This is an optimization exercise on Yosys and OpenROAD, whose aim is small area, not a production implementation. The RTL was checked by simulation tests, not by an equivalence proof against the original design. Some runs may be left out. An edit can pass the tests and still lose a function that they never use. In runs 9 to 11 the design's own scripts or RTL, not TritonCTS, make the clock network. The clock port is modelled as an ideal driver, which makes a skipped or thinned clock tree look cheaper than it is; a real chip needs a root buffer or a tree. Power and IR drop assume default switching activity.

Fig. 1: run 1, register map, names as in the netlist
Scale: 4 px per um. Other sequential cells in the stronger gray, the rest of the logic in the fainter gray.
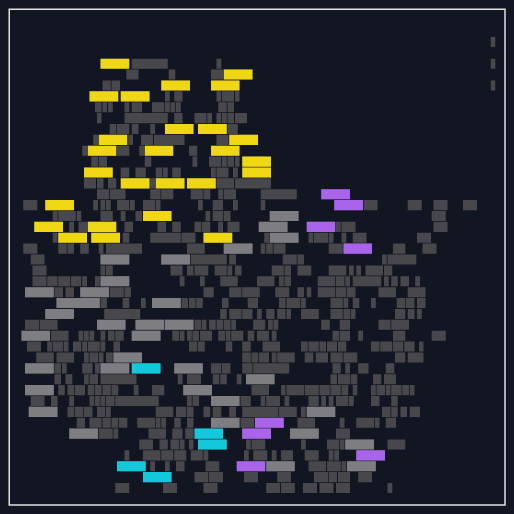
Fig. 2: run 1, local utilization
Scale: 3 px per um. The die is cut into 12 by 12 equal tiles; black is low, pale yellow is high, 0 to 100% covered.
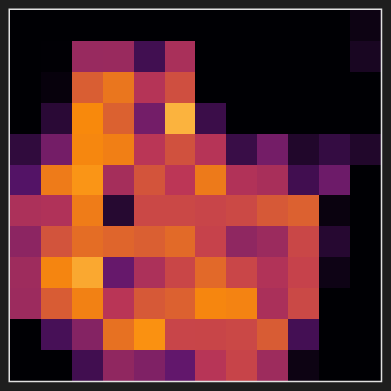
Fig. 3: run 1, cell sizes after repair
Scale: 4 px per um.
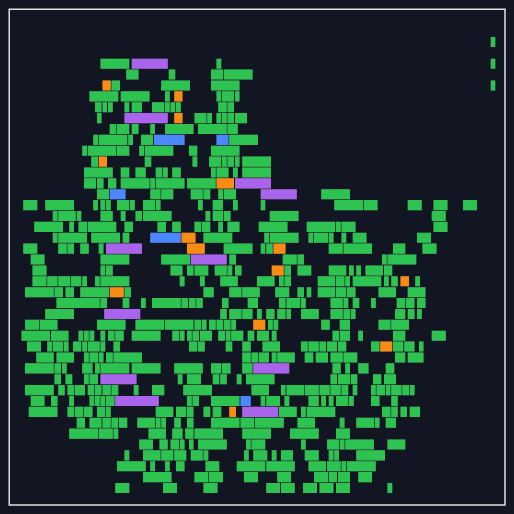
## config.mk

```make
export PLATFORM = sky130hd
export DESIGN_NAME = game_logic_top
export DESIGN_NICKNAME = game_logic_top
export VERILOG_FILES = /design/flow/design.v
export SDC_FILE = /design/flow/constraint.sdc
export NUM_CORES = 4
export LEC_CHECK = 0
export CAP_MARGIN = 20
export CORE_MARGIN = 2
export CORE_UTILIZATION = 30
export SLEW_MARGIN = 20
```

## constraint.sdc

```tcl
create_clock -name core_clock -period 10.0 [get_ports {clk}]
set_input_delay 2.0000 -clock core_clock [delete_from_list [all_inputs] [get_ports {clk}]]
set_output_delay 2.0000 -clock core_clock [all_outputs]
set_load 0.01 [all_outputs]
```

## design.v

```verilog
module x_register(
	input clk,		 
	input sync,		 
	input resetn,	 
	input enable,	 
	input load_x,
	input load_direction,
	input new_direction,
	input [7:0] new_x_position,
	output reg [7:0] curr_x_position
	);
	reg direction;
	localparam X_MAX = 8'b10010000,						 
		   	   LEFT  = 1'b0,							 
		   	   RIGHT = 1'b1;
	always @(posedge clk) begin
		if (!resetn) begin					             
			curr_x_position <= 8'b0;
			direction <= 1'b1;
		end
		else begin
			if (load_x)
				curr_x_position <= new_x_position;
			else 
				curr_x_position <= curr_x_position;
			if (load_direction)
				direction <= new_direction;
			else
				direction <= direction;
			if (sync) begin							 
				if (enable) begin
					if (curr_x_position == 8'b0) begin   		 
						if (direction == LEFT)
							direction <= RIGHT;
						else
							direction <= direction;
						curr_x_position <= curr_x_position + 1'b1;
					end
					else if (curr_x_position == X_MAX) begin     
						if (direction == RIGHT)
							direction <= LEFT;
						else
							direction <= direction;
						curr_x_position <= curr_x_position - 1'b1;
					end
					else begin
						if (direction == LEFT)
							curr_x_position <= curr_x_position - 1'b1;
						else
							curr_x_position <= curr_x_position + 1'b1;
					end
				end
				else begin
					curr_x_position <= curr_x_position;
					direction <= direction;
				end
			end
		end
	end
endmodule
module y_register(
    input clk,                       
    input resetn,                    
    input load,                      
    input [6:0] new_y_position,      
    output reg [6:0] curr_y_position
    );
    localparam Y_INIT     = 7'b1101000,   
               UNIT_BLOCK = 5'b10000;     
    always @(posedge clk) begin
        if (!resetn)
            curr_y_position <= Y_INIT;
        else if (load)
            curr_y_position <= new_y_position;
        else
            curr_y_position <= curr_y_position;
    end
endmodule  
module overlap_detector(
	input clk,
	input resetn,
	input [7:0] curr_x_position,
	input [7:0] prev_x_position,
	output reg q
	);
	always @(posedge clk) begin
		if (!resetn)
			q <= 1'b0;
		else begin
			if (curr_x_position > prev_x_position) begin
				if ((curr_x_position - prev_x_position) <= 10)
					q <= 1'b1;
				else
					q <= 1'b0;
			end
			else if (prev_x_position > curr_x_position) begin
				if ((prev_x_position - curr_x_position) <= 10)
					q <= 1'b1;
				else
					q <= 1'b0;
			end
			else 
				if (prev_x_position == curr_x_position)
					q <= 1'b1;
				else
					q <= 1'b0;
		end
	end
endmodule  
module row_counter(
    input clk,
    input resetn,
    input inc_row,
    output reg [2:0] difficulty,
    output reg new_direction,
    output reg [6:0] new_y_position,
    output reg [7:0] new_x_position
    );
    reg [4:0] r;
    localparam Y_ROW_0 = 7'd104,
               Y_ROW_1 = 7'd88,
               Y_ROW_2 = 7'd72,
               Y_ROW_3 = 7'd56,
               Y_ROW_4 = 7'd40,
               Y_ROW_5 = 7'd24,
               Y_ROW_6 = 7'd8;
    localparam LOW_DIFF  = 3'd4,
               MID_DIFF  = 3'd3,
               HIGH_DIFF = 3'd2,
               MAX_DIFF  = 3'd1;
    localparam X_INIT   = 8'b0,
               X_END    = 8'd144,
               GO_LEFT  = 1'b0,
               GO_RIGHT = 1'b1;
    always @(posedge clk) begin
        if (!resetn)
            r <= 5'b0;
        else begin
            if (inc_row)
                r <= r + 1'b1;
            else
                r <= r;
        end
    end
    always @(*) begin
        case (r)
            5'd0: begin
                    new_y_position = Y_ROW_0;
                    new_x_position = X_INIT;
                    new_direction  = GO_RIGHT;
                    difficulty     = MID_DIFF;
                  end
            5'd1: begin
                    new_direction  = GO_LEFT;
                    new_x_position = X_END;
                    new_y_position = Y_ROW_1;
                    difficulty     = MID_DIFF;
                  end
            5'd2: begin
                    new_direction  = GO_RIGHT;
                    new_x_position = X_INIT;
                    new_y_position = Y_ROW_2;
                    difficulty     = MID_DIFF;
                  end
            5'd3: begin
                    new_direction  = GO_LEFT;                            
                    new_x_position = X_END;
                    new_y_position = Y_ROW_3;
                    difficulty     = MID_DIFF;
                  end
            5'd4: begin
                    new_direction  = GO_RIGHT;                            
                    new_x_position = X_INIT;
                    new_y_position = Y_ROW_4;
                    difficulty     = MID_DIFF;
                  end
            5'd5: begin
                    new_direction  = GO_LEFT;                            
                    new_x_position = X_END;
                    new_y_position = Y_ROW_5;
                    difficulty     = MID_DIFF;
                  end
            5'd6: begin
                    new_direction  = GO_RIGHT;                            
                    new_x_position = X_INIT;
                    new_y_position = Y_ROW_6;
                    difficulty     = MID_DIFF;
                  end
            default: begin
				        new_direction  = GO_RIGHT;                            
                    new_x_position = X_INIT;
						  new_y_position = Y_ROW_0;
                    difficulty     = MID_DIFF;
						end
        endcase
    end
endmodule  
module game_speed_counter(
	input clk,
	input resetn,
   input load,
   input [2:0] difficulty,
	output q
	);
	localparam D = 26'd199;
	reg [25:0] count;
	always @(posedge clk) begin
		if (!resetn)
			count <= D;
		else if (load)
			count <= difficulty * D;
		else begin
			if (count == 5'b0)
				count <= difficulty * D;
			else
				count <= count - 1'b1;
		end
	end
	assign q = ~{|count};
endmodule  
module gameplay_control(
    input  clk,
    input  resetn,
    input  s,
    input  c,
    input  p,
    input  o,
    output reg ld_x,
    output reg ld_y,
    output reg ld_d,
    output reg ld_df,
    output reg enable,
    output reg save_x,
    output reg inc_row,
    output reg inc_score,
    output reg dec_chances,
    output reg [1:0] game_status
    );
    reg [4:0] curr_state, next_state;
    localparam ROW_0_PREP = 4'd0,
               ROW_0      = 4'd1,
               ROW_0_HOLD = 4'd2,
               PREP_NEXT  = 4'd3,
               NEXT_ROW   = 4'd4,
               ROW_HOLD   = 4'd5,
               JUDGE      = 4'd6,
               ROW_FAIL   = 4'd7,
               END        = 4'd8,
					ROW_SUCCESS= 4'd9;
    always @(*) begin
        case (curr_state)
            ROW_0_PREP : next_state = ROW_0;
            ROW_0      : next_state = s ? ROW_0 : ROW_0_HOLD;
            ROW_0_HOLD : next_state = s ? ROW_SUCCESS : ROW_0_HOLD;
            PREP_NEXT  : next_state = NEXT_ROW;
            NEXT_ROW   : begin
                            if (~c)
                                next_state = END;
                            else
                                next_state = s ? NEXT_ROW : ROW_HOLD;
                         end
            ROW_HOLD   : next_state = s ? JUDGE : ROW_HOLD;
            JUDGE      : next_state = o ? ROW_SUCCESS : ROW_FAIL;
            ROW_FAIL   : next_state = NEXT_ROW;
				ROW_SUCCESS: next_state = PREP_NEXT;
				END 	     : next_state = END;
            default    : next_state = ROW_0_PREP;
        endcase
    end  
    always @(*) begin
        ld_x        = 0;                     
        ld_y        = 0;                     
        ld_d        = 0;                     
		  ld_df		  = 0;
        enable      = 0;                     
        save_x      = 0;                     
        inc_row     = 0;                     
        inc_score   = 0;                     
        dec_chances = 0;                     
        game_status = 2'b01;
        case (curr_state)
            ROW_0_PREP : begin
                            ld_x = 1'b1;
                            ld_y = 1'b1;
                            ld_d = 1'b1;
                            ld_df = 1'b1;
                         end
            ROW_0      : enable = 1'b1;
            ROW_0_HOLD : enable = 1'b1;
            PREP_NEXT  : begin
                            ld_x = 1'b1;
                            ld_y = 1'b1;
                            ld_d = 1'b1;
                            ld_df = 1'b1;
                         end
            NEXT_ROW   : enable = 1'b1;
            ROW_HOLD   : enable = 1'b1;
            ROW_FAIL   : begin
                            ld_x = 1'b1;
                            ld_y = 1'b1;
                            ld_d = 1'b1;
                            dec_chances = 1'b1;
                         end
            ROW_SUCCESS: begin
                            save_x = 1'b1;
                            inc_row = 1'b1;
                            inc_score = 1'b1;
                            dec_chances = 1'b1;
                         end
            END        : game_status = 2'b10;
			default    : game_status = 2'b10;
        endcase
    end
    always @(posedge clk) begin
        if (!resetn)
            curr_state <= ROW_0_PREP;
        else
            curr_state <= next_state;
    end
endmodule  
module gameplay_datapath(
    input clk,                           
    input resetn,                        
    input enable,                        
    input save_x,
    input ld_x,                          
    input ld_y,                          
    input ld_d,
	 input ld_df,
    input inc_row,
    input inc_score,
    input dec_chances,
    output sync,
    output o,                            
    output reg c,                        
    output [7:0] curr_x_position,        
    output [7:0] out_prev_x_position,    
    output [6:0] curr_y_position,        
    output reg [3:0] chances,
    output reg [3:0] score
    );
    wire new_direction;
    wire difficulty;
    wire [7:0] new_x_position;
    wire [6:0] new_y_position;
    reg [7:0] prev_x_position;
    assign out_prev_x_position = prev_x_position;
    localparam CHANCES = 4'b1010;
    x_register x(
        .clk(clk),
        .sync(sync),
        .resetn(resetn),
        .enable(enable),
        .load_x(ld_x),
        .load_direction(ld_d),
        .new_direction(new_direction),
        .new_x_position(new_x_position),
        .curr_x_position(curr_x_position)
    );
    y_register y(
        .clk(clk),                               
        .resetn(resetn),                         
        .load(ld_y),
        .new_y_position(new_y_position),
        .curr_y_position(curr_y_position)
    );
    overlap_detector o0(
        .clk(clk),
        .resetn(resetn),
        .curr_x_position(curr_x_position),
        .prev_x_position(prev_x_position),
        .q(o)
	);
    row_counter r0(
        .clk(clk),
        .resetn(resetn),
        .inc_row(inc_row),
        .new_y_position(new_y_position),
        .new_x_position(new_x_position),
        .new_direction(new_direction),
        .difficulty(difficulty)
    );
    game_speed_counter g0(
        .clk(clk),
        .resetn(resetn),
        .load(ld_df),
        .difficulty(difficulty),
        .q(sync)
    );
    always @(posedge clk) begin
        if (!resetn) begin
            prev_x_position <= 0;
            chances <= CHANCES;
            score <= 0;
        end
        else begin
            if (save_x)
                prev_x_position <= curr_x_position;
            else
                prev_x_position <= prev_x_position;
            if (dec_chances) begin
                if (chances > 0)
                    chances <= chances - 1'b1;
                else
                    chances <= 0;
            end
            else chances <= chances;
            if (inc_score)
                score <= score + 1'b1;         
            else
                score <= score;
            if (chances > 0)
                c <= 1;
            else
                c <= 0;
        end
    end
endmodule  
module game_logic_top(
    input clk,
    input resetn,
    input KEY,
    output sync,
    output w_o,
	output bypass_erase,
    output [7:0] prev_x,
    output [7:0] x,
    output [6:0] y,
    output [3:0] score,
    output [3:0] chances,
    output [1:0] game_status
    );
    wire w_c, w_p;
    wire w_ld_x, w_ld_y, w_ld_d, w_ld_df;
    wire w_enable, w_save_x;
    wire w_inc_row, w_inc_score, w_dec_chances;
	assign bypass_erase = w_inc_row;
    gameplay_control c0(
        .clk(clk),
        .resetn(resetn),
        .s(KEY),
        .c(w_c),
        .p(w_p),
        .o(w_o),
        .ld_x(w_ld_x),
        .ld_y(w_ld_y),
        .ld_d(w_ld_d),
		  .ld_df(w_ld_df),
        .enable(w_enable),
        .save_x(w_save_x),
        .inc_row(w_inc_row),
        .inc_score(w_inc_score),
        .dec_chances(w_dec_chances),
        .game_status(game_status)
    );
    gameplay_datapath d0(
        .clk(clk),
        .resetn(resetn),
        .enable(w_enable),
        .save_x(w_save_x),
        .ld_x(w_ld_x),
        .ld_y(w_ld_y),
        .ld_d(w_ld_d),
		  .ld_df(w_ld_df),
        .inc_row(w_inc_row),
        .inc_score(w_inc_score),
        .dec_chances(w_dec_chances),
        .sync(sync),
        .o(w_o),    
        .c(w_c),
        .curr_x_position(x),
        .out_prev_x_position(prev_x),                
        .curr_y_position(y),
        .chances(chances),
        .score(score)
    );
endmodule  
```

## run.sh

```bash
#!/bin/bash
# synth_recipe.tcl (not shown) runs the flow's synth.tcl, then flattens the netlist and writes it again
# the make line also repeats each setting of config.mk as NAME=value (left out here)
make -C /OpenROAD-flow-scripts/flow DESIGN_CONFIG=/design/flow/config.mk WORK_HOME=/design/flow/orfs CLKGATE_MAP_FILE= SYNTH_SCRIPT=/design/flow/synth_recipe.tcl finish
```

==> flow_summary.json, run 1 <==
{
  "relSlewSlack_pct": 35.4,
  "num_rows": 43,
  "clk_pin_slew_ps": 60,
  "synth_top_area_cell": "dfxtp_1",
  "wirelength_um": 9650,
  "cts_buffer_depth": 2,
  "start_util_pct": 30.8,
  "grt_max_degree": 28,
  "hold_class": "reg2reg",
  "ant_nets": 0,
  "cp.required_ps": 10250,
  "ys_ff_latch": 72,
  "setup_viol": 0,
  "intPower_uw": 525,
  "drcViolationCount": 0,
  "synth_top_flop_cell": "dfxtp_1",
  "synth.area.mux_share_pct": 4.20,
  "synth.yosys.seq_area_share_pct": 33.8,
  "clock_tree.root_cell": "clkbuf_16",
  "max_freq_mhz": 203,
  "status": "timing/DRC/antenna clean",
  "synth_warnings": 9,
  "cp_max_fo": 27,
  "cts_buffers": 9,
  "final_cell_area_um2": 5040,
  "first_iter_violations": 161,
  "cts_setup_buffers": 0,
  "ys_top_cells_by_area": "dfxtp_1, ha_1, nor2_1, mux2i_1, xnor2_1",
  "cts_resized": 0,
  "synthArstFlopShare_pct": 0,
  "power_frac_seq_pct": 44.7,
  "grt_overflow": 0,
  "synth.distinct_cells": 61
}
About Fig. 1:
| color | netlist name | sequential cells |
|---|---|---|
| yellow | d0.g0.count | 26 |
| purple | d0.prev_x_position | 8 |
| cyan | d0.r0.r | 5 |

About Fig. 2:
mean over tiles: 32%
emptiest ninth of the die: top right
tiles over 75% full: 2.8%
nearly empty tiles: 31%
fullest tile: 84%

About Fig. 3:
| color | size | cells | share |
|---|---|---|---|
| orange | drive 2 | 14 | 2.6% |
| blue | drive 3 to 4 | 5 | 0.92% |
| green | drive 1 or less | 514 | 94% |
| purple | drive 6 and up | 11 | 2.0% |

==> run 1: layout make-up <==
class                           count  area (um2)  area share (%)
Clock buffer                       11         233            4.62
Timing Repair Buffer               34         340            6.75
Multi-Input combinational cell    390        2590            51.4
Tap cell                          180         225            4.47
Sequential cell                    72        1450            28.8
Clock inverter                      5        81.3            1.61
Inverter                           32         120            2.38
==> run 1: path summary, 6_finish.rpt <==
path / start / to / slack, ps / depth (start not counted)
min: d0.g0.count[0] / d0.g0.count[0] / 390 / 1
max reg2reg: d0.g0.count[19] / d0.g0.count[10] / 7360 / 5
min reg2reg: d0.g0.count[0] / d0.g0.count[0] / 390 / 1
max: resetn / d0.g0.count[14] / 5070 / 4
==> run 1: per-layer routing <==
layer / global-route usage [%] / vias up / wire, um
met5: 0 / - / 0
met2: 21.6 / 60 / 4620
li1: - / 1839 / -
met4: 4.69 / 0 / 108
met1: 17.1 / 1668 / 4570
met3: 3.02 / 9 / 355
==> run 1: sequential cells by signal, summed over array words and instances, names as in the netlist <==
signal	count
c0.ld_df	1
game_status	2
c0.curr_state	4
d0.x.direction	1
d0.y.curr_y_position	3
c0.ld_y	1
d0.score	4
d0.r0.r	5
d0.o0.q	1
c0.dec_chances	1
c0.inc_score	1
d0.x.curr_x_position	8
c0.enable	1
d0.prev_x_position	8
d0.chances	4
d0.c	1
d0.g0.count	26
==> run 1: power groups by stage <==
| stage | Combinational (uW) | Clock [uW] | Sequential, uW |
|---|---|---|---|
| global placement | 34.4 | 0 | 308 |
| detailed placement | 35.3 | 0 | 308 |
| floorplan | 30.4 | 0 | 304 |
| global route | 40.4 | 360 | 303 |
| CTS | 35.5 | 347 | 302 |
| finish | 35.3 | 338 | 302 |
==> run 1: Yosys cell counts, types with 4 or more instances <==
cell type / instances
a21oi_1: 25
a21o_1: 6
dfxtp_1: 71
ha_1: 29
and3_1: 4
a22oi_1: 4
and2_1: 5
clkbuf_1: 22
nand2b_1: 8
mux2i_1: 18
o21ai_0: 19
nor4_1: 5
or4_1: 7
nor2_1: 67
nand2_1: 34
nand4_1: 7
xnor2_1: 20
xor2_1: 13
o21a_1: 4
nor2b_1: 12
or2_2: 5
inv_1: 31
or3_1: 7
nor3_1: 20
a31oi_1: 4
buf_4: 4
nand3_1: 15
==> run 1: worst reg2reg max path: stages, from the launching register on <==
cell     delay (ps)
dfxtp_1         320
or4_1           660
nor3_1          440
and3_1          330
or3_1           620
nor2_1          120
Fig. 4: run 1, clock tree after CTS
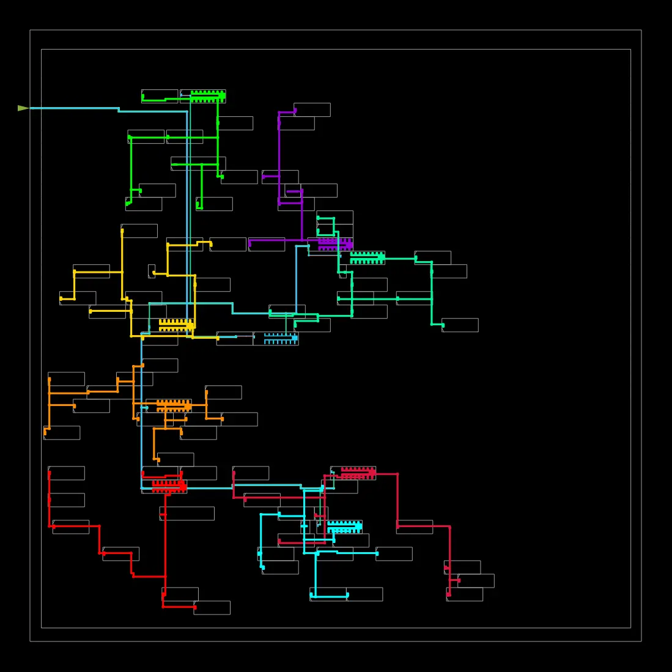

==> run 2: a larger rewrite; changed files in full <==
removed: run.sh
==> design.v <==
module game_logic_top(
    input clk,
    input resetn,
    input KEY,
    output sync,
    output w_o,
    output bypass_erase,
    output [7:0] prev_x,
    output [7:0] x,
    output [6:0] y,
    output [3:0] score,
    output [3:0] chances,
    output [1:0] game_status
    );
    localparam PREP  = 3'd0,
               ROW   = 3'd1,
               ROWX  = 3'd3,
               HOLD  = 3'd5,
               JUDGE = 3'd4,
               FAIL  = 3'd2,
               SUCC  = 3'd6,
               DONE  = 3'd7;
    localparam [7:0] FR_START = 8'd9,
                     FR_END   = 8'd10;
    reg [2:0] st;
    reg [7:0] xr;
    reg       dir;
    reg       ov;
    reg [7:0] fr;
    reg [7:0] px;
    reg [3:0] ch;
    reg [3:0] sc;
    wire first   = ch[3] & ch[1];           
    wire tick    = (fr == FR_END);
    wire s_prep  = (st == PREP);
    wire s_fail  = (st == FAIL);
    wire s_succ  = (st == SUCC);
    wire moving  = (st == ROW) | (st == ROWX) | (st == HOLD);
    wire ld_odd  = sc[0] & ~sc[3] & ~(sc[2] & sc[1]);
    wire [3:0] yr = (s_prep & (sc != 4'd0)) ? sc - 4'd1 : sc;
    wire [2:0] yk = (yr > 4'd6) ? 3'd6 : 3'd6 - yr[2:0];
    wire at1     = (xr == 8'd1);
    wire at143   = xr[7] & xr[3] & xr[2] & xr[1] & xr[0];
    wire [8:0] cc;
    wire [7:0] zz;
    wire [7:0] pn = ~px;
    assign cc[0] = 1'b1;
    genvar gi;
    generate
        for (gi = 0; gi < 8; gi = gi + 1) begin : gsub
            assign zz[gi]     = xr[gi] ^ pn[gi] ^ cc[gi];
            assign cc[gi + 1] = (xr[gi] & pn[gi]) | ((xr[gi] ^ pn[gi]) & cc[gi]);
        end
    endgenerate
    wire near = (cc[8] & ~|zz[7:4] & (zz[3:0] <= 4'd10)) |
                (~cc[8] & &zz[7:4] & (zz[3:0] >= 4'd6));
    always @(posedge clk) begin
        if (!resetn) begin
            st  <= PREP;
            xr  <= 8'd0;
            dir <= 1'b1;
            ov  <= 1'b0;
            fr  <= FR_START;
            px  <= 8'd0;
            ch  <= 4'd10;
            sc  <= 4'd0;
        end else begin
            ov <= near;
            fr <= (s_prep | tick) ? FR_START : {fr[6:0], fr[7] ^ fr[2]};
            case (st)
                PREP:  st <= ROW;
                ROW:   st <= (ch == 4'd0) ? DONE : (KEY ? ROW : HOLD);
                ROWX:  st <= KEY ? ROW : HOLD;
                HOLD:  st <= KEY ? (first ? SUCC : JUDGE) : HOLD;
                JUDGE: st <= ov ? SUCC : FAIL;
                FAIL:  st <= (ch == 4'd1) ? ROWX : ROW;
                SUCC:  st <= PREP;
                default: st <= DONE;
            endcase
            if ((s_prep | s_fail) & ~tick) begin
                xr  <= {ld_odd, 2'b00, ld_odd, 4'b0000};
                dir <= ~ld_odd;
            end else if (moving & tick) begin
                xr  <= dir ? xr + 8'd1 : xr - 8'd1;
                dir <= dir ? ~at143 : at1;
            end
            if (s_succ) begin
                px <= xr;
                sc <= sc + 4'd1;
            end
            if ((s_succ | s_fail) & (ch != 4'd0))
                ch <= ch - 4'd1;
        end
    end
    assign sync         = tick;
    assign w_o          = ov;
    assign bypass_erase = s_succ;
    assign prev_x       = px;
    assign x            = xr;
    assign y            = {yk, 4'b1000};
    assign score        = sc;
    assign chances      = ch;
    assign game_status  = ((st == JUDGE) | (st == DONE)) ? 2'b10 : 2'b01;
endmodule
==> flow/run.sh <==
#!/bin/bash
# Standard layout, with these changes:
#  - synthesis maps the logic with an area-oriented ABC script and no
#    full/half-adder extraction (registers are mapped exactly as in the
#    standard synthesis);
#  - the port buffers are the smallest buffer cell;
#  - clock tree synthesis adds no dummy loads.
set -o pipefail
here=$(pwd)
export AREA_ABC_SCRIPT=$here/flow/abc.script
bash standard.sh \
  "SYNTH_SCRIPT=$here/flow/synth.tcl" \
  "ADDER_MAP_FILE=" \
  "BUFFER_PORTS_ARGS=-buffer_cell sky130_fd_sc_hd__buf_1" \
  "CTS_ARGS=-sink_clustering_enable -repair_clock_nets -dont_use_dummy_load -sink_clustering_size 40 -sink_clustering_max_diameter 100 -buf_list sky130_fd_sc_hd__clkbuf_8" \
  finish > standard.log 2>&1
==> flow/abc.script <==
strash
&get -n
&deepsyn -T 60
&put
dch -f
amap
==> flow/synth.tcl <==
# The standard flow's synthesis script (synth_recipe.tcl), except that the ABC step runs
# an area-oriented script (abc.script beside this file) in place of ORFS's.
proc synth {args} { yosys synth -nofsm -noshare {*}$args }
proc abc {args} {
  set i [lsearch -exact $args -script]
  if { $i >= 0 } { lset args [expr { $i + 1 }] $::env(AREA_ABC_SCRIPT) }
  yosys abc {*}$args
}
source $::env(SCRIPTS_DIR)/synth.tcl
# left out here: clear keep_hierarchy, flatten, clean up, hide names made inside functions, write 1_2_yosys.v
==> standard.sh <==
#!/bin/bash
# synth_recipe.tcl (not shown) runs the flow's synth.tcl, then flattens the netlist and writes it again
# the make line also repeats each setting of config.mk as NAME=value (left out here)
make -C /OpenROAD-flow-scripts/flow DESIGN_CONFIG=/design/flow/config.mk WORK_HOME=/design/flow/orfs CLKGATE_MAP_FILE= SYNTH_SCRIPT=/design/flow/synth_recipe.tcl "${@:-finish}"
==> config.mk <==
export PLATFORM = sky130hd
export DESIGN_NAME = game_logic_top
export DESIGN_NICKNAME = game_logic_top
export VERILOG_FILES = /design/flow/design.v
export SDC_FILE = /design/flow/constraint.sdc
export NUM_CORES = 4
export LEC_CHECK = 0
export ABC_AREA = 1
export CAP_MARGIN = 20
export CORE_AREA = 2 2 60 60
export DIE_AREA = 0 0 62 62
export SLEW_MARGIN = 20
Fig. 5: run 2, clock tree after CTS
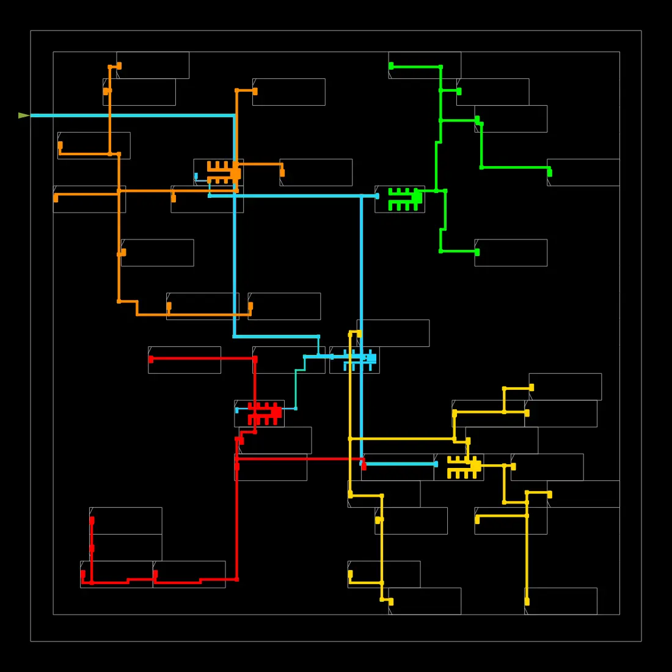
depth of the CTS H-tree: 2
CTS root buffer: clkbuf_8
Seq cells: 37
Clock Sinks: 37

Fig. 6: run 2, register map, names as in the netlist
Scale: 8 px per um. Other sequential cells in the stronger gray, the rest of the logic in the fainter gray.
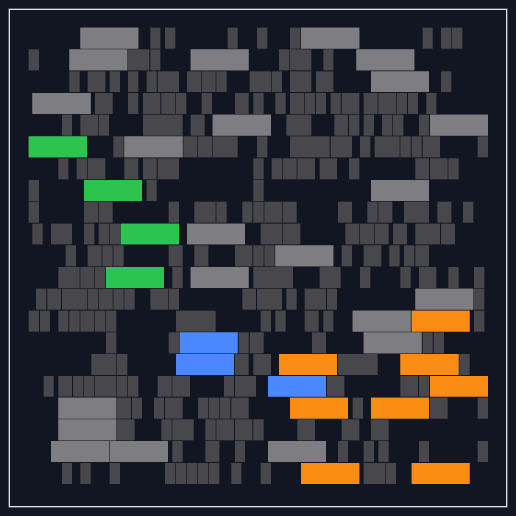
| color | netlist name | sequential cells |
|---|---|---|
| green | sc | 4 |
| blue | st | 3 |
| orange | fr | 8 |

==> run 2 against run 1 <==
  * Wire length decreased by 61%
  * Core utilization is 24 points higher
  * Power down 61%
  * Sequential power decreased by 49%
  * Via count down 52%
  * Critical path type is now reg2out
  * Combinational power is 45% lower
==> flow_summary.json, run 2 <==
{
  "synthCells": 240,
  "synth_top_area_cell": "dfxtp_1",
  "synth.yosys.seq_area_share_pct": 42.3,
  "dpl.cell_count": 318,
  "ys_ff_latch": 37,
  "start_util_pct": 53.3,
  "cp.required_ps": 8000,
  "r2r_cells": 7,
  "setup_viol": 0,
  "ys_top_cells_by_area": "dfxtp_1, nor2_1, clkinv_1, o22ai_1, o21ai_0",
  "rr_endpoint": "xr[5]",
  "hold_path_end": "fr[2]",
  "clk_pin_slew_ps": 80,
  "drcViolationCount": 0,
  "tns_ps": 0,
  "ant_nets": 0,
  "grt_max_degree": 14,
  "num_rows": 21,
  "r2r_start": "fr[1]",
  "cts_buffer_depth": 2,
  "grt_overflow": 0,
  "synth_warnings": 1,
  "status": "timing/DRC/antenna clean",
  "wirelength_um": 3800,
  "hold_class": "reg2reg",
  "top_regs": "fr (8), px (8), xr (8)",
  "cts_resized": 0,
  "synth.distinct_cells": 27,
  "relSlewSlack_pct": 49.6,
  "cp_max_fo": 6,
  "cts_buffers": 5,
  "hold_depth": 2,
  "max_freq_mhz": 270,
  "synth_commonest_cells": "nor2_1, clkinv_1, dfxtp_1",
  "num_io_pins": 39,
  "synthArstFlopShare_pct": 0,
  "netlist_area_um2": 1750,
  "hp-start": "fr[1]",
  "max_cap_viol_count": 0,
  "cts_setup_buffers": 0,
  "first_iter_violations": 105,
  "fin_crit_ps": 3710,
  "ff2ff_setup_slack_ps": 7640
}
-- run 2: changes by cell type after synthesis, sizes merged, moves of 9 or more --
| cell | delta |
|---|---|
| nor2b | -9 |
| a21oi | -19 |
| xnor2 | -20 |
| clkbuf | -22 |
| mux2i | -18 |
| xor2 | -13 |
| ha | -29 |
| nand3 | -10 |
| o22ai | +10 |
| clkinv | +38 |
| nor2 | -13 |
| dfxtp | -34 |
| inv | -31 |
| nand2 | -28 |
-- run 2: worst max path at each step --
stage | from | endpoint | slack (ps) | cells after the start
floorplan | st[2] | y[4] | 6820 | 4
global placement | resetn | sc[3] | 6220 | 8
detailed placement | resetn | sc[3] | 6160 | 8
CTS | st[0] | y[4] | 6270 | 5
global route | st[0] | y[4] | 6110 | 5
finish | st[0] | y[4] | 6290 | 5
-- run 2: routing by layer --
metal  track usage [%]  routed length, um
met1              31.2               1960
met5                 0                  0
met4              6.69                 49
met3              5.59                203
met2              30.4               1590
-- run 2: worst min-delay path: cells and delay by family (launching register included) --
| kind | cells | cell delay, ps |
|---|---|---|
| flops | 1 | 300 |
| buf+inv | 1 | 50 |
| simple gates | 1 | 40 |
-- run 2: cell type report --
cell class                      count  area, um2
Fill cell                         315       1300
Multi-Input combinational cell    162        842
Timing Repair Buffer               34        128
Sequential cell                    37        741
Clock buffer                        5       68.8
Tap cell                           46       57.6
Inverter                           39        146
-- run 2: cell families (layout without fill, tap and decap cells) --
group	Yosys count	after routing	synth area share [%]
simple gates	96	96	24.6
flops	37	37	42.3
other cells	2	4	0.429
buf+inv	43	78	10.1
compound gates	62	62	22.6
-- run 2: power breakdown --
part / switching [uW] / internal [uW]
sequential: 3.27 / 152
combinational: 13.4 / 5.86
clock: 47.1 / 44.8
-- run 2: metrics by stage --
| stage | util (%) | cell area [um2] | total power [uW] | hold WS, ps | worst slack, ps |
|---|---|---|---|---|---|
| floorplan | - | 1760 | 173 | 403 | 6820 |
| global placement | 58.3 | 1910 | 178 | 412 | 6220 |
| detailed placement | 58.3 | 1910 | 178 | 419 | 6160 |
| CTS | 60.4 | 1980 | 268 | 415 | 6270 |
| global route | 60.4 | 1980 | 278 | 437 | 6110 |
| finish | 60.4 | 1980 | 266 | 416 | 6290 |
Fig. 7: run 2, local utilization
Scale: 6 px per um. The die is cut into 6 by 6 equal tiles; black is low, pale yellow is high, 0 to 100% covered.
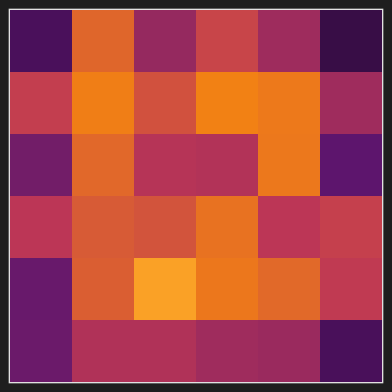

==> run 2 -> run 3 <==
--- a/flow/run.sh
+++ b/flow/run.sh
@@ -12,5 +12,5 @@
   "SYNTH_SCRIPT=$here/flow/synth.tcl" \
   "ADDER_MAP_FILE=" \
   "BUFFER_PORTS_ARGS=-buffer_cell sky130_fd_sc_hd__buf_1" \
-  "CTS_ARGS=-sink_clustering_enable -repair_clock_nets -dont_use_dummy_load -sink_clustering_size 40 -sink_clustering_max_diameter 100 -buf_list sky130_fd_sc_hd__clkbuf_8" \
+  "CTS_ARGS=-repair_clock_nets -dont_use_dummy_load -buf_list sky130_fd_sc_hd__clkbuf_4" \
   finish > standard.log 2>&1
==> flow/abc.script (replaced) <==
strash
&get -n
&deepsyn -T 120
&put
dch -f
amap
Fig. 8: run 3, local utilization
Scale: 6 px per um. The die is cut into 6 by 6 equal tiles; black is low, pale yellow is high, 0 to 100% covered.
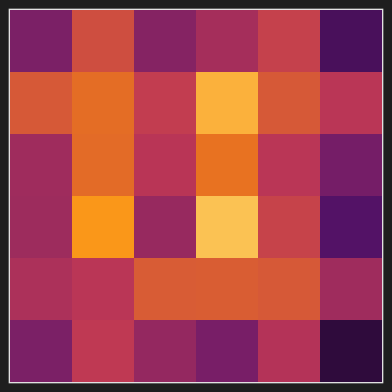
mean over tiles: 49%
fullest tile: 87%
tiles over 75% full: 8.3%

==> run 3 against run 2 <==
  * Still clean on timing, DRC and antenna
  * Synthesized area barely moved
  * Register-to-register slack hardly changed
  * Combinational power fell by 21%
==> flow_summary.json, run 3 <==
{
  "status": "timing/DRC/antenna clean",
  "hold_class": "reg2reg",
  "drcViolationCount": 0,
  "clock_tree.root_cell": "clkbuf_4",
  "synth_warnings": 1,
  "grt_max_degree": 12,
  "synthArstFlopShare_pct": 0,
  "synth.distinct_cells": 28,
  "cp.required_ps": 8000,
  "top_regs": "fr (8), px (8), xr (8)",
  "relSlewSlack_pct": 56.6,
  "synth_top_area_cell": "dfxtp_1",
  "start_util_pct": 53.4,
  "fin_crit_ps": 3740,
  "max_cap_viol_count": 0,
  "netlist_area_um2": 1750,
  "cts_resized": 0,
  "grt_pass1_wl_um": 6150,
  "setup_viol": 0,
  "ys_top_cells_by_area": "dfxtp_1, nor2_1, clkinv_1, o21ai_0, o22ai_1",
  "htree_levels": 2,
  "p_leak_uw": 0.000648,
  "synth_commonest_cells": "nor2_1, clkinv_1, dfxtp_1",
  "wl_per_cell_um": 11.4,
  "grt_antenna_before_repair": 0,
  "cts_buffers": 5,
  "numPortBuffers": 34,
  "num_rows": 21,
  "cp-start-kind": "flip-flop",
  "tns_ps": 0,
  "fin_crit_sh_pct": 37.4,
  "clk_pin_slew_ps": 100,
  "whs_ps": 423,
  "synthCells": 242,
  "dpl-instance-area_um2": 1920,
  "cts_setup_buffers": 0,
  "cts_buffer_depth": 2,
  "cts_num_sinks": 37,
  "layout_commonest_cell": "nor2_1",
  "wirelength_um": 3690,
  "viasPerCell": 5.23,
  "ys_ff_latch": 37,
  "ant_nets": 0,
  "synth.yosys.seq_area_share_pct": 42.3,
  "num_io_pins": 39,
  "final_cell_area_um2": 1950,
  "first_iter_violations": 158,
  "cp_max_fo": 5,
  "max_freq_mhz": 267
}
Fig. 9: run 3, register map, names as in the netlist
Scale: 8 px per um. Other sequential cells in the stronger gray, the rest of the logic in the fainter gray.
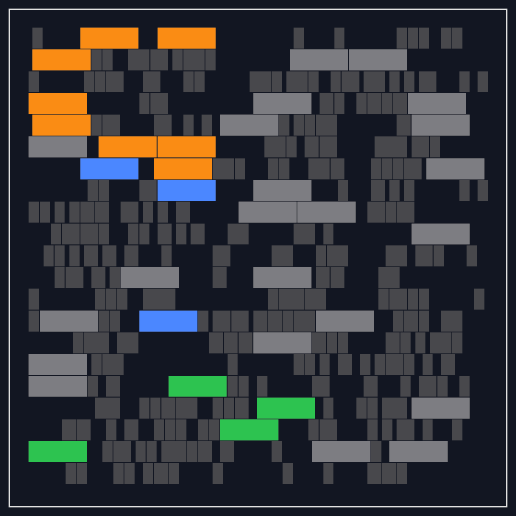
| color | netlist name | sequential cells |
|---|---|---|
| green | sc | 4 |
| orange | fr | 8 |
| blue | st | 3 |
not colored: 22

==> run 3: cell count changes after synthesis, moves of 2 or more <==
cell      change
a21oi_1       +2
a31oi_1       -4
clkinv_1      +5
nand2_1       +6
nand4b_1      -2
nor2_1        -5
nor3_1        -3
o21a_1        +2
o31a_1        -2
or2_0         +2
==> run 3: layout make-up <==
cell class / instances / area, um2
Sequential cell: 37 / 741
Tap cell: 46 / 57.6
Multi-Input combinational cell: 159 / 825
Fill cell: 326 / 1330
Clock buffer: 5 / 37.5
Timing Repair Buffer: 34 / 128
Inverter: 44 / 165
==> run 3: logic make-up (layout without fill, tap and decap cells) <==
| logic type | count (synthesis) | in the layout | share of synthesized area [%] |
|---|---|---|---|
| AO/OA/AOI/OAI | 60 | 60 | 22.1 |
| buffers and inverters | 48 | 83 | 11.1 |
| flip-flops | 37 | 37 | 42.3 |
| other | 2 | 4 | 0.428 |
| AND/OR/NAND/NOR | 95 | 95 | 24.1 |
==> run 3: power by group <==
part           total (uW)  leakage, uW  switching, uW  internal, uW
logic                15.2     0.000324           10.4          4.77
clock network        65.6    0.0000230           42.1          23.5
registers             153     0.000300           2.37           151
total                 234     0.000648           54.9           179
==> run 3: metal layers <==
metal  GRT usage [%]  wire, um  up-vias
met3            6.63       180        7
li1                -         -      906
met2            34.5      1750       35
met5               0         0        -
met4            8.21        47        0
met1            28.2      1720      753
==> run 3: through the flow <==
step           power [uW]  utilization [%]  instances  worst slack [ps]
2_1_floorplan         168                -        244              6700
3_3_place_gp          172             58.3        320              6450
3_5_place_dp          172             58.3        320              6390
4_1_cts               238             59.5        325              6240
5_1_grt               247             59.5        325              6070
6_report              234             59.5        325              6260
==> run 3: worst max-delay path: stages (launching register included) <==
cell      delay [ps]
dfxtp_1          410
clkinv_1         140
nand2_1          160
clkinv_1         100
nor3_1           270
clkinv_1         170
buf_1            160
==> run 3: path summary, 6_finish.rpt <==
| kind | start | end | slack, ps | depth (start not counted) |
|---|---|---|---|---|
| hold / removal | fr[5] | fr[6] | 420 | 2 |
| hold reg to reg | fr[5] | fr[6] | 420 | 2 |
| setup / recovery | st[0] | game_status[0] | 6260 | 6 |
| setup reg to reg | fr[3] | xr[6] | 7630 | 8 |
Fig. 10: run 3, clock tree after CTS
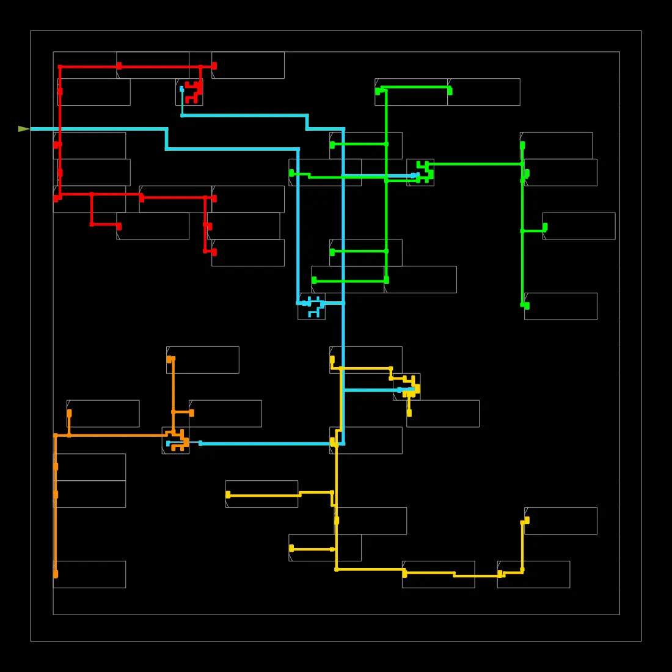

==> run 3 -> run 4 <==
--- a/flow/run.sh
+++ b/flow/run.sh
@@ -12,5 +12,5 @@
   "SYNTH_SCRIPT=$here/flow/synth.tcl" \
   "ADDER_MAP_FILE=" \
   "BUFFER_PORTS_ARGS=-buffer_cell sky130_fd_sc_hd__buf_1" \
-  "CTS_ARGS=-repair_clock_nets -dont_use_dummy_load -buf_list sky130_fd_sc_hd__clkbuf_4" \
+  "CTS_ARGS=-sink_clustering_enable -repair_clock_nets -dont_use_dummy_load -sink_clustering_size 20 -root_buf sky130_fd_sc_hd__clkbuf_8 -buf_list sky130_fd_sc_hd__clkbuf_4" \
   finish > standard.log 2>&1
Fig. 11: run 4, clock tree after CTS
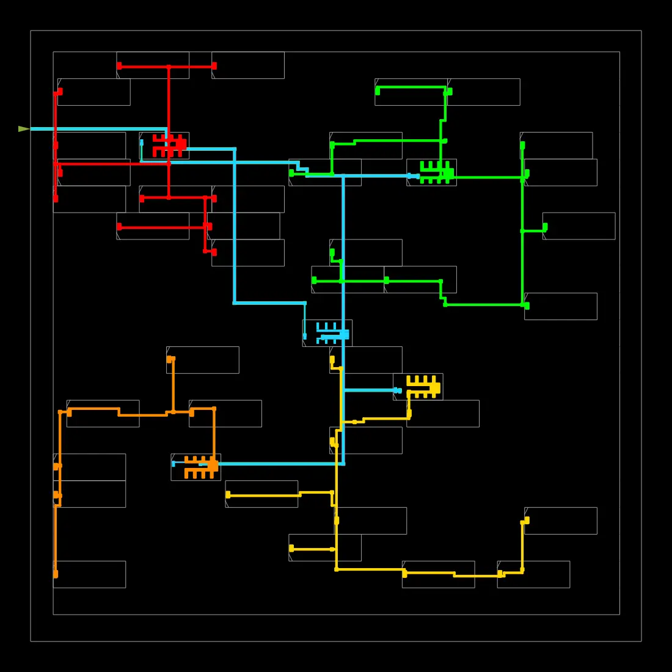
CTS Buf Count: 5

==> run 4 against run 3 <==
  * Still clean on timing, DRC and antenna
  * Core utilization is 0.95 points higher
  * First-iteration DRC count is 16% lower
  * Register-to-register slack worse by 20 ps
  * Sequential cell count stayed put
  * Global-route usage is 0.17 points higher
  * Largest power group unchanged
==> flow_summary.json, run 4 <==
{
  "cts_setup_buffers": 0,
  "rsz0062_at_grt": "false",
  "synth_warnings": 1,
  "fin_crit_ps": 3680,
  "cp.required_ps": 8000,
  "synth_top_area_cell": "dfxtp_1",
  "cp_max_fo": 5,
  "cts_resized": 0,
  "fin_total_pwr_uw": 259,
  "max_freq_mhz": 272,
  "whs_ps": 419,
  "grt_overflow": 0,
  "cts_num_sinks": 37,
  "cts_buffer_depth": 2,
  "synth.yosys.seq_area_share_pct": 42.3,
  "relSlewSlack_pct": 56.2,
  "start_util_pct": 53.4,
  "ys_top_cells_by_area": "dfxtp_1, nor2_1, clkinv_1, o21ai_0, o22ai_1",
  "worst_pin_slew_ps": 650,
  "num_rows": 21,
  "path_common_cell": "clkinv_1",
  "numPortBuffers": 34,
  "skew_ps": 23.2,
  "core_area_um2": 3280,
  "grt_antenna_before_repair": 0,
  "hold_class": "reg2reg",
  "tns_ps": 0,
  "synthCells": 242,
  "clock_latency_ps": 290,
  "drcViolationCount": 0,
  "cp_slowest_cell": "dfxtp_1",
  "grt_max_degree": 12,
  "clk_pin_slew_ps": 70,
  "status": "timing/DRC/antenna clean",
  "first_iter_violations": 133,
  "path_cells": "clkinv_1 > nand2_1 > clkinv_1 > nor3_1 > clkinv_1 > buf_1",
  "ant_nets": 0,
  "num_io_pins": 39,
  "htree_levels": 2,
  "ys_ff_latch": 37,
  "wl_per_cell_um": 11.5,
  "place_congestion": 0.822,
  "netlist_area_um2": 1750,
  "layout_commonest_cell": "nor2_1",
  "clock_tree.root_cell": "clkbuf_8",
  "fin_crit_sh_pct": 36.8,
  "dpl.cell_count": 320,
  "fin_cells": 325,
  "synth.distinct_cells": 28,
  "synth_commonest_cells": "nor2_1, clkinv_1, dfxtp_1",
  "max_cap_viol_count": 0,
  "grt_pass1_wl_um": 6170,
  "setup_viol": 0,
  "cp-start-kind": "flip-flop",
  "synthArstFlopShare_pct": 0,
  "max_stage_delay_ps": 400,
  "wirelength_um": 3720,
  "p_leak_uw": 0.000661,
  "top_regs": "fr (8), px (8), xr (8)"
}
Fig. 12: run 4, register map, names as in the netlist
Scale: 8 px per um. Other sequential cells in the stronger gray, the rest of the logic in the fainter gray.
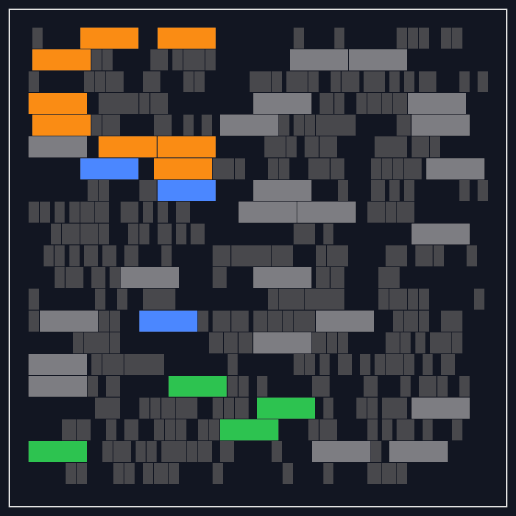
| color | netlist name | sequential cells |
|---|---|---|
| orange | fr | 8 |
| blue | st | 3 |
| green | sc | 4 |
not colored: 22

-- run 4: final cells by class --
class,count,area [um2]
Sequential cell,37,741
Tap cell,46,57.6
Multi-Input combinational cell,159,825
Clock buffer,5,68.8
Inverter,44,165
Fill cell,323,1300
Timing Repair Buffer,34,128
-- run 4: cells by family after synthesis --
| family | synth area share (%) |
|---|---|
| AND/OR/NAND/NOR | 24.1 |
| AO/OA/AOI/OAI | 22.1 |
| buffers and inverters | 11.1 |
| flip-flops | 42.3 |
| other | 0.428 |
-- run 4: final timing paths --
| check | start | to | slack [ps] | cells after the start |
|---|---|---|---|---|
| min reg2reg | fr[5] | fr[6] | 420 | 2 |
| max reg2reg | fr[3] | xr[6] | 7610 | 8 |
| max | st[0] | game_status[0] | 6320 | 6 |
| min | fr[5] | fr[6] | 420 | 2 |
-- run 4: worst max-delay path: cells and delay by family (launching register included) --
family                 cells  cell delay [ps]
buffers and inverters      4              570
and+or+nand+nor            2              420
DFF                        1              400
-- run 4: per-stage QoR --
step	area, um2	setup WS [ps]	util (%)
final	1980	6320	60.4
after global placement	1920	6450	58.3
after detailed placement	1920	6390	58.3
after floorplan	1760	6700	-
after global routing	1980	6140	60.4
after CTS	1980	6310	60.4
-- run 4: power breakdown --
part	leakage [uW]	switching, uW	internal (uW)	total (uW)
Combinational	0.000324	10.4	4.77	15.2
Clock	0.0000359	45.8	44.7	90.5
Sequential	0.000300	2.42	151	153
-- run 4: layer usage --
metal  part of all wire [%]  vias to the layer above  global-route usage (%)
met5                      0                        -                       0
met4                    1.2                        0                    8.51
met3                    5.0                        6                    7.25
met2                     47                       37                    33.9
met1                     47                      745                    28.7
li1                       -                      902                       -
Fig. 13: run 4, local utilization
Scale: 6 px per um. The die is cut into 6 by 6 equal tiles; black is low, pale yellow is high, 0 to 100% covered.
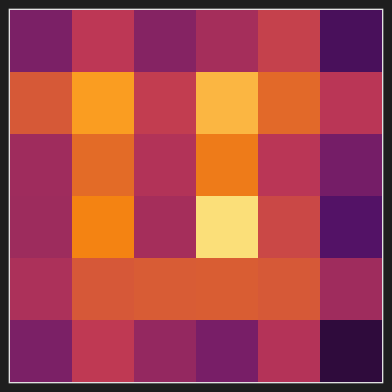

==> run 4 -> run 5 <==
--- a/flow/run.sh
+++ b/flow/run.sh
@@ -12,5 +12,5 @@
   "SYNTH_SCRIPT=$here/flow/synth.tcl" \
   "ADDER_MAP_FILE=" \
   "BUFFER_PORTS_ARGS=-buffer_cell sky130_fd_sc_hd__buf_1" \
-  "CTS_ARGS=-sink_clustering_enable -repair_clock_nets -dont_use_dummy_load -sink_clustering_size 20 -root_buf sky130_fd_sc_hd__clkbuf_8 -buf_list sky130_fd_sc_hd__clkbuf_4" \
+  "CTS_ARGS=-sink_clustering_enable -repair_clock_nets -dont_use_dummy_load -sink_clustering_size 30 -buf_list sky130_fd_sc_hd__clkbuf_4" \
   finish > standard.log 2>&1
==> flow/abc.script (replaced) <==
strash
&get -n
&deepsyn -T 60
&put
dch -f
amap
Fig. 14: run 5, local utilization
Scale: 6 px per um. The die is cut into 6 by 6 equal tiles; black is low, pale yellow is high, 0 to 100% covered.
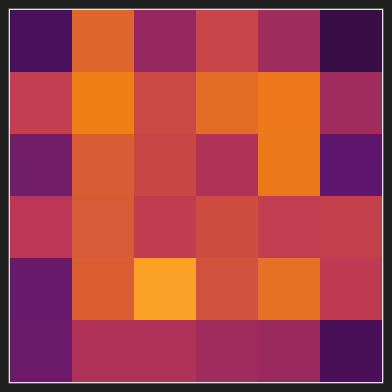
tiles over 75% full: 2.8%
fullest tile: 80%
mean over tiles: 49%

Fig. 15: run 5, wiring by layer
Scale: 10 px per um.
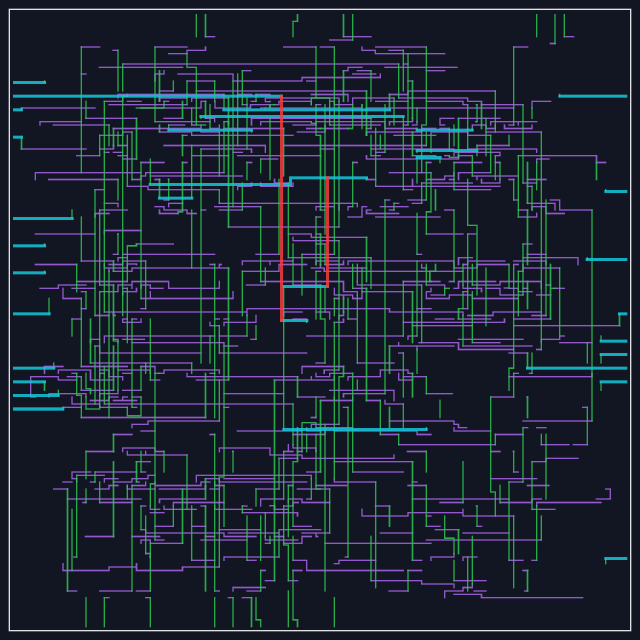
| color | layer | wire length |
|---|---|---|
| purple | met1 | 1990 um |
| cyan | met3 | 200 um |
| red | met4 | 33.3 um |
| green | met2 | 1580 um |

==> run 5 against run 4 <==
  * Highest routed layer unchanged
  * Die area did not move
  * Clock power fell by 24%
  * Still clean on timing, DRC and antenna
  * Largest power group unchanged
  * Clock-buffer cell count did not move
  * Wire length rose by 1.9%
==> flow_summary.json, run 5 <==
{
  "dr_wl_met2_um": 1580,
  "start_util_pct": 53.3,
  "clk_pin_slew_ps": 120,
  "relSlewSlack_pct": 49.2,
  "fin_crit_ps": 3780,
  "routed.top_layer": "met4",
  "wl_per_cell_um": 11.7,
  "status": "timing/DRC/antenna clean",
  "max_freq_mhz": 264,
  "fin_cells": 323,
  "clock_tree.root_cell": "clkbuf_4",
  "setup_viol": 0,
  "netlist_area_um2": 1750,
  "grt_pass1_wl_um": 5980,
  "skew_ps": 44.5,
  "ys_ff_latch": 37,
  "synth_commonest_cells": "nor2_1, clkinv_1, dfxtp_1",
  "tns_ps": 0,
  "drt-met1-wl_um": 1990,
  "first_iter_violations": 131,
  "rsz0062_at_grt": "false",
  "grt_overflow": 0,
  "drcViolationCount": 0,
  "cts_num_sinks": 37,
  "r2r_cells": 8,
  "cts_resized": 0,
  "worst_pin_slew_ps": 755,
  "final_cell_area_um2": 1950,
  "fin_util_pct": 59.4,
  "place_congestion": 0.796,
  "dpl.cell_count": 318,
  "numPortBuffers": 34,
  "num_rows": 21,
  "hold_depth": 2,
  "grt_antenna_before_repair": 0,
  "layout_commonest_cell": "nor2_1",
  "p_leak_uw": 0.000661
}
[run 5: cell types whose count changed after synthesis, moves of 3 or more]
cell,before,now
clkinv_1,44,39
nor2_1,49,54
nor3_1,11,14
nand2_1,12,6
a31oi_1,1,5
[run 5: stage by stage]
stage | total power (uW) | hold WS, ps
floorplan | 173 | 403
finish | 243 | 406
detailed placement | 178 | 419
CTS | 245 | 407
global placement | 178 | 412
global route | 254 | 424
[run 5: area by class of cell]
cell class / instances / area (um2)
Fill cell: 318 / 1330
Multi-Input combinational cell: 162 / 842
Sequential cell: 37 / 741
Inverter: 39 / 146
Timing Repair Buffer: 34 / 128
Tap cell: 46 / 57.6
Clock buffer: 5 / 37.5
[run 5: kinds of logic after synthesis]
group                  share of synthesized area (%)
buffers and inverters                           10.1
AOI/OAI and AO/OA                               22.6
other                                          0.429
and+or+nand+nor                                 24.6
DFF                                             42.3
[run 5: report_power, final]
part / internal [uW] / switching [uW]
clock network: 23.5 / 44.8
registers: 152 / 3.28
logic: 5.86 / 13.4
total: 181 / 61.6
[run 5: metal layers]
layer  track usage (%)  vias to the layer above
met2              30.1                       41
met4              6.69                        0
li1                  -                      912
met3              6.21                        4
met5                 0                        -
met1              31.2                      764
[run 5: worst max-delay path by stage]
| stage | to | cells past startpoint | from | slack [ps] |
|---|---|---|---|---|
| 2_1_floorplan | y[4] | 4 | st[2] | 6820 |
| 3_3_place_gp | sc[3] | 8 | resetn | 6220 |
| 3_5_place_dp | sc[3] | 8 | resetn | 6160 |
| 4_1_cts | y[4] | 5 | st[0] | 6180 |
| 5_1_grt | y[4] | 5 | st[0] | 6020 |
| 6_report | y[4] | 5 | st[0] | 6220 |
[run 5: worst max-delay path, stage by stage (launching register included)]
cell	delay, ps
dfxtp_1	390
nor3_1	480
o21a_1	190
nor2_1	40
a211oi_1	170
buf_1	170
Fig. 16: run 5, register map, names as in the netlist
Scale: 8 px per um. Other sequential cells in the stronger gray, the rest of the logic in the fainter gray.
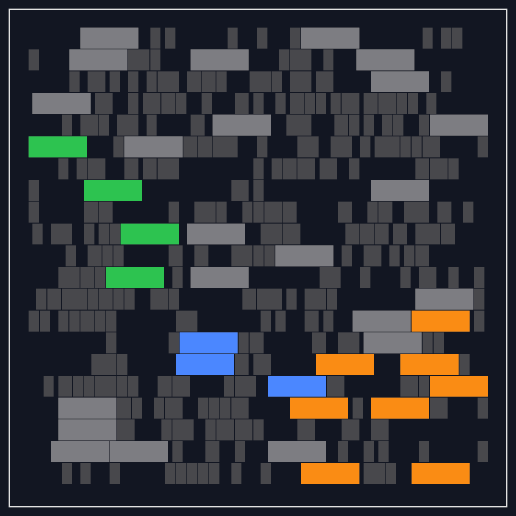

==> run 5 -> run 6 <==
--- a/design.v
+++ b/design.v
@@ -37,7 +37,7 @@
     wire s_succ  = (st == SUCC);
     wire moving  = (st == ROW) | (st == ROWX) | (st == HOLD);
     wire ld_odd  = sc[0] & ~sc[3] & ~(sc[2] & sc[1]);
-    wire [3:0] yr = (s_prep & (sc != 4'd0)) ? sc - 4'd1 : sc;
+    wire [3:0] yr = s_prep ? sc - 4'd1 : sc;
     wire [2:0] yk = (yr > 4'd6) ? 3'd6 : 3'd6 - yr[2:0];
     wire at1     = (xr == 8'd1);
     wire at143   = xr[7] & xr[3] & xr[2] & xr[1] & xr[0];
@@ -58,7 +58,6 @@
         if (!resetn) begin
             st  <= PREP;
             xr  <= 8'd0;
-            dir <= 1'b1;
             ov  <= 1'b0;
             fr  <= FR_START;
             px  <= 8'd0;
==> flow/run.sh (replaced) <==
#!/bin/bash
# Standard layout, with these changes:
#  - synthesis maps the logic with area-oriented ABC scripts (the smallest
#    result is kept), no full/half-adder extraction and no Kogge-Stone carry
#    lookahead; registers are mapped exactly as in the standard synthesis;
#  - the port buffers are the smallest buffer cell;
#  - clock tree synthesis adds no dummy loads.
set -o pipefail
here=$(pwd)
export AREA_ABC_SCRIPTS="$here/flow/abc1.script $here/flow/abc2.script $here/flow/abc3.script $here/flow/abc4.script"
bash standard.sh \
  "SYNTH_SCRIPT=$here/flow/synth.tcl" \
  "ADDER_MAP_FILE=" \
  "SYNTH_OPERATIONS_ARGS=-noshare" \
  "BUFFER_PORTS_ARGS=-buffer_cell sky130_fd_sc_hd__buf_1" \
  "CTS_ARGS=-sink_clustering_enable -repair_clock_nets -dont_use_dummy_load -sink_clustering_size 30 -buf_list sky130_fd_sc_hd__clkbuf_4" \
  finish > standard.log 2>&1
==> flow/abc1.script (new file) <==
strash
&get -n
&deepsyn -J 1000 -S 1
&put
dch -f
amap
==> flow/abc2.script (new file) <==
strash
&get -n
&deepsyn -I 20 -J 50 -S 1
&put
dch -f
amap
==> flow/abc3.script (new file) <==
strash
&get -n
&deepsyn -J 1000 -S 2
&put
dch -f
amap
==> flow/abc4.script (new file) <==
strash
&get -n
&deepsyn -J 300 -S 3
&put
dch -f
amap
==> flow/synth.tcl (replaced) <==
# The standard flow's synthesis script (synth_recipe.tcl), except for the ABC step: it
# maps the logic with each of the area-oriented ABC scripts listed in
# AREA_ABC_SCRIPTS (all deterministic) and keeps the smallest result.
# Registers are mapped before ABC runs, exactly as in the standard synthesis.
proc synth {args} { yosys synth -nofsm -noshare {*}$args }
proc abc {args} {
  set i [lsearch -exact $args -script]
  set lib [lindex $args [expr { [lsearch -exact $args -liberty] + 1 }]]
  yosys design -save pre_abc
  set best ""
  set best_area 0
  set k 0
  foreach script $::env(AREA_ABC_SCRIPTS) {
    yosys design -load pre_abc
    lset args [expr { $i + 1 }] $script
    yosys abc {*}$args
    set st [yosys tee -q -s result.string stat -liberty $lib]
    regexp {Chip area for module[^:]*:\s*([0-9.]+)} $st -> area
    puts "ABC script $script: area $area"
    yosys design -save abc_try_$k
    if { $best eq "" || $area < $best_area } {
      set best $k
      set best_area $area
    }
    incr k
  }
  puts "Keeping ABC result $best (area $best_area)"
  yosys design -load abc_try_$best
}
source $::env(SCRIPTS_DIR)/synth.tcl
# left out here: clear keep_hierarchy, flatten, clean up, hide names made inside functions, write 1_2_yosys.v
removed: flow/abc.script
Fig. 17: run 6, register map, names as in the netlist
Scale: 8 px per um. Other sequential cells in the stronger gray, the rest of the logic in the fainter gray.
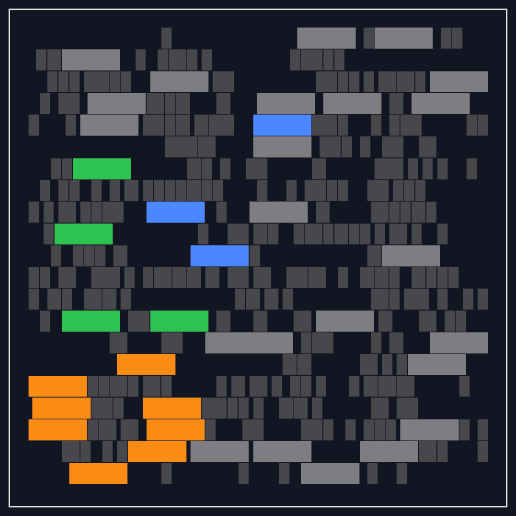
| color | netlist name | sequential cells |
|---|---|---|
| blue | st | 3 |
| orange | fr | 8 |
| green | sc | 4 |
not colored: 22

Fig. 18: run 6, cell sizes after repair
Scale: 8 px per um.
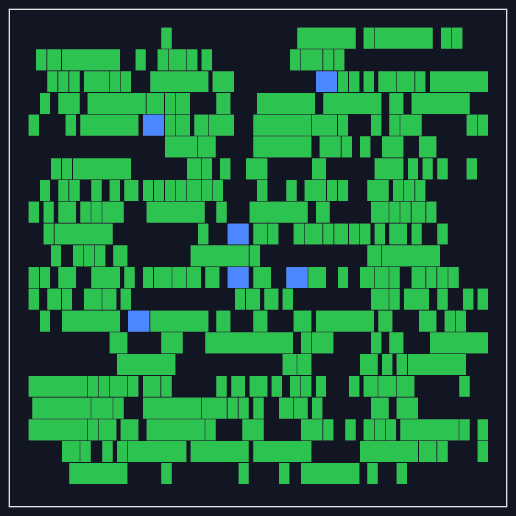
| color | size | cells | share |
|---|---|---|---|
| blue | drive 3 to 4 | 6 | 2.2% |
| green | drive 1 or less | 269 | 98% |

==> run 6 against run 5 <==
  * Synthesized cell count shrank 1.3%
  * Combinational power down 11%
  * Critical path depth is the same
  * Core utilization fell by 0.076 points
  * Worst hold slack gained 16 ps
  * Power decreased by 1.9%
  * Critical endpoint is now y[5]
==> flow_summary.json, run 6 <==
{
  "status": "timing/DRC/antenna clean",
  "synth_commonest_cells": "nor2_1, clkinv_1, dfxtp_1",
  "max_freq_mhz": 271,
  "netlist_area_um2": 1740,
  "num_rows": 21,
  "cts_hold_buf": 0,
  "grt_pass1_wl_um": 6230,
  "worst_pin_slew_ps": 670,
  "relSlewSlack_pct": 54.9,
  "final_cell_area_um2": 1950,
  "fin_crit_ps": 3690,
  "synth_top_flop_cell": "dfxtp_1",
  "wl_per_cell_um": 11.6,
  "synth_warnings": 1,
  "rsz0062_at_grt": "false",
  "setup_viol": 0,
  "hold_class": "reg2reg",
  "die_x_um": 62,
  "clk_pin_slew_ps": 110,
  "fin_util_pct": 59.4,
  "cts_buffers": 5,
  "drive_above_1_share_pct": 2.18,
  "start_util_pct": 53.0,
  "cts_resized": 0,
  "first_pass_iters": 4,
  "numPortBuffers": 34,
  "grt_antenna_before_repair": 0,
  "synth_top_area_cell": "dfxtp_1",
  "hold_viol": 0,
  "whs_ps": 421,
  "nFillCells": 337,
  "grt_pass1_vias": 1472,
  "netlist.area_leader.share_pct": 41.4,
  "synthArstFlopShare_pct": 0,
  "num_io_pins": 39,
  "timing.final.ws_setup_ps": 6310,
  "p_leak_uw": 0.000674,
  "crit_path_end_kind": "output pin",
  "drcViolationCount": 0,
  "grt_overflow": 0,
  "first_iter_violations": 96,
  "top_regs": "fr (8), px (8), xr (8)",
  "syn_area_per_cell_um2": 7.35,
  "clock_tree.root_cell": "clkbuf_4",
  "place_congestion": 0.793,
  "pre_cts_ws_ps": 6410,
  "ys_ff_latch": 37,
  "layout_commonest_cell": "nor2_1",
  "skew_ps": 28.6,
  "ant_nets": 0,
  "cts_num_sinks": 37,
  "tns_ps": 0
}
## run 6: critical path: stages, from the launching register on
cell	delay, ps
dfxtp_1	370
nor3_1	500
nor3_1	130
nor2_1	130
o21ai_0	90
buf_1	130
## run 6: logic make-up (layout without fill, tap and decap cells)
kind of cell | count (synthesis) | count (layout) | share of synthesized area (%)
other cells | 2 | 4 | 0.431
flops | 37 | 37 | 43.1
compound gates | 60 | 60 | 22.6
simple gates | 95 | 95 | 23.7
buf+inv | 43 | 79 | 10.1
## run 6: final timing paths
path / startpoint / end / slack [ps] / depth (start not counted)
max reg2reg: fr[1] / xr[6] / 7850 / 8
min reg2reg: fr[1] / fr[2] / 420 / 2
max: st[0] / y[5] / 6310 / 5
min: fr[1] / fr[2] / 420 / 2
## run 6: per-layer routing
metal / vias up / share of wire [%] / track usage [%]
met5: - / 0 / 0
met2: 41 / 46 / 36.3
met3: 7 / 5.5 / 4.55
li1: 892 / - / -
met4: 0 / 1.5 / 8.81
met1: 738 / 47 / 27.7
## run 6: cell type report
cell class	count	area (um2)	area share [%]
clock buffer	5	37.5	1.93
timing repair buffer	35	135	6.93
sequential	37	751	38.5
inverter	39	146	7.51
multi-input combinational	159	822	42.2
tap	46	57.6	2.95
## run 6: power breakdown
part | internal [uW] | switching (uW)
clock network | 23.5 | 43.5
registers | 152 | 2.55
logic | 5.64 | 11.6
total | 181 | 57.7
## run 6: metrics by stage
| stage | instances | total power [uW] |
|---|---|---|
| after floorplan | 239 | 171 |
| after global placement | 316 | 175 |
| after detailed placement | 316 | 175 |
| after CTS | 321 | 242 |
| after global routing | 321 | 249 |
| final | 321 | 238 |
Fig. 19: run 6, local utilization
Scale: 6 px per um. The die is cut into 6 by 6 equal tiles; black is low, pale yellow is high, 0 to 100% covered.
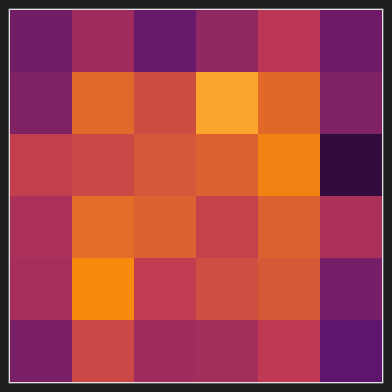

==> run 6 -> run 7 <==
--- a/flow/run.sh
+++ b/flow/run.sh
@@ -7,7 +7,7 @@
 #  - clock tree synthesis adds no dummy loads.
 set -o pipefail
 here=$(pwd)
-export AREA_ABC_SCRIPTS="$here/flow/abc1.script $here/flow/abc2.script $here/flow/abc3.script $here/flow/abc4.script"
+export AREA_ABC_SCRIPTS="$(ls $here/flow/abc*.script | tr "\n" " ")"
 bash standard.sh \
   "SYNTH_SCRIPT=$here/flow/synth.tcl" \
   "ADDER_MAP_FILE=" \
==> flow/abc5.script (new file) <==
strash
&get -n
&deepsyn -J 300 -S 1
&put
dch -f
amap
==> flow/abc6.script (new file) <==
strash
&get -n
&deepsyn -J 1000 -S 3
&put
dch -f
amap
==> flow/abc7.script (new file) <==
strash
&get -n
&deepsyn -J 500 -S 4
&put
dch -f
amap
==> flow/abc8.script (new file) <==
strash
&get -n
&deepsyn -I 10 -J 100 -S 2
&put
dch -f
amap
==> flow/synth.tcl (replaced) <==
# The standard flow's synthesis script (synth_recipe.tcl), except for the ABC step: the
# logic is mapped with each of the area-oriented ABC scripts listed in
# AREA_ABC_SCRIPTS (all deterministic), run side by side in separate Yosys
# processes on a copy of the design, and the smallest result is kept.
# Registers are mapped before ABC runs, exactly as in the standard synthesis.
proc synth {args} { yosys synth -nofsm -noshare {*}$args }
proc abc {args} {
  set i [lsearch -exact $args -script]
  set lib [lindex $args [expr { [lsearch -exact $args -liberty] + 1 }]]
  set top $::env(DESIGN_NAME)
  set dir $::env(OBJECTS_DIR)/abc_tries
  file mkdir $dir
  yosys write_rtlil $dir/pre.il
  set k 0
  foreach script $::env(AREA_ABC_SCRIPTS) {
    set a $args
    lset a [expr { $i + 1 }] $script
    set f [open $dir/try_$k.ys w]
    puts $f "read_rtlil $dir/pre.il"
    puts $f "abc [join $a]"
    puts $f "tee -q -o $dir/area_$k.txt stat -liberty $lib"
    puts $f "select $top"
    puts $f "write_rtlil -selected $dir/res_$k.il"
    close $f
    incr k
  }
  set yosys_exe yosys
  if { [info exists ::env(YOSYS_EXE)] } { set yosys_exe $::env(YOSYS_EXE) }
  exec bash -c "for t in $dir/try_*.ys; do $yosys_exe -q -s \$t > \$t.log 2>&1 & done; wait"
  set best -1
  set best_area 0
  for { set j 0 } { $j < $k } { incr j } {
    if { ![file exists $dir/res_$j.il] } { puts "ABC try $j failed"; continue }
    set f [open $dir/area_$j.txt r]
    set st [read $f]
    close $f
    if { ![regexp {Chip area for module[^:]*:\s*([0-9.]+)} $st -> area] } { continue }
    puts "ABC try $j ([lindex $::env(AREA_ABC_SCRIPTS) $j]): area $area"
    if { $best < 0 || $area < $best_area } {
      set best $j
      set best_area $area
    }
  }
  if { $best < 0 } { error "no ABC try succeeded" }
  puts "Keeping ABC try $best (area $best_area)"
  yosys delete $top
  yosys read_rtlil $dir/res_$best.il
  yosys hierarchy -top $top
}
source $::env(SCRIPTS_DIR)/synth.tcl
# left out here: clear keep_hierarchy, flatten, clean up, hide names made inside functions, write 1_2_yosys.v
Fig. 20: run 7, local utilization
Scale: 6 px per um. The die is cut into 6 by 6 equal tiles; black is low, pale yellow is high, 0 to 100% covered.
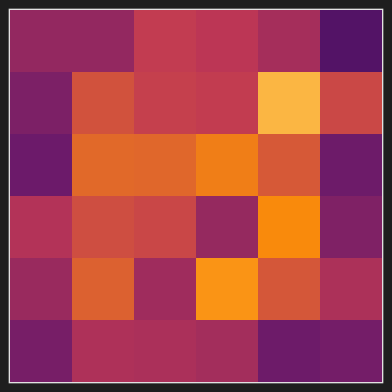
densest ninth of the die: middle
mean over tiles: 49%
tiles over 75% full: 5.6%

Fig. 21: run 7, register map, names as in the netlist
Scale: 8 px per um. Other sequential cells in the stronger gray, the rest of the logic in the fainter gray.
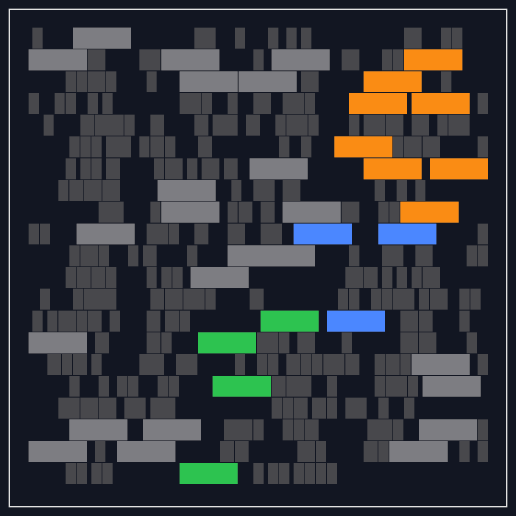
| color | netlist name | sequential cells |
|---|---|---|
| green | sc | 4 |
| orange | fr | 8 |
| blue | st | 3 |
not colored: 22

==> run 7 against run 6 <==
  * Via count increased by 0.18%
  * Cell count decreased by 1.2%
  * Largest cell class unchanged
  * Wire length increased by 1.1%
  * Non-clock buffer count unchanged
  * Highest routed layer unchanged
  * Clock power increased by 1%
  * Fmax decreased by 6.4%
  * Clock skew decreased by 0.62 ps
  * Global-route usage decreased by 0.47 points
  * Final area decreased by 0.51%
  * Still clean on timing, DRC and antenna
==> flow_summary.json, run 7 <==
{
  "status": "timing/DRC/antenna clean",
  "synthArstFlopShare_pct": 0,
  "wl_per_cell_um": 11.9,
  "cts_buffers": 5,
  "numPortBuffers": 34,
  "final_cell_area_um2": 1940,
  "syn_area_per_cell_um2": 7.43,
  "synth_top_area_cell": "dfxtp_1",
  "r2r_cells": 10,
  "skew_ps": 27.9,
  "hold_class": "reg2reg",
  "num_io_pins": 39,
  "path_cells": "nor3_1 > o21ai_0 > a221oi_1 > o22ai_1 > buf_1",
  "rr_endpoint": "xr[7]",
  "worst_pin_slew_ps": 629,
  "cts_hold_buf": 0,
  "max_freq_mhz": 253,
  "hold_path_end": "fr[4]",
  "grt_pass1_wl_um": 5900,
  "timing.final.ws_setup_ps": 6050,
  "place_congestion": 0.780,
  "first_iter_violations": 104,
  "ant_nets": 0,
  "hp-start": "fr[3]",
  "nFillCells": 329,
  "p_leak_uw": 0.000665,
  "clk_pin_slew_ps": 110,
  "pre_cts_ws_ps": 6390,
  "first_pass_iters": 4
}
run 7: cell count changes after synthesis, moves of 3 or more:
cell	previous run	this run
o22ai_1	16	12
a31oi_1	1	5
a22oi_1	2	5
nand2_1	14	17
nor2_1	51	44
run 7: cells by family (layout without fill, tap and decap cells):
logic type / after synthesis / after routing
AOI/OAI and AO/OA: 62 / 62
other: 2 / 4
DFF: 37 / 37
and+or+nand+nor: 90 / 90
buffers and inverters: 42 / 78
run 7: layout make-up:
type,count,area [um2],share of cell area [%]
inverters,38,143,7.35
well taps,46,57.6,2.97
clock buffers,5,37.5,1.94
flip-flops and latches,37,751,38.7
repair buffers,35,135,6.97
multi-input cells,156,816,42.1
run 7: worst max path at each step:
stage | startpoint | to | slack, ps | cells past startpoint
after global placement | resetn | fr[0] | 6430 | 4
after global routing | st[2] | y[6] | 5840 | 5
after floorplan | st[2] | y[6] | 6530 | 4
after CTS | st[2] | y[6] | 6020 | 5
final | st[2] | y[6] | 6050 | 5
after detailed placement | resetn | fr[0] | 6390 | 4
run 7: per-stage QoR:
step                total power (uW)  instances  utilization [%]
floorplan                        172        235                -
global placement                 176        312             57.9
detailed placement               176        312             57.9
CTS                              245        317             59.0
global route                     254        317             59.0
finish                           241        317             59.0
run 7: power by group:
| part | internal, uW | leakage, uW | switching (uW) |
|---|---|---|---|
| Combinational | 5.66 | 0.000344 | 12.5 |
| Sequential | 152 | 0.000299 | 2.62 |
| Clock | 23.5 | 0.0000230 | 44.5 |
| Total | 181 | 0.000665 | 59.7 |
run 7: worst max-delay path, delay by kind of cell, from the launching register on:
family	cells	cell delay, ps
buf+inv	1	140
simple gates	1	430
flops	1	370
compound gates	3	650
run 7: metal layers:
layer / global-route usage [%] / part of all wire, % / wire [um]
met5: 0 / 0 / 0
met3: 6.21 / 3.7 / 138
met1: 25.2 / 47 / 1760
met2: 36.6 / 48 / 1810
met4: 8.21 / 1.4 / 54
==> run 7 -> run 8 <==
==> flow/run.sh (replaced) <==
#!/bin/bash
# Standard layout, with these changes:
#  - synthesis maps the logic with area-oriented ABC scripts (the smallest
#    result is kept), no full/half-adder extraction and no Kogge-Stone carry
#    lookahead; registers are mapped exactly as in the standard synthesis;
#  - the port buffers are the smallest buffer cell;
#  - the clock tree is one level of four clkbuf_4 buffers driven by the
#    clock port (cts_hook.tcl), in place of TritonCTS's two-level tree.
set -o pipefail
here=$(pwd)
export AREA_ABC_SCRIPTS="$(ls $here/flow/abc*.script | tr "\n" " ")"
export CLOCK_BUF_CELL=sky130_fd_sc_hd__clkbuf_4
export CLOCK_GROUPS=4
bash standard.sh \
  "PRE_CTS_TCL=$here/flow/cts_hook.tcl" \
  "SYNTH_SCRIPT=$here/flow/synth.tcl" \
  "ADDER_MAP_FILE=" \
  "SYNTH_OPERATIONS_ARGS=-noshare" \
  "BUFFER_PORTS_ARGS=-buffer_cell sky130_fd_sc_hd__buf_1" \
  finish > standard.log 2>&1
==> flow/cts_hook.tcl (new file) <==
# Sourced before clock tree synthesis (PRE_CTS_TCL). Replaces TritonCTS with a
# one-level clock tree: the register clock pins are split by position into
# CLOCK_GROUPS groups and each group gets one CLOCK_BUF_CELL buffer, placed at
# its centre and driven by the clock port (so the port drives CLOCK_GROUPS
# pins). Every register sees the same kind of path: port -> buffer -> CLK.
rename clock_tree_synthesis tritoncts_clock_tree_synthesis
proc clock_tree_synthesis { args } {
  set cell $::env(CLOCK_BUF_CELL)
  set ngroups $::env(CLOCK_GROUPS)
  set block [ord::get_db_block]
  set net [$block findNet clk]
  set pins {}
  foreach it [$net getITerms] {
    set inst [$it getInst]
    set box [$inst getBBox]
    lappend pins [list [expr { ([$box xMin] + [$box xMax]) / 2 }] \
                       [expr { ([$box yMin] + [$box yMax]) / 2 }] \
                       [$inst getName]/[[$it getMTerm] getName]]
  }
  set xs [lmap p $pins { lindex $p 0 }]
  set ys [lmap p $pins { lindex $p 1 }]
  set w [expr { [tcl::mathfunc::max {*}$xs] - [tcl::mathfunc::min {*}$xs] }]
  set h [expr { [tcl::mathfunc::max {*}$ys] - [tcl::mathfunc::min {*}$ys] }]
  set key [expr { $w >= $h ? 0 : 1 }]
  set pins [lsort -integer -index $key $pins]
  set n [llength $pins]
  set dbu [$block getDbUnitsPerMicron]
  for { set g 0 } { $g < $ngroups } { incr g } {
    set grp [lrange $pins [expr { $g * $n / $ngroups }] [expr { ($g + 1) * $n / $ngroups - 1 }]]
    set sx 0
    set sy 0
    foreach p $grp {
      set sx [expr { $sx + [lindex $p 0] }]
      set sy [expr { $sy + [lindex $p 1] }]
    }
    set cx [expr { double($sx) / [llength $grp] / $dbu }]
    set cy [expr { double($sy) / [llength $grp] / $dbu }]
    set loads [lmap p $grp { get_pins [lindex $p 2] }]
    insert_buffer -buffer_cell $cell -net clk -load_pins $loads \
      -location [list $cx $cy] -buffer_name clkbuf_leaf_$g -net_name clk_leaf_$g
    set leaf [$block findNet clk_leaf_$g]
    $leaf setSigType CLOCK
    [$block findInst clkbuf_leaf_$g] setDoNotTouch 1
    $leaf setDoNotTouch 1
  }
  $net setSigType CLOCK
  puts "Clock tree: $ngroups $cell buffers driven by the clock port"
}
==> run 8 against run 7 <==
  * Synthesized cell count unchanged
  * The flow now stops in 4_1_cts
  * Synthesized area unchanged
==> flow_summary.json, run 8 <==
{
  "synth_xor_area_share_pct": 0,
  "synth.distinct_cells": 31,
  "synth_top_area_cell": "dfxtp_1",
  "synth.area.mux_share_pct": 0,
  "synth_commonest_cells": "nor2_1, clkinv_1, dfxtp_1",
  "num_io_pins": 39,
  "synthCells": 233,
  "haltStage": "4_1_cts",
  "place_congestion": 0.780,
  "ys_ff_latch": 37,
  "ys_top_cells_by_area": "dfxtp_1, nor2_1, clkinv_1, o22ai_1, o21ai_0",
  "status": "aborted with a tool error",
  "pre_cts_ws_ps": 6390,
  "synthSimpleGateAreaFrac_pct": 22.8,
  "die_x_um": 62,
  "dpl.hpwl_um": 2850,
  "synth-compound-area-share_pct": 23.4,
  "netlist_area_um2": 1730,
  "start_util_pct": 52.7,
  "post_synth_fa_ha_maj_area_fraction_pct": 0,
  "numPortBuffers": 34,
  "synth_most_common_cell": "nor2_1",
  "netlist.area_leader.share_pct": 41.6,
  "num_rows": 21,
  "synth_top_flop_cell": "dfxtp_1",
  "syn_area_per_cell_um2": 7.43,
  "synthArstFlopShare_pct": 0,
  "synth_top_family_by_area": "compound AO/OA/AOI/OAI gates",
  "synth_warnings": 1,
  "die_y_um": 62,
  "error_line": "Error: cts.tcl, 36 invalid command name \"NULL\"",
  "synth_edf_count": 1,
  "synth.yosys.seq_area_share_pct": 43.4
}
run 8: cell counts after synthesis:
Identical to the previous run, type by type.
run 8: power by group through the flow:
stage / registers (uW) / logic (uW) / clock network [uW]
detailed placement: 158 / 18.4 / 0
global placement: 158 / 18.3 / 0
floorplan: 158 / 13.8 / 0
run 8: through the flow:
stage	util, %	power [uW]	instance area, um2	std cells
3_5_place_dp	57.9	176	1900	312
3_3_place_gp	57.9	176	1900	312
2_1_floorplan	-	172	1740	235
run 8: kinds of logic after synthesis:
kind of cell,after synthesis
buf+inv,42
simple gates,90
flops,37
other cells,2
compound gates,62
run 8: how the worst max path moves through the flow:
stage,to,slack [ps],cells after the start
after global placement,fr[0],6430,4
after floorplan,y[6],6530,4
after detailed placement,fr[0],6390,4
==> run 8 -> run 9 <==
--- a/design.v
+++ b/design.v
@@ -26,7 +26,8 @@
     reg [7:0] xr;
     reg       dir;
     reg       ov;
-    reg [7:0] fr;
+    reg [7:0] frq;                          
+    wire [7:0] fr = frq ^ 8'b10101010;
     reg [7:0] px;
     reg [3:0] ch;
     reg [3:0] sc;
@@ -59,13 +60,13 @@
             st  <= PREP;
             xr  <= 8'd0;
             ov  <= 1'b0;
-            fr  <= FR_START;
+            frq <= FR_START ^ 8'b10101010;
             px  <= 8'd0;
             ch  <= 4'd10;
             sc  <= 4'd0;
         end else begin
             ov <= near;
-            fr <= (s_prep | tick) ? FR_START : {fr[6:0], fr[7] ^ fr[2]};
+            frq <= ((s_prep | tick) ? FR_START : {fr[6:0], fr[7] ^ fr[2]}) ^ 8'b10101010;
             case (st)
                 PREP:  st <= ROW;
                 ROW:   st <= (ch == 4'd0) ? DONE : (KEY ? ROW : HOLD);
==> flow/abc01.script (new file) <==
strash
&get -n
&deepsyn -J 1000 -S 1
&put
dch -f
amap
==> flow/abc02.script (new file) <==
strash
&get -n
&deepsyn -I 20 -J 50 -S 1
&put
dch -f
amap
==> flow/abc03.script (new file) <==
strash
&get -n
&deepsyn -J 1000 -S 2
&put
dch -f
amap
==> flow/abc04.script (new file) <==
strash
&get -n
&deepsyn -J 300 -S 3
&put
dch -f
amap
==> flow/abc05.script (new file) <==
strash
&get -n
&deepsyn -J 300 -S 1
&put
dch -f
amap
==> flow/abc06.script (new file) <==
strash
&get -n
&deepsyn -J 1000 -S 3
&put
dch -f
amap
==> flow/abc07.script (new file) <==
strash
&get -n
&deepsyn -J 500 -S 4
&put
dch -f
amap
==> flow/abc08.script (new file) <==
strash
&get -n
&deepsyn -I 10 -J 100 -S 2
&put
dch -f
amap
==> flow/abc09.script (new file) <==
strash
&get -n
&deepsyn -J 1000 -S 5
&put
dch -f
amap
==> flow/abc10.script (new file) <==
strash
&get -n
&deepsyn -J 1000 -S 6
&put
dch -f
amap
==> flow/abc11.script (new file) <==
strash
&get -n
&deepsyn -J 500 -S 7
&put
dch -f
amap
==> flow/abc12.script (new file) <==
strash
&get -n
&deepsyn -J 500 -S 8
&put
dch -f
amap
==> flow/abc13.script (new file) <==
strash
&get -n
&deepsyn -I 10 -J 100 -S 3
&put
dch -f
amap
==> flow/abc14.script (new file) <==
strash
&get -n
&deepsyn -I 20 -J 50 -S 4
&put
dch -f
amap
==> flow/abc15.script (new file) <==
strash
&get -n
&deepsyn -J 2000 -S 9
&put
dch -f
amap
==> flow/abc16.script (new file) <==
strash
&get -n
&deepsyn -J 300 -S 10
&put
dch -f
amap
--- a/flow/cts_hook.tcl
+++ b/flow/cts_hook.tcl
@@ -25,6 +25,7 @@
   set pins [lsort -integer -index $key $pins]
   set n [llength $pins]
   set dbu [$block getDbUnitsPerMicron]
+  set leaves {}
   for { set g 0 } { $g < $ngroups } { incr g } {
     set grp [lrange $pins [expr { $g * $n / $ngroups }] [expr { ($g + 1) * $n / $ngroups - 1 }]]
     set sx 0
@@ -38,11 +39,31 @@
     set loads [lmap p $grp { get_pins [lindex $p 2] }]
     insert_buffer -buffer_cell $cell -net clk -load_pins $loads \
       -location [list $cx $cy] -buffer_name clkbuf_leaf_$g -net_name clk_leaf_$g
-    set leaf [$block findNet clk_leaf_$g]
+    # insert_buffer may add a suffix to the names; find the new net from a load
+    set first [lindex $grp 0 2]
+    set slash [string last / $first]
+    set load_inst [$block findInst [string range $first 0 [expr { $slash - 1 }]]]
+    set leaf [[$load_inst findITerm [string range $first [expr { $slash + 1 }] end]] getNet]
     $leaf setSigType CLOCK
-    [$block findInst clkbuf_leaf_$g] setDoNotTouch 1
+    lappend leaves $leaf
+  }
+  $net setSigType CLOCK
+  # connect the new buffers' power and ground pins to the supply nets
+  # and keep the later repair steps from changing the tree
+  set vdd [$block findNet VDD]
+  set vss [$block findNet VSS]
+  foreach leaf $leaves {
+    foreach it [$leaf getITerms] {
+      if { ![$it isOutputSignal] } { continue }
+      set inst [$it getInst]
+      foreach pin [$inst getITerms] {
+        set type [[$pin getMTerm] getSigType]
+        if { $type eq "POWER" } { $pin connect $vdd }
+        if { $type eq "GROUND" } { $pin connect $vss }
+      }
+      $inst setDoNotTouch 1
+    }
     $leaf setDoNotTouch 1
   }
-  $net setSigType CLOCK
   puts "Clock tree: $ngroups $cell buffers driven by the clock port"
 }
removed: flow/abc1.script
removed: flow/abc2.script
removed: flow/abc3.script
removed: flow/abc4.script
removed: flow/abc5.script
removed: flow/abc6.script
removed: flow/abc7.script
removed: flow/abc8.script
Fig. 22: run 9, cell sizes after repair
Scale: 8 px per um.
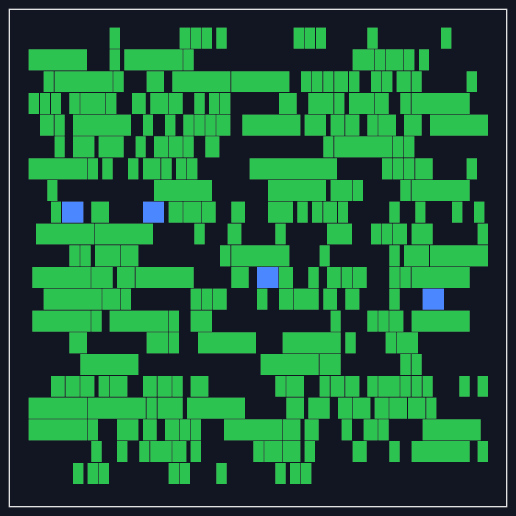
| color | size | cells | share |
|---|---|---|---|
| blue | drive 3 to 4 | 4 | 1.5% |
| green | drive 1 or less | 259 | 98% |

==> run 9 against run 8 <==
  * The run now finishes clean
  * Synthesized area is 2.1% lower
  * Synthesized cell count shrank 2.6%
==> flow_summary.json, run 9 <==
{
  "die_x_um": 62,
  "n_antenna_cell": 0,
  "core_area_um2": 3280,
  "skew_ps": 18.1,
  "dpl.hpwl_um": 2790,
  "nFillCells": 340,
  "dr_wl_met3_um": 105,
  "synthArstFlopShare_pct": 0,
  "rsz0062_at_grt": "false",
  "cts_hold_buf": 0,
  "fin_crit_sh_pct": 37.8,
  "syn_area_per_cell_um2": 7.47,
  "worst_pin_slew_ps": 779,
  "clock_latency_ps": 160,
  "start_util_pct": 51.6,
  "num_rows": 21,
  "numPortBuffers": 34,
  "synthCells": 227,
  "synth_edf_count": 1,
  "top_regs": "frq (8), px (8), xr (8)",
  "synth_top_flop_cell": "dfxtp_1",
  "tns_ps": 0,
  "dpl-instance-area_um2": 1860,
  "synth_commonest_cells": "nor2_1, dfxtp_1, clkinv_1",
  "crit_type": "reg2out",
  "synth_most_common_cell": "nor2_1",
  "synth.yosys.seq_area_share_pct": 44.3,
  "synth_top_area_cell": "dfxtp_1",
  "die_y_um": 62,
  "max_cap_viol_count": 0,
  "synth.distinct_cells": 31,
  "ys_top_cells_by_area": "dfxtp_1, nor2_1, clkinv_1, o22ai_1, a21oi_1",
  "num_io_pins": 39,
  "first_pass_iters": 4,
  "dr_wl_met2_um": 1780,
  "viasPerCell": 5.30,
  "netlist_area_um2": 1700,
  "gr-usage-all-layers_pct": 19.6,
  "synth_warnings": 1,
  "wl_per_cell_um": 11.7,
  "netlist.area_leader.share_pct": 42.5,
  "ys_ff_latch": 37,
  "status": "timing/DRC/antenna clean",
  "place_congestion": 0.754,
  "hold_depth": 1
}
Fig. 23: run 9, local utilization
Scale: 6 px per um. The die is cut into 6 by 6 equal tiles; black is low, pale yellow is high, 0 to 100% covered.
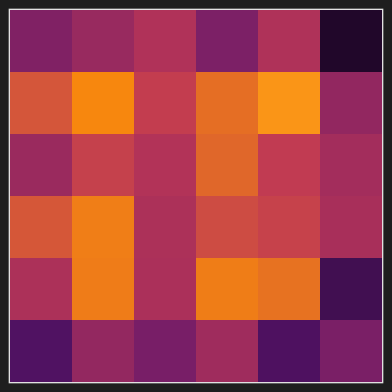
fullest tile: 77%
mean over tiles: 48%
tiles over 75% full: 2.8%
emptiest ninth of the die: bottom right

-- run 9: changes by cell type after synthesis, moves of 3 or more --
cell      before  now
nor4_1         5    1
nor3_1        10    6
nand2b_1       0    3
nor2_1        44   47
clkinv_1      38   32
a21oi_1        8   16
a31oi_1        5    2
-- run 9: kinds of logic after synthesis --
family | share of synthesized area [%]
DFF | 44.3
AOI/OAI and AO/OA | 25.8
buffers and inverters | 8.86
and+or+nand+nor | 20.7
other | 0.443
-- run 9: area by class of cell, without the clock buffers --
class                           count  share of cell area, %
Inverter                           32                   6.36
Multi-Input combinational cell    156                   42.5
Sequential cell                    37                   39.8
Tap cell                           46                   3.05
Timing Repair Buffer               34                   6.76
-- run 9: worst max path at each step --
stage | from | endpoint | slack, ps | cells after the start
2_1_floorplan | frq[0] | sync | 6540 | 2
3_3_place_gp | frq[0] | sync | 6450 | 3
3_5_place_dp | frq[0] | sync | 6400 | 3
4_1_cts | frq[0] | sync | 6400 | 3
5_1_grt | frq[0] | sync | 6070 | 3
6_report | frq[0] | sync | 6220 | 3
-- run 9: metal layers --
layer,track usage (%),vias up
met4,1.22,0
met3,1.45,2
li1,-,863
met1,25.4,747
met2,36.8,26
met5,0,-
-- run 9: through the flow --
| step | util, % | power, uW | hold WS [ps] | cells | setup slack (ps) |
|---|---|---|---|---|---|
| 4_1_cts | 57.5 | 227 | 372 | 309 | 6400 |
| 3_3_place_gp | 56.6 | 185 | 372 | 305 | 6450 |
| 6_report | 57.5 | 237 | 377 | 309 | 6220 |
| 5_1_grt | 57.5 | 247 | 413 | 309 | 6070 |
| 3_5_place_dp | 56.6 | 185 | 372 | 305 | 6400 |
| 2_1_floorplan | - | 179 | 364 | 229 | 6540 |
-- run 9: power breakdown --
part	internal, uW	switching, uW	total (uW)
registers	154	4.46	158
clock network	19.2	35.7	54.8
logic	7.74	15.8	23.6
total	181	56.0	237
-- run 9: critical path, cell delays in order, from the launching register on --
cell,delay (ps)
dfxtp_1,310
or4_1,500
nor4b_1,610
buf_1,210
Fig. 24: run 9, wiring by layer
Scale: 10 px per um.
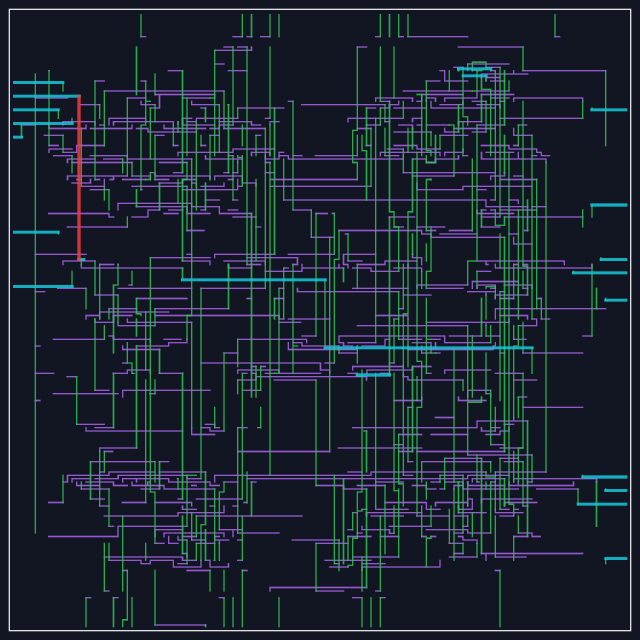

==> run 9 -> run 10 <==
--- a/design.v
+++ b/design.v
@@ -20,19 +20,20 @@
                FAIL  = 3'd2,
                SUCC  = 3'd6,
                DONE  = 3'd7;
-    localparam [7:0] FR_START = 8'd9,
-                     FR_END   = 8'd10;
+    localparam [7:0] FR_START = 8'd71,
+                     FR_END   = 8'd126,
+                     FR_MASK  = 8'b10111011;    
     reg [2:0] st;
     reg [7:0] xr;
     reg       dir;
     reg       ov;
     reg [7:0] frq;                          
-    wire [7:0] fr = frq ^ 8'b10101010;
+    wire [7:0] fr = frq ^ 8'b01010101;
     reg [7:0] px;
     reg [3:0] ch;
     reg [3:0] sc;
     wire first   = ch[3] & ch[1];           
-    wire tick    = (fr == FR_END);
+    wire tick    = ((fr & FR_MASK) == (FR_END & FR_MASK));
     wire s_prep  = (st == PREP);
     wire s_fail  = (st == FAIL);
     wire s_succ  = (st == SUCC);
@@ -60,13 +61,13 @@
             st  <= PREP;
             xr  <= 8'd0;
             ov  <= 1'b0;
-            frq <= FR_START ^ 8'b10101010;
+            frq <= FR_START ^ 8'b01010101;
             px  <= 8'd0;
             ch  <= 4'd10;
             sc  <= 4'd0;
         end else begin
             ov <= near;
-            frq <= ((s_prep | tick) ? FR_START : {fr[6:0], fr[7] ^ fr[2]}) ^ 8'b10101010;
+            frq <= ((s_prep | tick) ? FR_START : {fr[6:0], fr[7] ^ fr[2]}) ^ 8'b01010101;
             case (st)
                 PREP:  st <= ROW;
                 ROW:   st <= (ch == 4'd0) ? DONE : (KEY ? ROW : HOLD);
==> flow/abc17.script (new file) <==
strash
&get -n
&deepsyn -J 1000 -S 11
&put
dch -f
amap
==> flow/abc18.script (new file) <==
strash
&get -n
&deepsyn -J 500 -S 12
&put
dch -f
amap
==> flow/abc19.script (new file) <==
strash
&get -n
&deepsyn -I 20 -J 50 -S 13
&put
dch -f
amap
==> flow/abc20.script (new file) <==
strash
&get -n
&deepsyn -J 300 -S 14
&put
dch -f
amap
==> flow/abc21.script (new file) <==
strash
&get -n
&deepsyn -J 1000 -S 15
&put
dch -f
amap
==> flow/abc22.script (new file) <==
strash
&get -n
&deepsyn -I 10 -J 100 -S 16
&put
dch -f
amap
==> flow/abc23.script (new file) <==
strash
&get -n
&deepsyn -J 2000 -S 17
&put
dch -f
amap
==> flow/abc24.script (new file) <==
strash
&get -n
&deepsyn -J 500 -S 18
&put
dch -f
amap
Fig. 25: run 10, wiring by layer
Scale: 10 px per um.
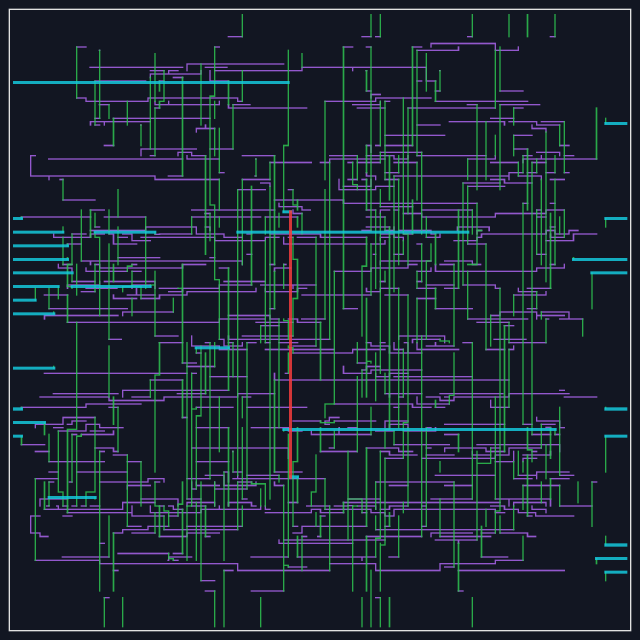
| color | layer | wire length |
|---|---|---|
| red | met4 | 26.5 um |
| green | met2 | 1760 um |
| purple | met1 | 1770 um |
| cyan | met3 | 165 um |

Fig. 26: run 10, local utilization
Scale: 6 px per um. The die is cut into 6 by 6 equal tiles; black is low, pale yellow is high, 0 to 100% covered.
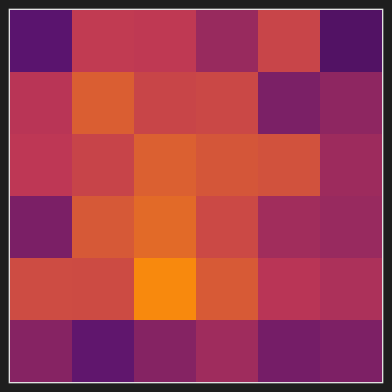
mean over tiles: 47%
densest ninth of the die: middle
fullest tile: 74%

==> run 10 against run 9 <==
  * Synthesized cell count is 2.6% lower
  * Cell count shrank 1.9%
  * Sequential cell count unchanged
  * Register-to-register slack better by 310 ps
  * Combinational power decreased by 43%
  * Synthesized area down 0.74%
  * First-iteration DRC count down 30%
  * Setup slack gained 160 ps
==> flow_summary.json, run 10 <==
{
  "status": "timing/DRC/antenna clean",
  "ys_ff_latch": 37,
  "pre_cts_ws_ps": 6370,
  "synth_edf_count": 1,
  "first_pass_iters": 4,
  "ys_top_cells_by_area": "dfxtp_1, nor2_1, clkinv_1, o22ai_1, o21ai_0",
  "start_util_pct": 51.2,
  "die_x_um": 62,
  "syn_area_per_cell_um2": 7.61,
  "crit_type": "reg2out",
  "clock_latency_ps": 170,
  "cts_hold_buf": 0,
  "worst_setup_path_endpoint": "y[4]",
  "top_regs": "frq (8), px (8), xr (8)",
  "fin_util_pct": 57.1,
  "rsz0062_at_grt": "false",
  "skew_ps": 11.0,
  "max_cap_viol_count": 0,
  "gr-usage-all-layers_pct": 19.7,
  "num_rows": 21,
  "place_congestion": 0.816,
  "fin_crit_sh_pct": 36.2,
  "synth_most_common_cell": "nor2_1",
  "dpl.hpwl_um": 2850,
  "tns_ps": 0,
  "nFillCells": 346,
  "n_antenna_cell": 0,
  "synth_warnings": 1,
  "num_io_pins": 39,
  "synthArstFlopShare_pct": 0,
  "core_area_um2": 3280,
  "synth_top_flop_cell": "dfxtp_1",
  "fin_total_pwr_uw": 223,
  "startpoint": "st[0]"
}
==> run 10: worst min-delay path by stage <==
stage,to,slack (ps),cells after the start
4_1_cts,frq[4],380,1
2_1_floorplan,frq[4],360,1
3_5_place_dp,frq[4],380,1
5_1_grt,frq[7],410,1
6_report,frq[4],390,1
3_3_place_gp,frq[7],370,1
==> run 10: stage by stage <==
stage / instance area, um2 / instances
finish: 1880 / 303
global route: 1880 / 303
CTS: 1880 / 303
detailed placement: 1850 / 299
global placement: 1850 / 299
floorplan: 1690 / 223
==> run 10: per-layer routing <==
metal | global-route usage [%] | vias up | share of wire (%)
met4 | 1.82 | 0 | 0.70
met3 | 1.04 | 2 | 4.4
met2 | 34.7 | 36 | 47
met5 | 0 | - | 0
met1 | 27.6 | 734 | 47
li1 | - | 857 | -
==> run 10: area by class of cell, without the clock buffers <==
class | instances | area (um2) | area share [%]
repair buffers | 34 | 128 | 6.80
flip-flops and latches | 37 | 751 | 40.0
inverters | 32 | 120 | 6.40
multi-input cells | 150 | 790 | 42.1
well taps | 46 | 57.6 | 3.07
==> run 10: where the power goes <==
group          switching (uW)  internal, uW
sequential               2.25           151
combinational            9.49          3.97
clock                    37.4          19.2
==> run 10: kinds of logic after synthesis <==
family | Yosys count | synth area share [%]
buffers and inverters | 36 | 8.92
and+or+nand+nor | 75 | 19.0
AOI/OAI and AO/OA | 71 | 27.0
DFF | 37 | 44.6
other | 2 | 0.446
==> run 10: worst max-delay path, stage by stage (launching register included) <==
cell and delay (ps):
dfxtp_1 370, nor3_1 460, o21ai_0 160, a221oi_1 280, buf_1 180
Fig. 27: run 10, register map, names as in the netlist
Scale: 8 px per um. Other sequential cells in the stronger gray, the rest of the logic in the fainter gray.
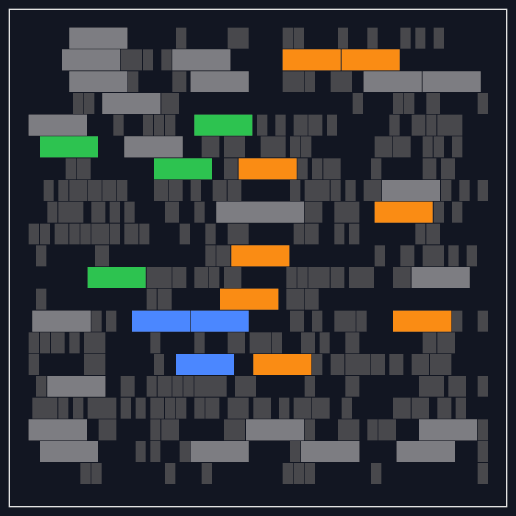

==> run 10 -> run 11 <==
--- a/design.v
+++ b/design.v
@@ -13,12 +13,12 @@
     output [1:0] game_status
     );
     localparam PREP  = 3'd0,
-               ROW   = 3'd1,
-               ROWX  = 3'd3,
-               HOLD  = 3'd5,
-               JUDGE = 3'd4,
-               FAIL  = 3'd2,
-               SUCC  = 3'd6,
+               ROW   = 3'd3,
+               ROWX  = 3'd1,
+               HOLD  = 3'd2,
+               JUDGE = 3'd6,
+               FAIL  = 3'd5,
+               SUCC  = 3'd4,
                DONE  = 3'd7;
     localparam [7:0] FR_START = 8'd71,
                      FR_END   = 8'd126,
Fig. 28: run 11, register map, names as in the netlist
Scale: 8 px per um. Other sequential cells in the stronger gray, the rest of the logic in the fainter gray.
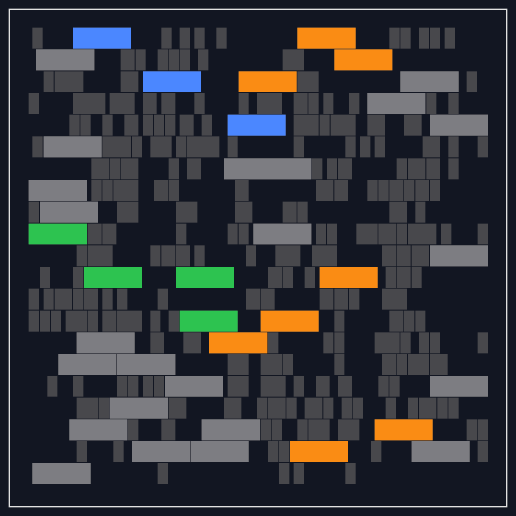
| color | netlist name | sequential cells |
|---|---|---|
| green | sc | 4 |
| orange | xr | 8 |
| blue | st | 3 |

==> run 11 against run 10 <==
  * First-iteration DRC count is 74% higher
  * Clock power up 3%
  * Via count is 0.80% lower
  * Power rose by 7.9%
  * Largest cell class unchanged
==> flow_summary.json, run 11 <==
{
  "max_cap_viol_count": 0,
  "ys_ff_latch": 37,
  "dr_wl_met3_um": 138,
  "start_util_pct": 51.4,
  "synth_edf_count": 1,
  "tns_ps": 0,
  "hold_depth": 1,
  "max_stage_delay_ps": 440,
  "num_io_pins": 39,
  "path_cells": "clkinv_1 > nand2_1 > clkinv_1 > nor2_1 > nand2_1 > a31oi_1 > buf_1",
  "first_pass_iters": 4,
  "core_area_um2": 3280,
  "synth_most_common_cell": "nor2_1",
  "ys_top_cells_by_area": "dfxtp_1, nor2_1, clkinv_1, o21ai_0, o22ai_1",
  "synthArstFlopShare_pct": 0,
  "place_congestion": 0.775,
  "status": "timing/DRC/antenna clean",
  "clock_latency_ps": 170,
  "nFillCells": 339,
  "fin_crit_sh_pct": 36.2,
  "skew_ps": 10.9,
  "cts_hold_buf": 0,
  "routed.top_layer": "met4",
  "dpl.hpwl_um": 2770,
  "cp_slowest_cell": "dfxtp_1",
  "drt-met1-wl_um": 1810
}
Fig. 29: run 11, local utilization
Scale: 6 px per um. The die is cut into 6 by 6 equal tiles; black is low, pale yellow is high, 0 to 100% covered.
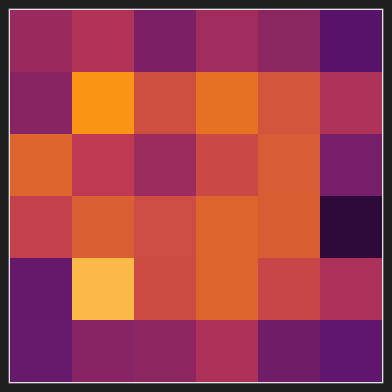
mean over tiles: 48%
tiles over 75% full: 5.6%
fullest tile: 85%

run 11: changes by cell type in the layout (fill, tap and decap cells not counted), sizes merged, moves of 2 or more:
cell	delta
a22oi	-3
or3	+2
o22ai	-4
a21oi	-3
nor2	+8
nand2	+3
o32ai	+3
nor3	-5
clkinv	+3
o221a	+2
run 11: final timing paths:
path	startpoint	to	slack, ps
setup / recovery	st[2]	y[6]	6380
hold / removal	frq[0]	frq[1]	380
setup reg to reg	frq[5]	xr[4]	7610
hold reg to reg	frq[0]	frq[1]	380
run 11: critical path, delay by kind of cell (launching register included):
family / cells / cell delay, ps
buffers and inverters: 3 / 450
AO/OA/AOI/OAI: 1 / 180
flip-flops: 1 / 440
AND/OR/NAND/NOR: 3 / 380
run 11: per-layer routing:
| metal | vias up | GRT usage (%) |
|---|---|---|
| li1 | 866 | - |
| met1 | 714 | 28.0 |
| met2 | 32 | 30.1 |
| met3 | 4 | 1.45 |
| met4 | 0 | 1.82 |
| met5 | - | 0 |
run 11: where the power goes:
| part | internal [uW] | leakage, uW | switching (uW) |
|---|---|---|---|
| registers | 153 | 0.000299 | 4.87 |
| clock network | 19.2 | 0.0000184 | 38.9 |
| logic | 8.15 | 0.000318 | 16.2 |
| total | 181 | 0.000636 | 60.0 |
run 11: cell type report, without the clock buffers:
cell class                      count  area (um2)  area share, %
Multi-Input combinational cell    150         785           41.5
Sequential cell                    37         751           39.7
Timing Repair Buffer               35         135           7.15
Inverter                           35         131           6.95
Tap cell                           46        57.6           3.05
run 11: kinds of logic (layout without fill, tap and decap cells):
kind of cell,count (synthesis),count (layout),synth area share (%)
other,2,4,0.445
DFF,37,37,44.4
and+or+nand+nor,80,80,19.3
buffers and inverters,39,74,9.56
AOI/OAI and AO/OA,66,66,26.2
run 11: stage by stage:
| step | worst slack [ps] | instances | utilization [%] | total power (uW) | instance area (um2) |
|---|---|---|---|---|---|
| after CTS | 6470 | 307 | 57.5 | 228 | 1890 |
| final | 6380 | 307 | 57.5 | 241 | 1890 |
| after detailed placement | 6470 | 303 | 56.6 | 186 | 1860 |
| after global placement | 6510 | 303 | 56.6 | 186 | 1860 |
| after floorplan | 6820 | 226 | - | 179 | 1700 |
| after global routing | 6200 | 307 | 57.5 | 254 | 1890 |

afterwards: timing with drivers on the ports:
In the flow no input, the clock included, has a driving cell. The finished layouts below were timed again as built, in two steps. Step 1 assumes that a clkbuf_16 drives the clock port and a buf_2 every other input. Step 2 adds t to the input delays and takes it off the output delays; t is the mean of the earliest and latest rising clock arrival at the registers after step 1. Input paths then give back, and output paths get back, about the clock's delay inside the block. Slacks: ideal ports / drivers / drivers and shift; pairs: ideal ports / drivers.
run	t, ns	setup WS [ns]	latest minus earliest clock arrival (ns)	slew at the worst register clock pin (ns)
run 1	0.366	5.071 / 5.087 / 4.720	0.005 / 0.005	0.06 / 0.06
run 2	0.302	6.292 / 6.265 / 6.146	0.027 / 0.027	0.08 / 0.08
run 3	0.347	6.259 / 6.237 / 6.446	0.038 / 0.038	0.11 / 0.11
run 4	0.303	6.323 / 6.298 / 6.431	0.023 / 0.023	0.07 / 0.07
run 5	0.350	6.218 / 6.194 / 6.147	0.044 / 0.045	0.12 / 0.12
run 6	0.350	6.305 / 6.280 / 6.431	0.029 / 0.029	0.11 / 0.11
run 7	0.359	6.053 / 6.030 / 6.389	0.028 / 0.028	0.11 / 0.11
run 9	0.193	6.217 / 6.180 / 6.373	0.018 / 0.018	0.11 / 0.11
run 10	0.197	6.378 / 6.341 / 6.343	0.011 / 0.011	0.11 / 0.11
run 11	0.201	6.382 / 6.343 / 6.450	0.011 / 0.011	0.11 / 0.11
After both steps setup and hold are still met in every run listed. For run 1, which loses most, drivers alone change the setup slack by +0.016 ns; drivers and shift together by -0.351 ns.
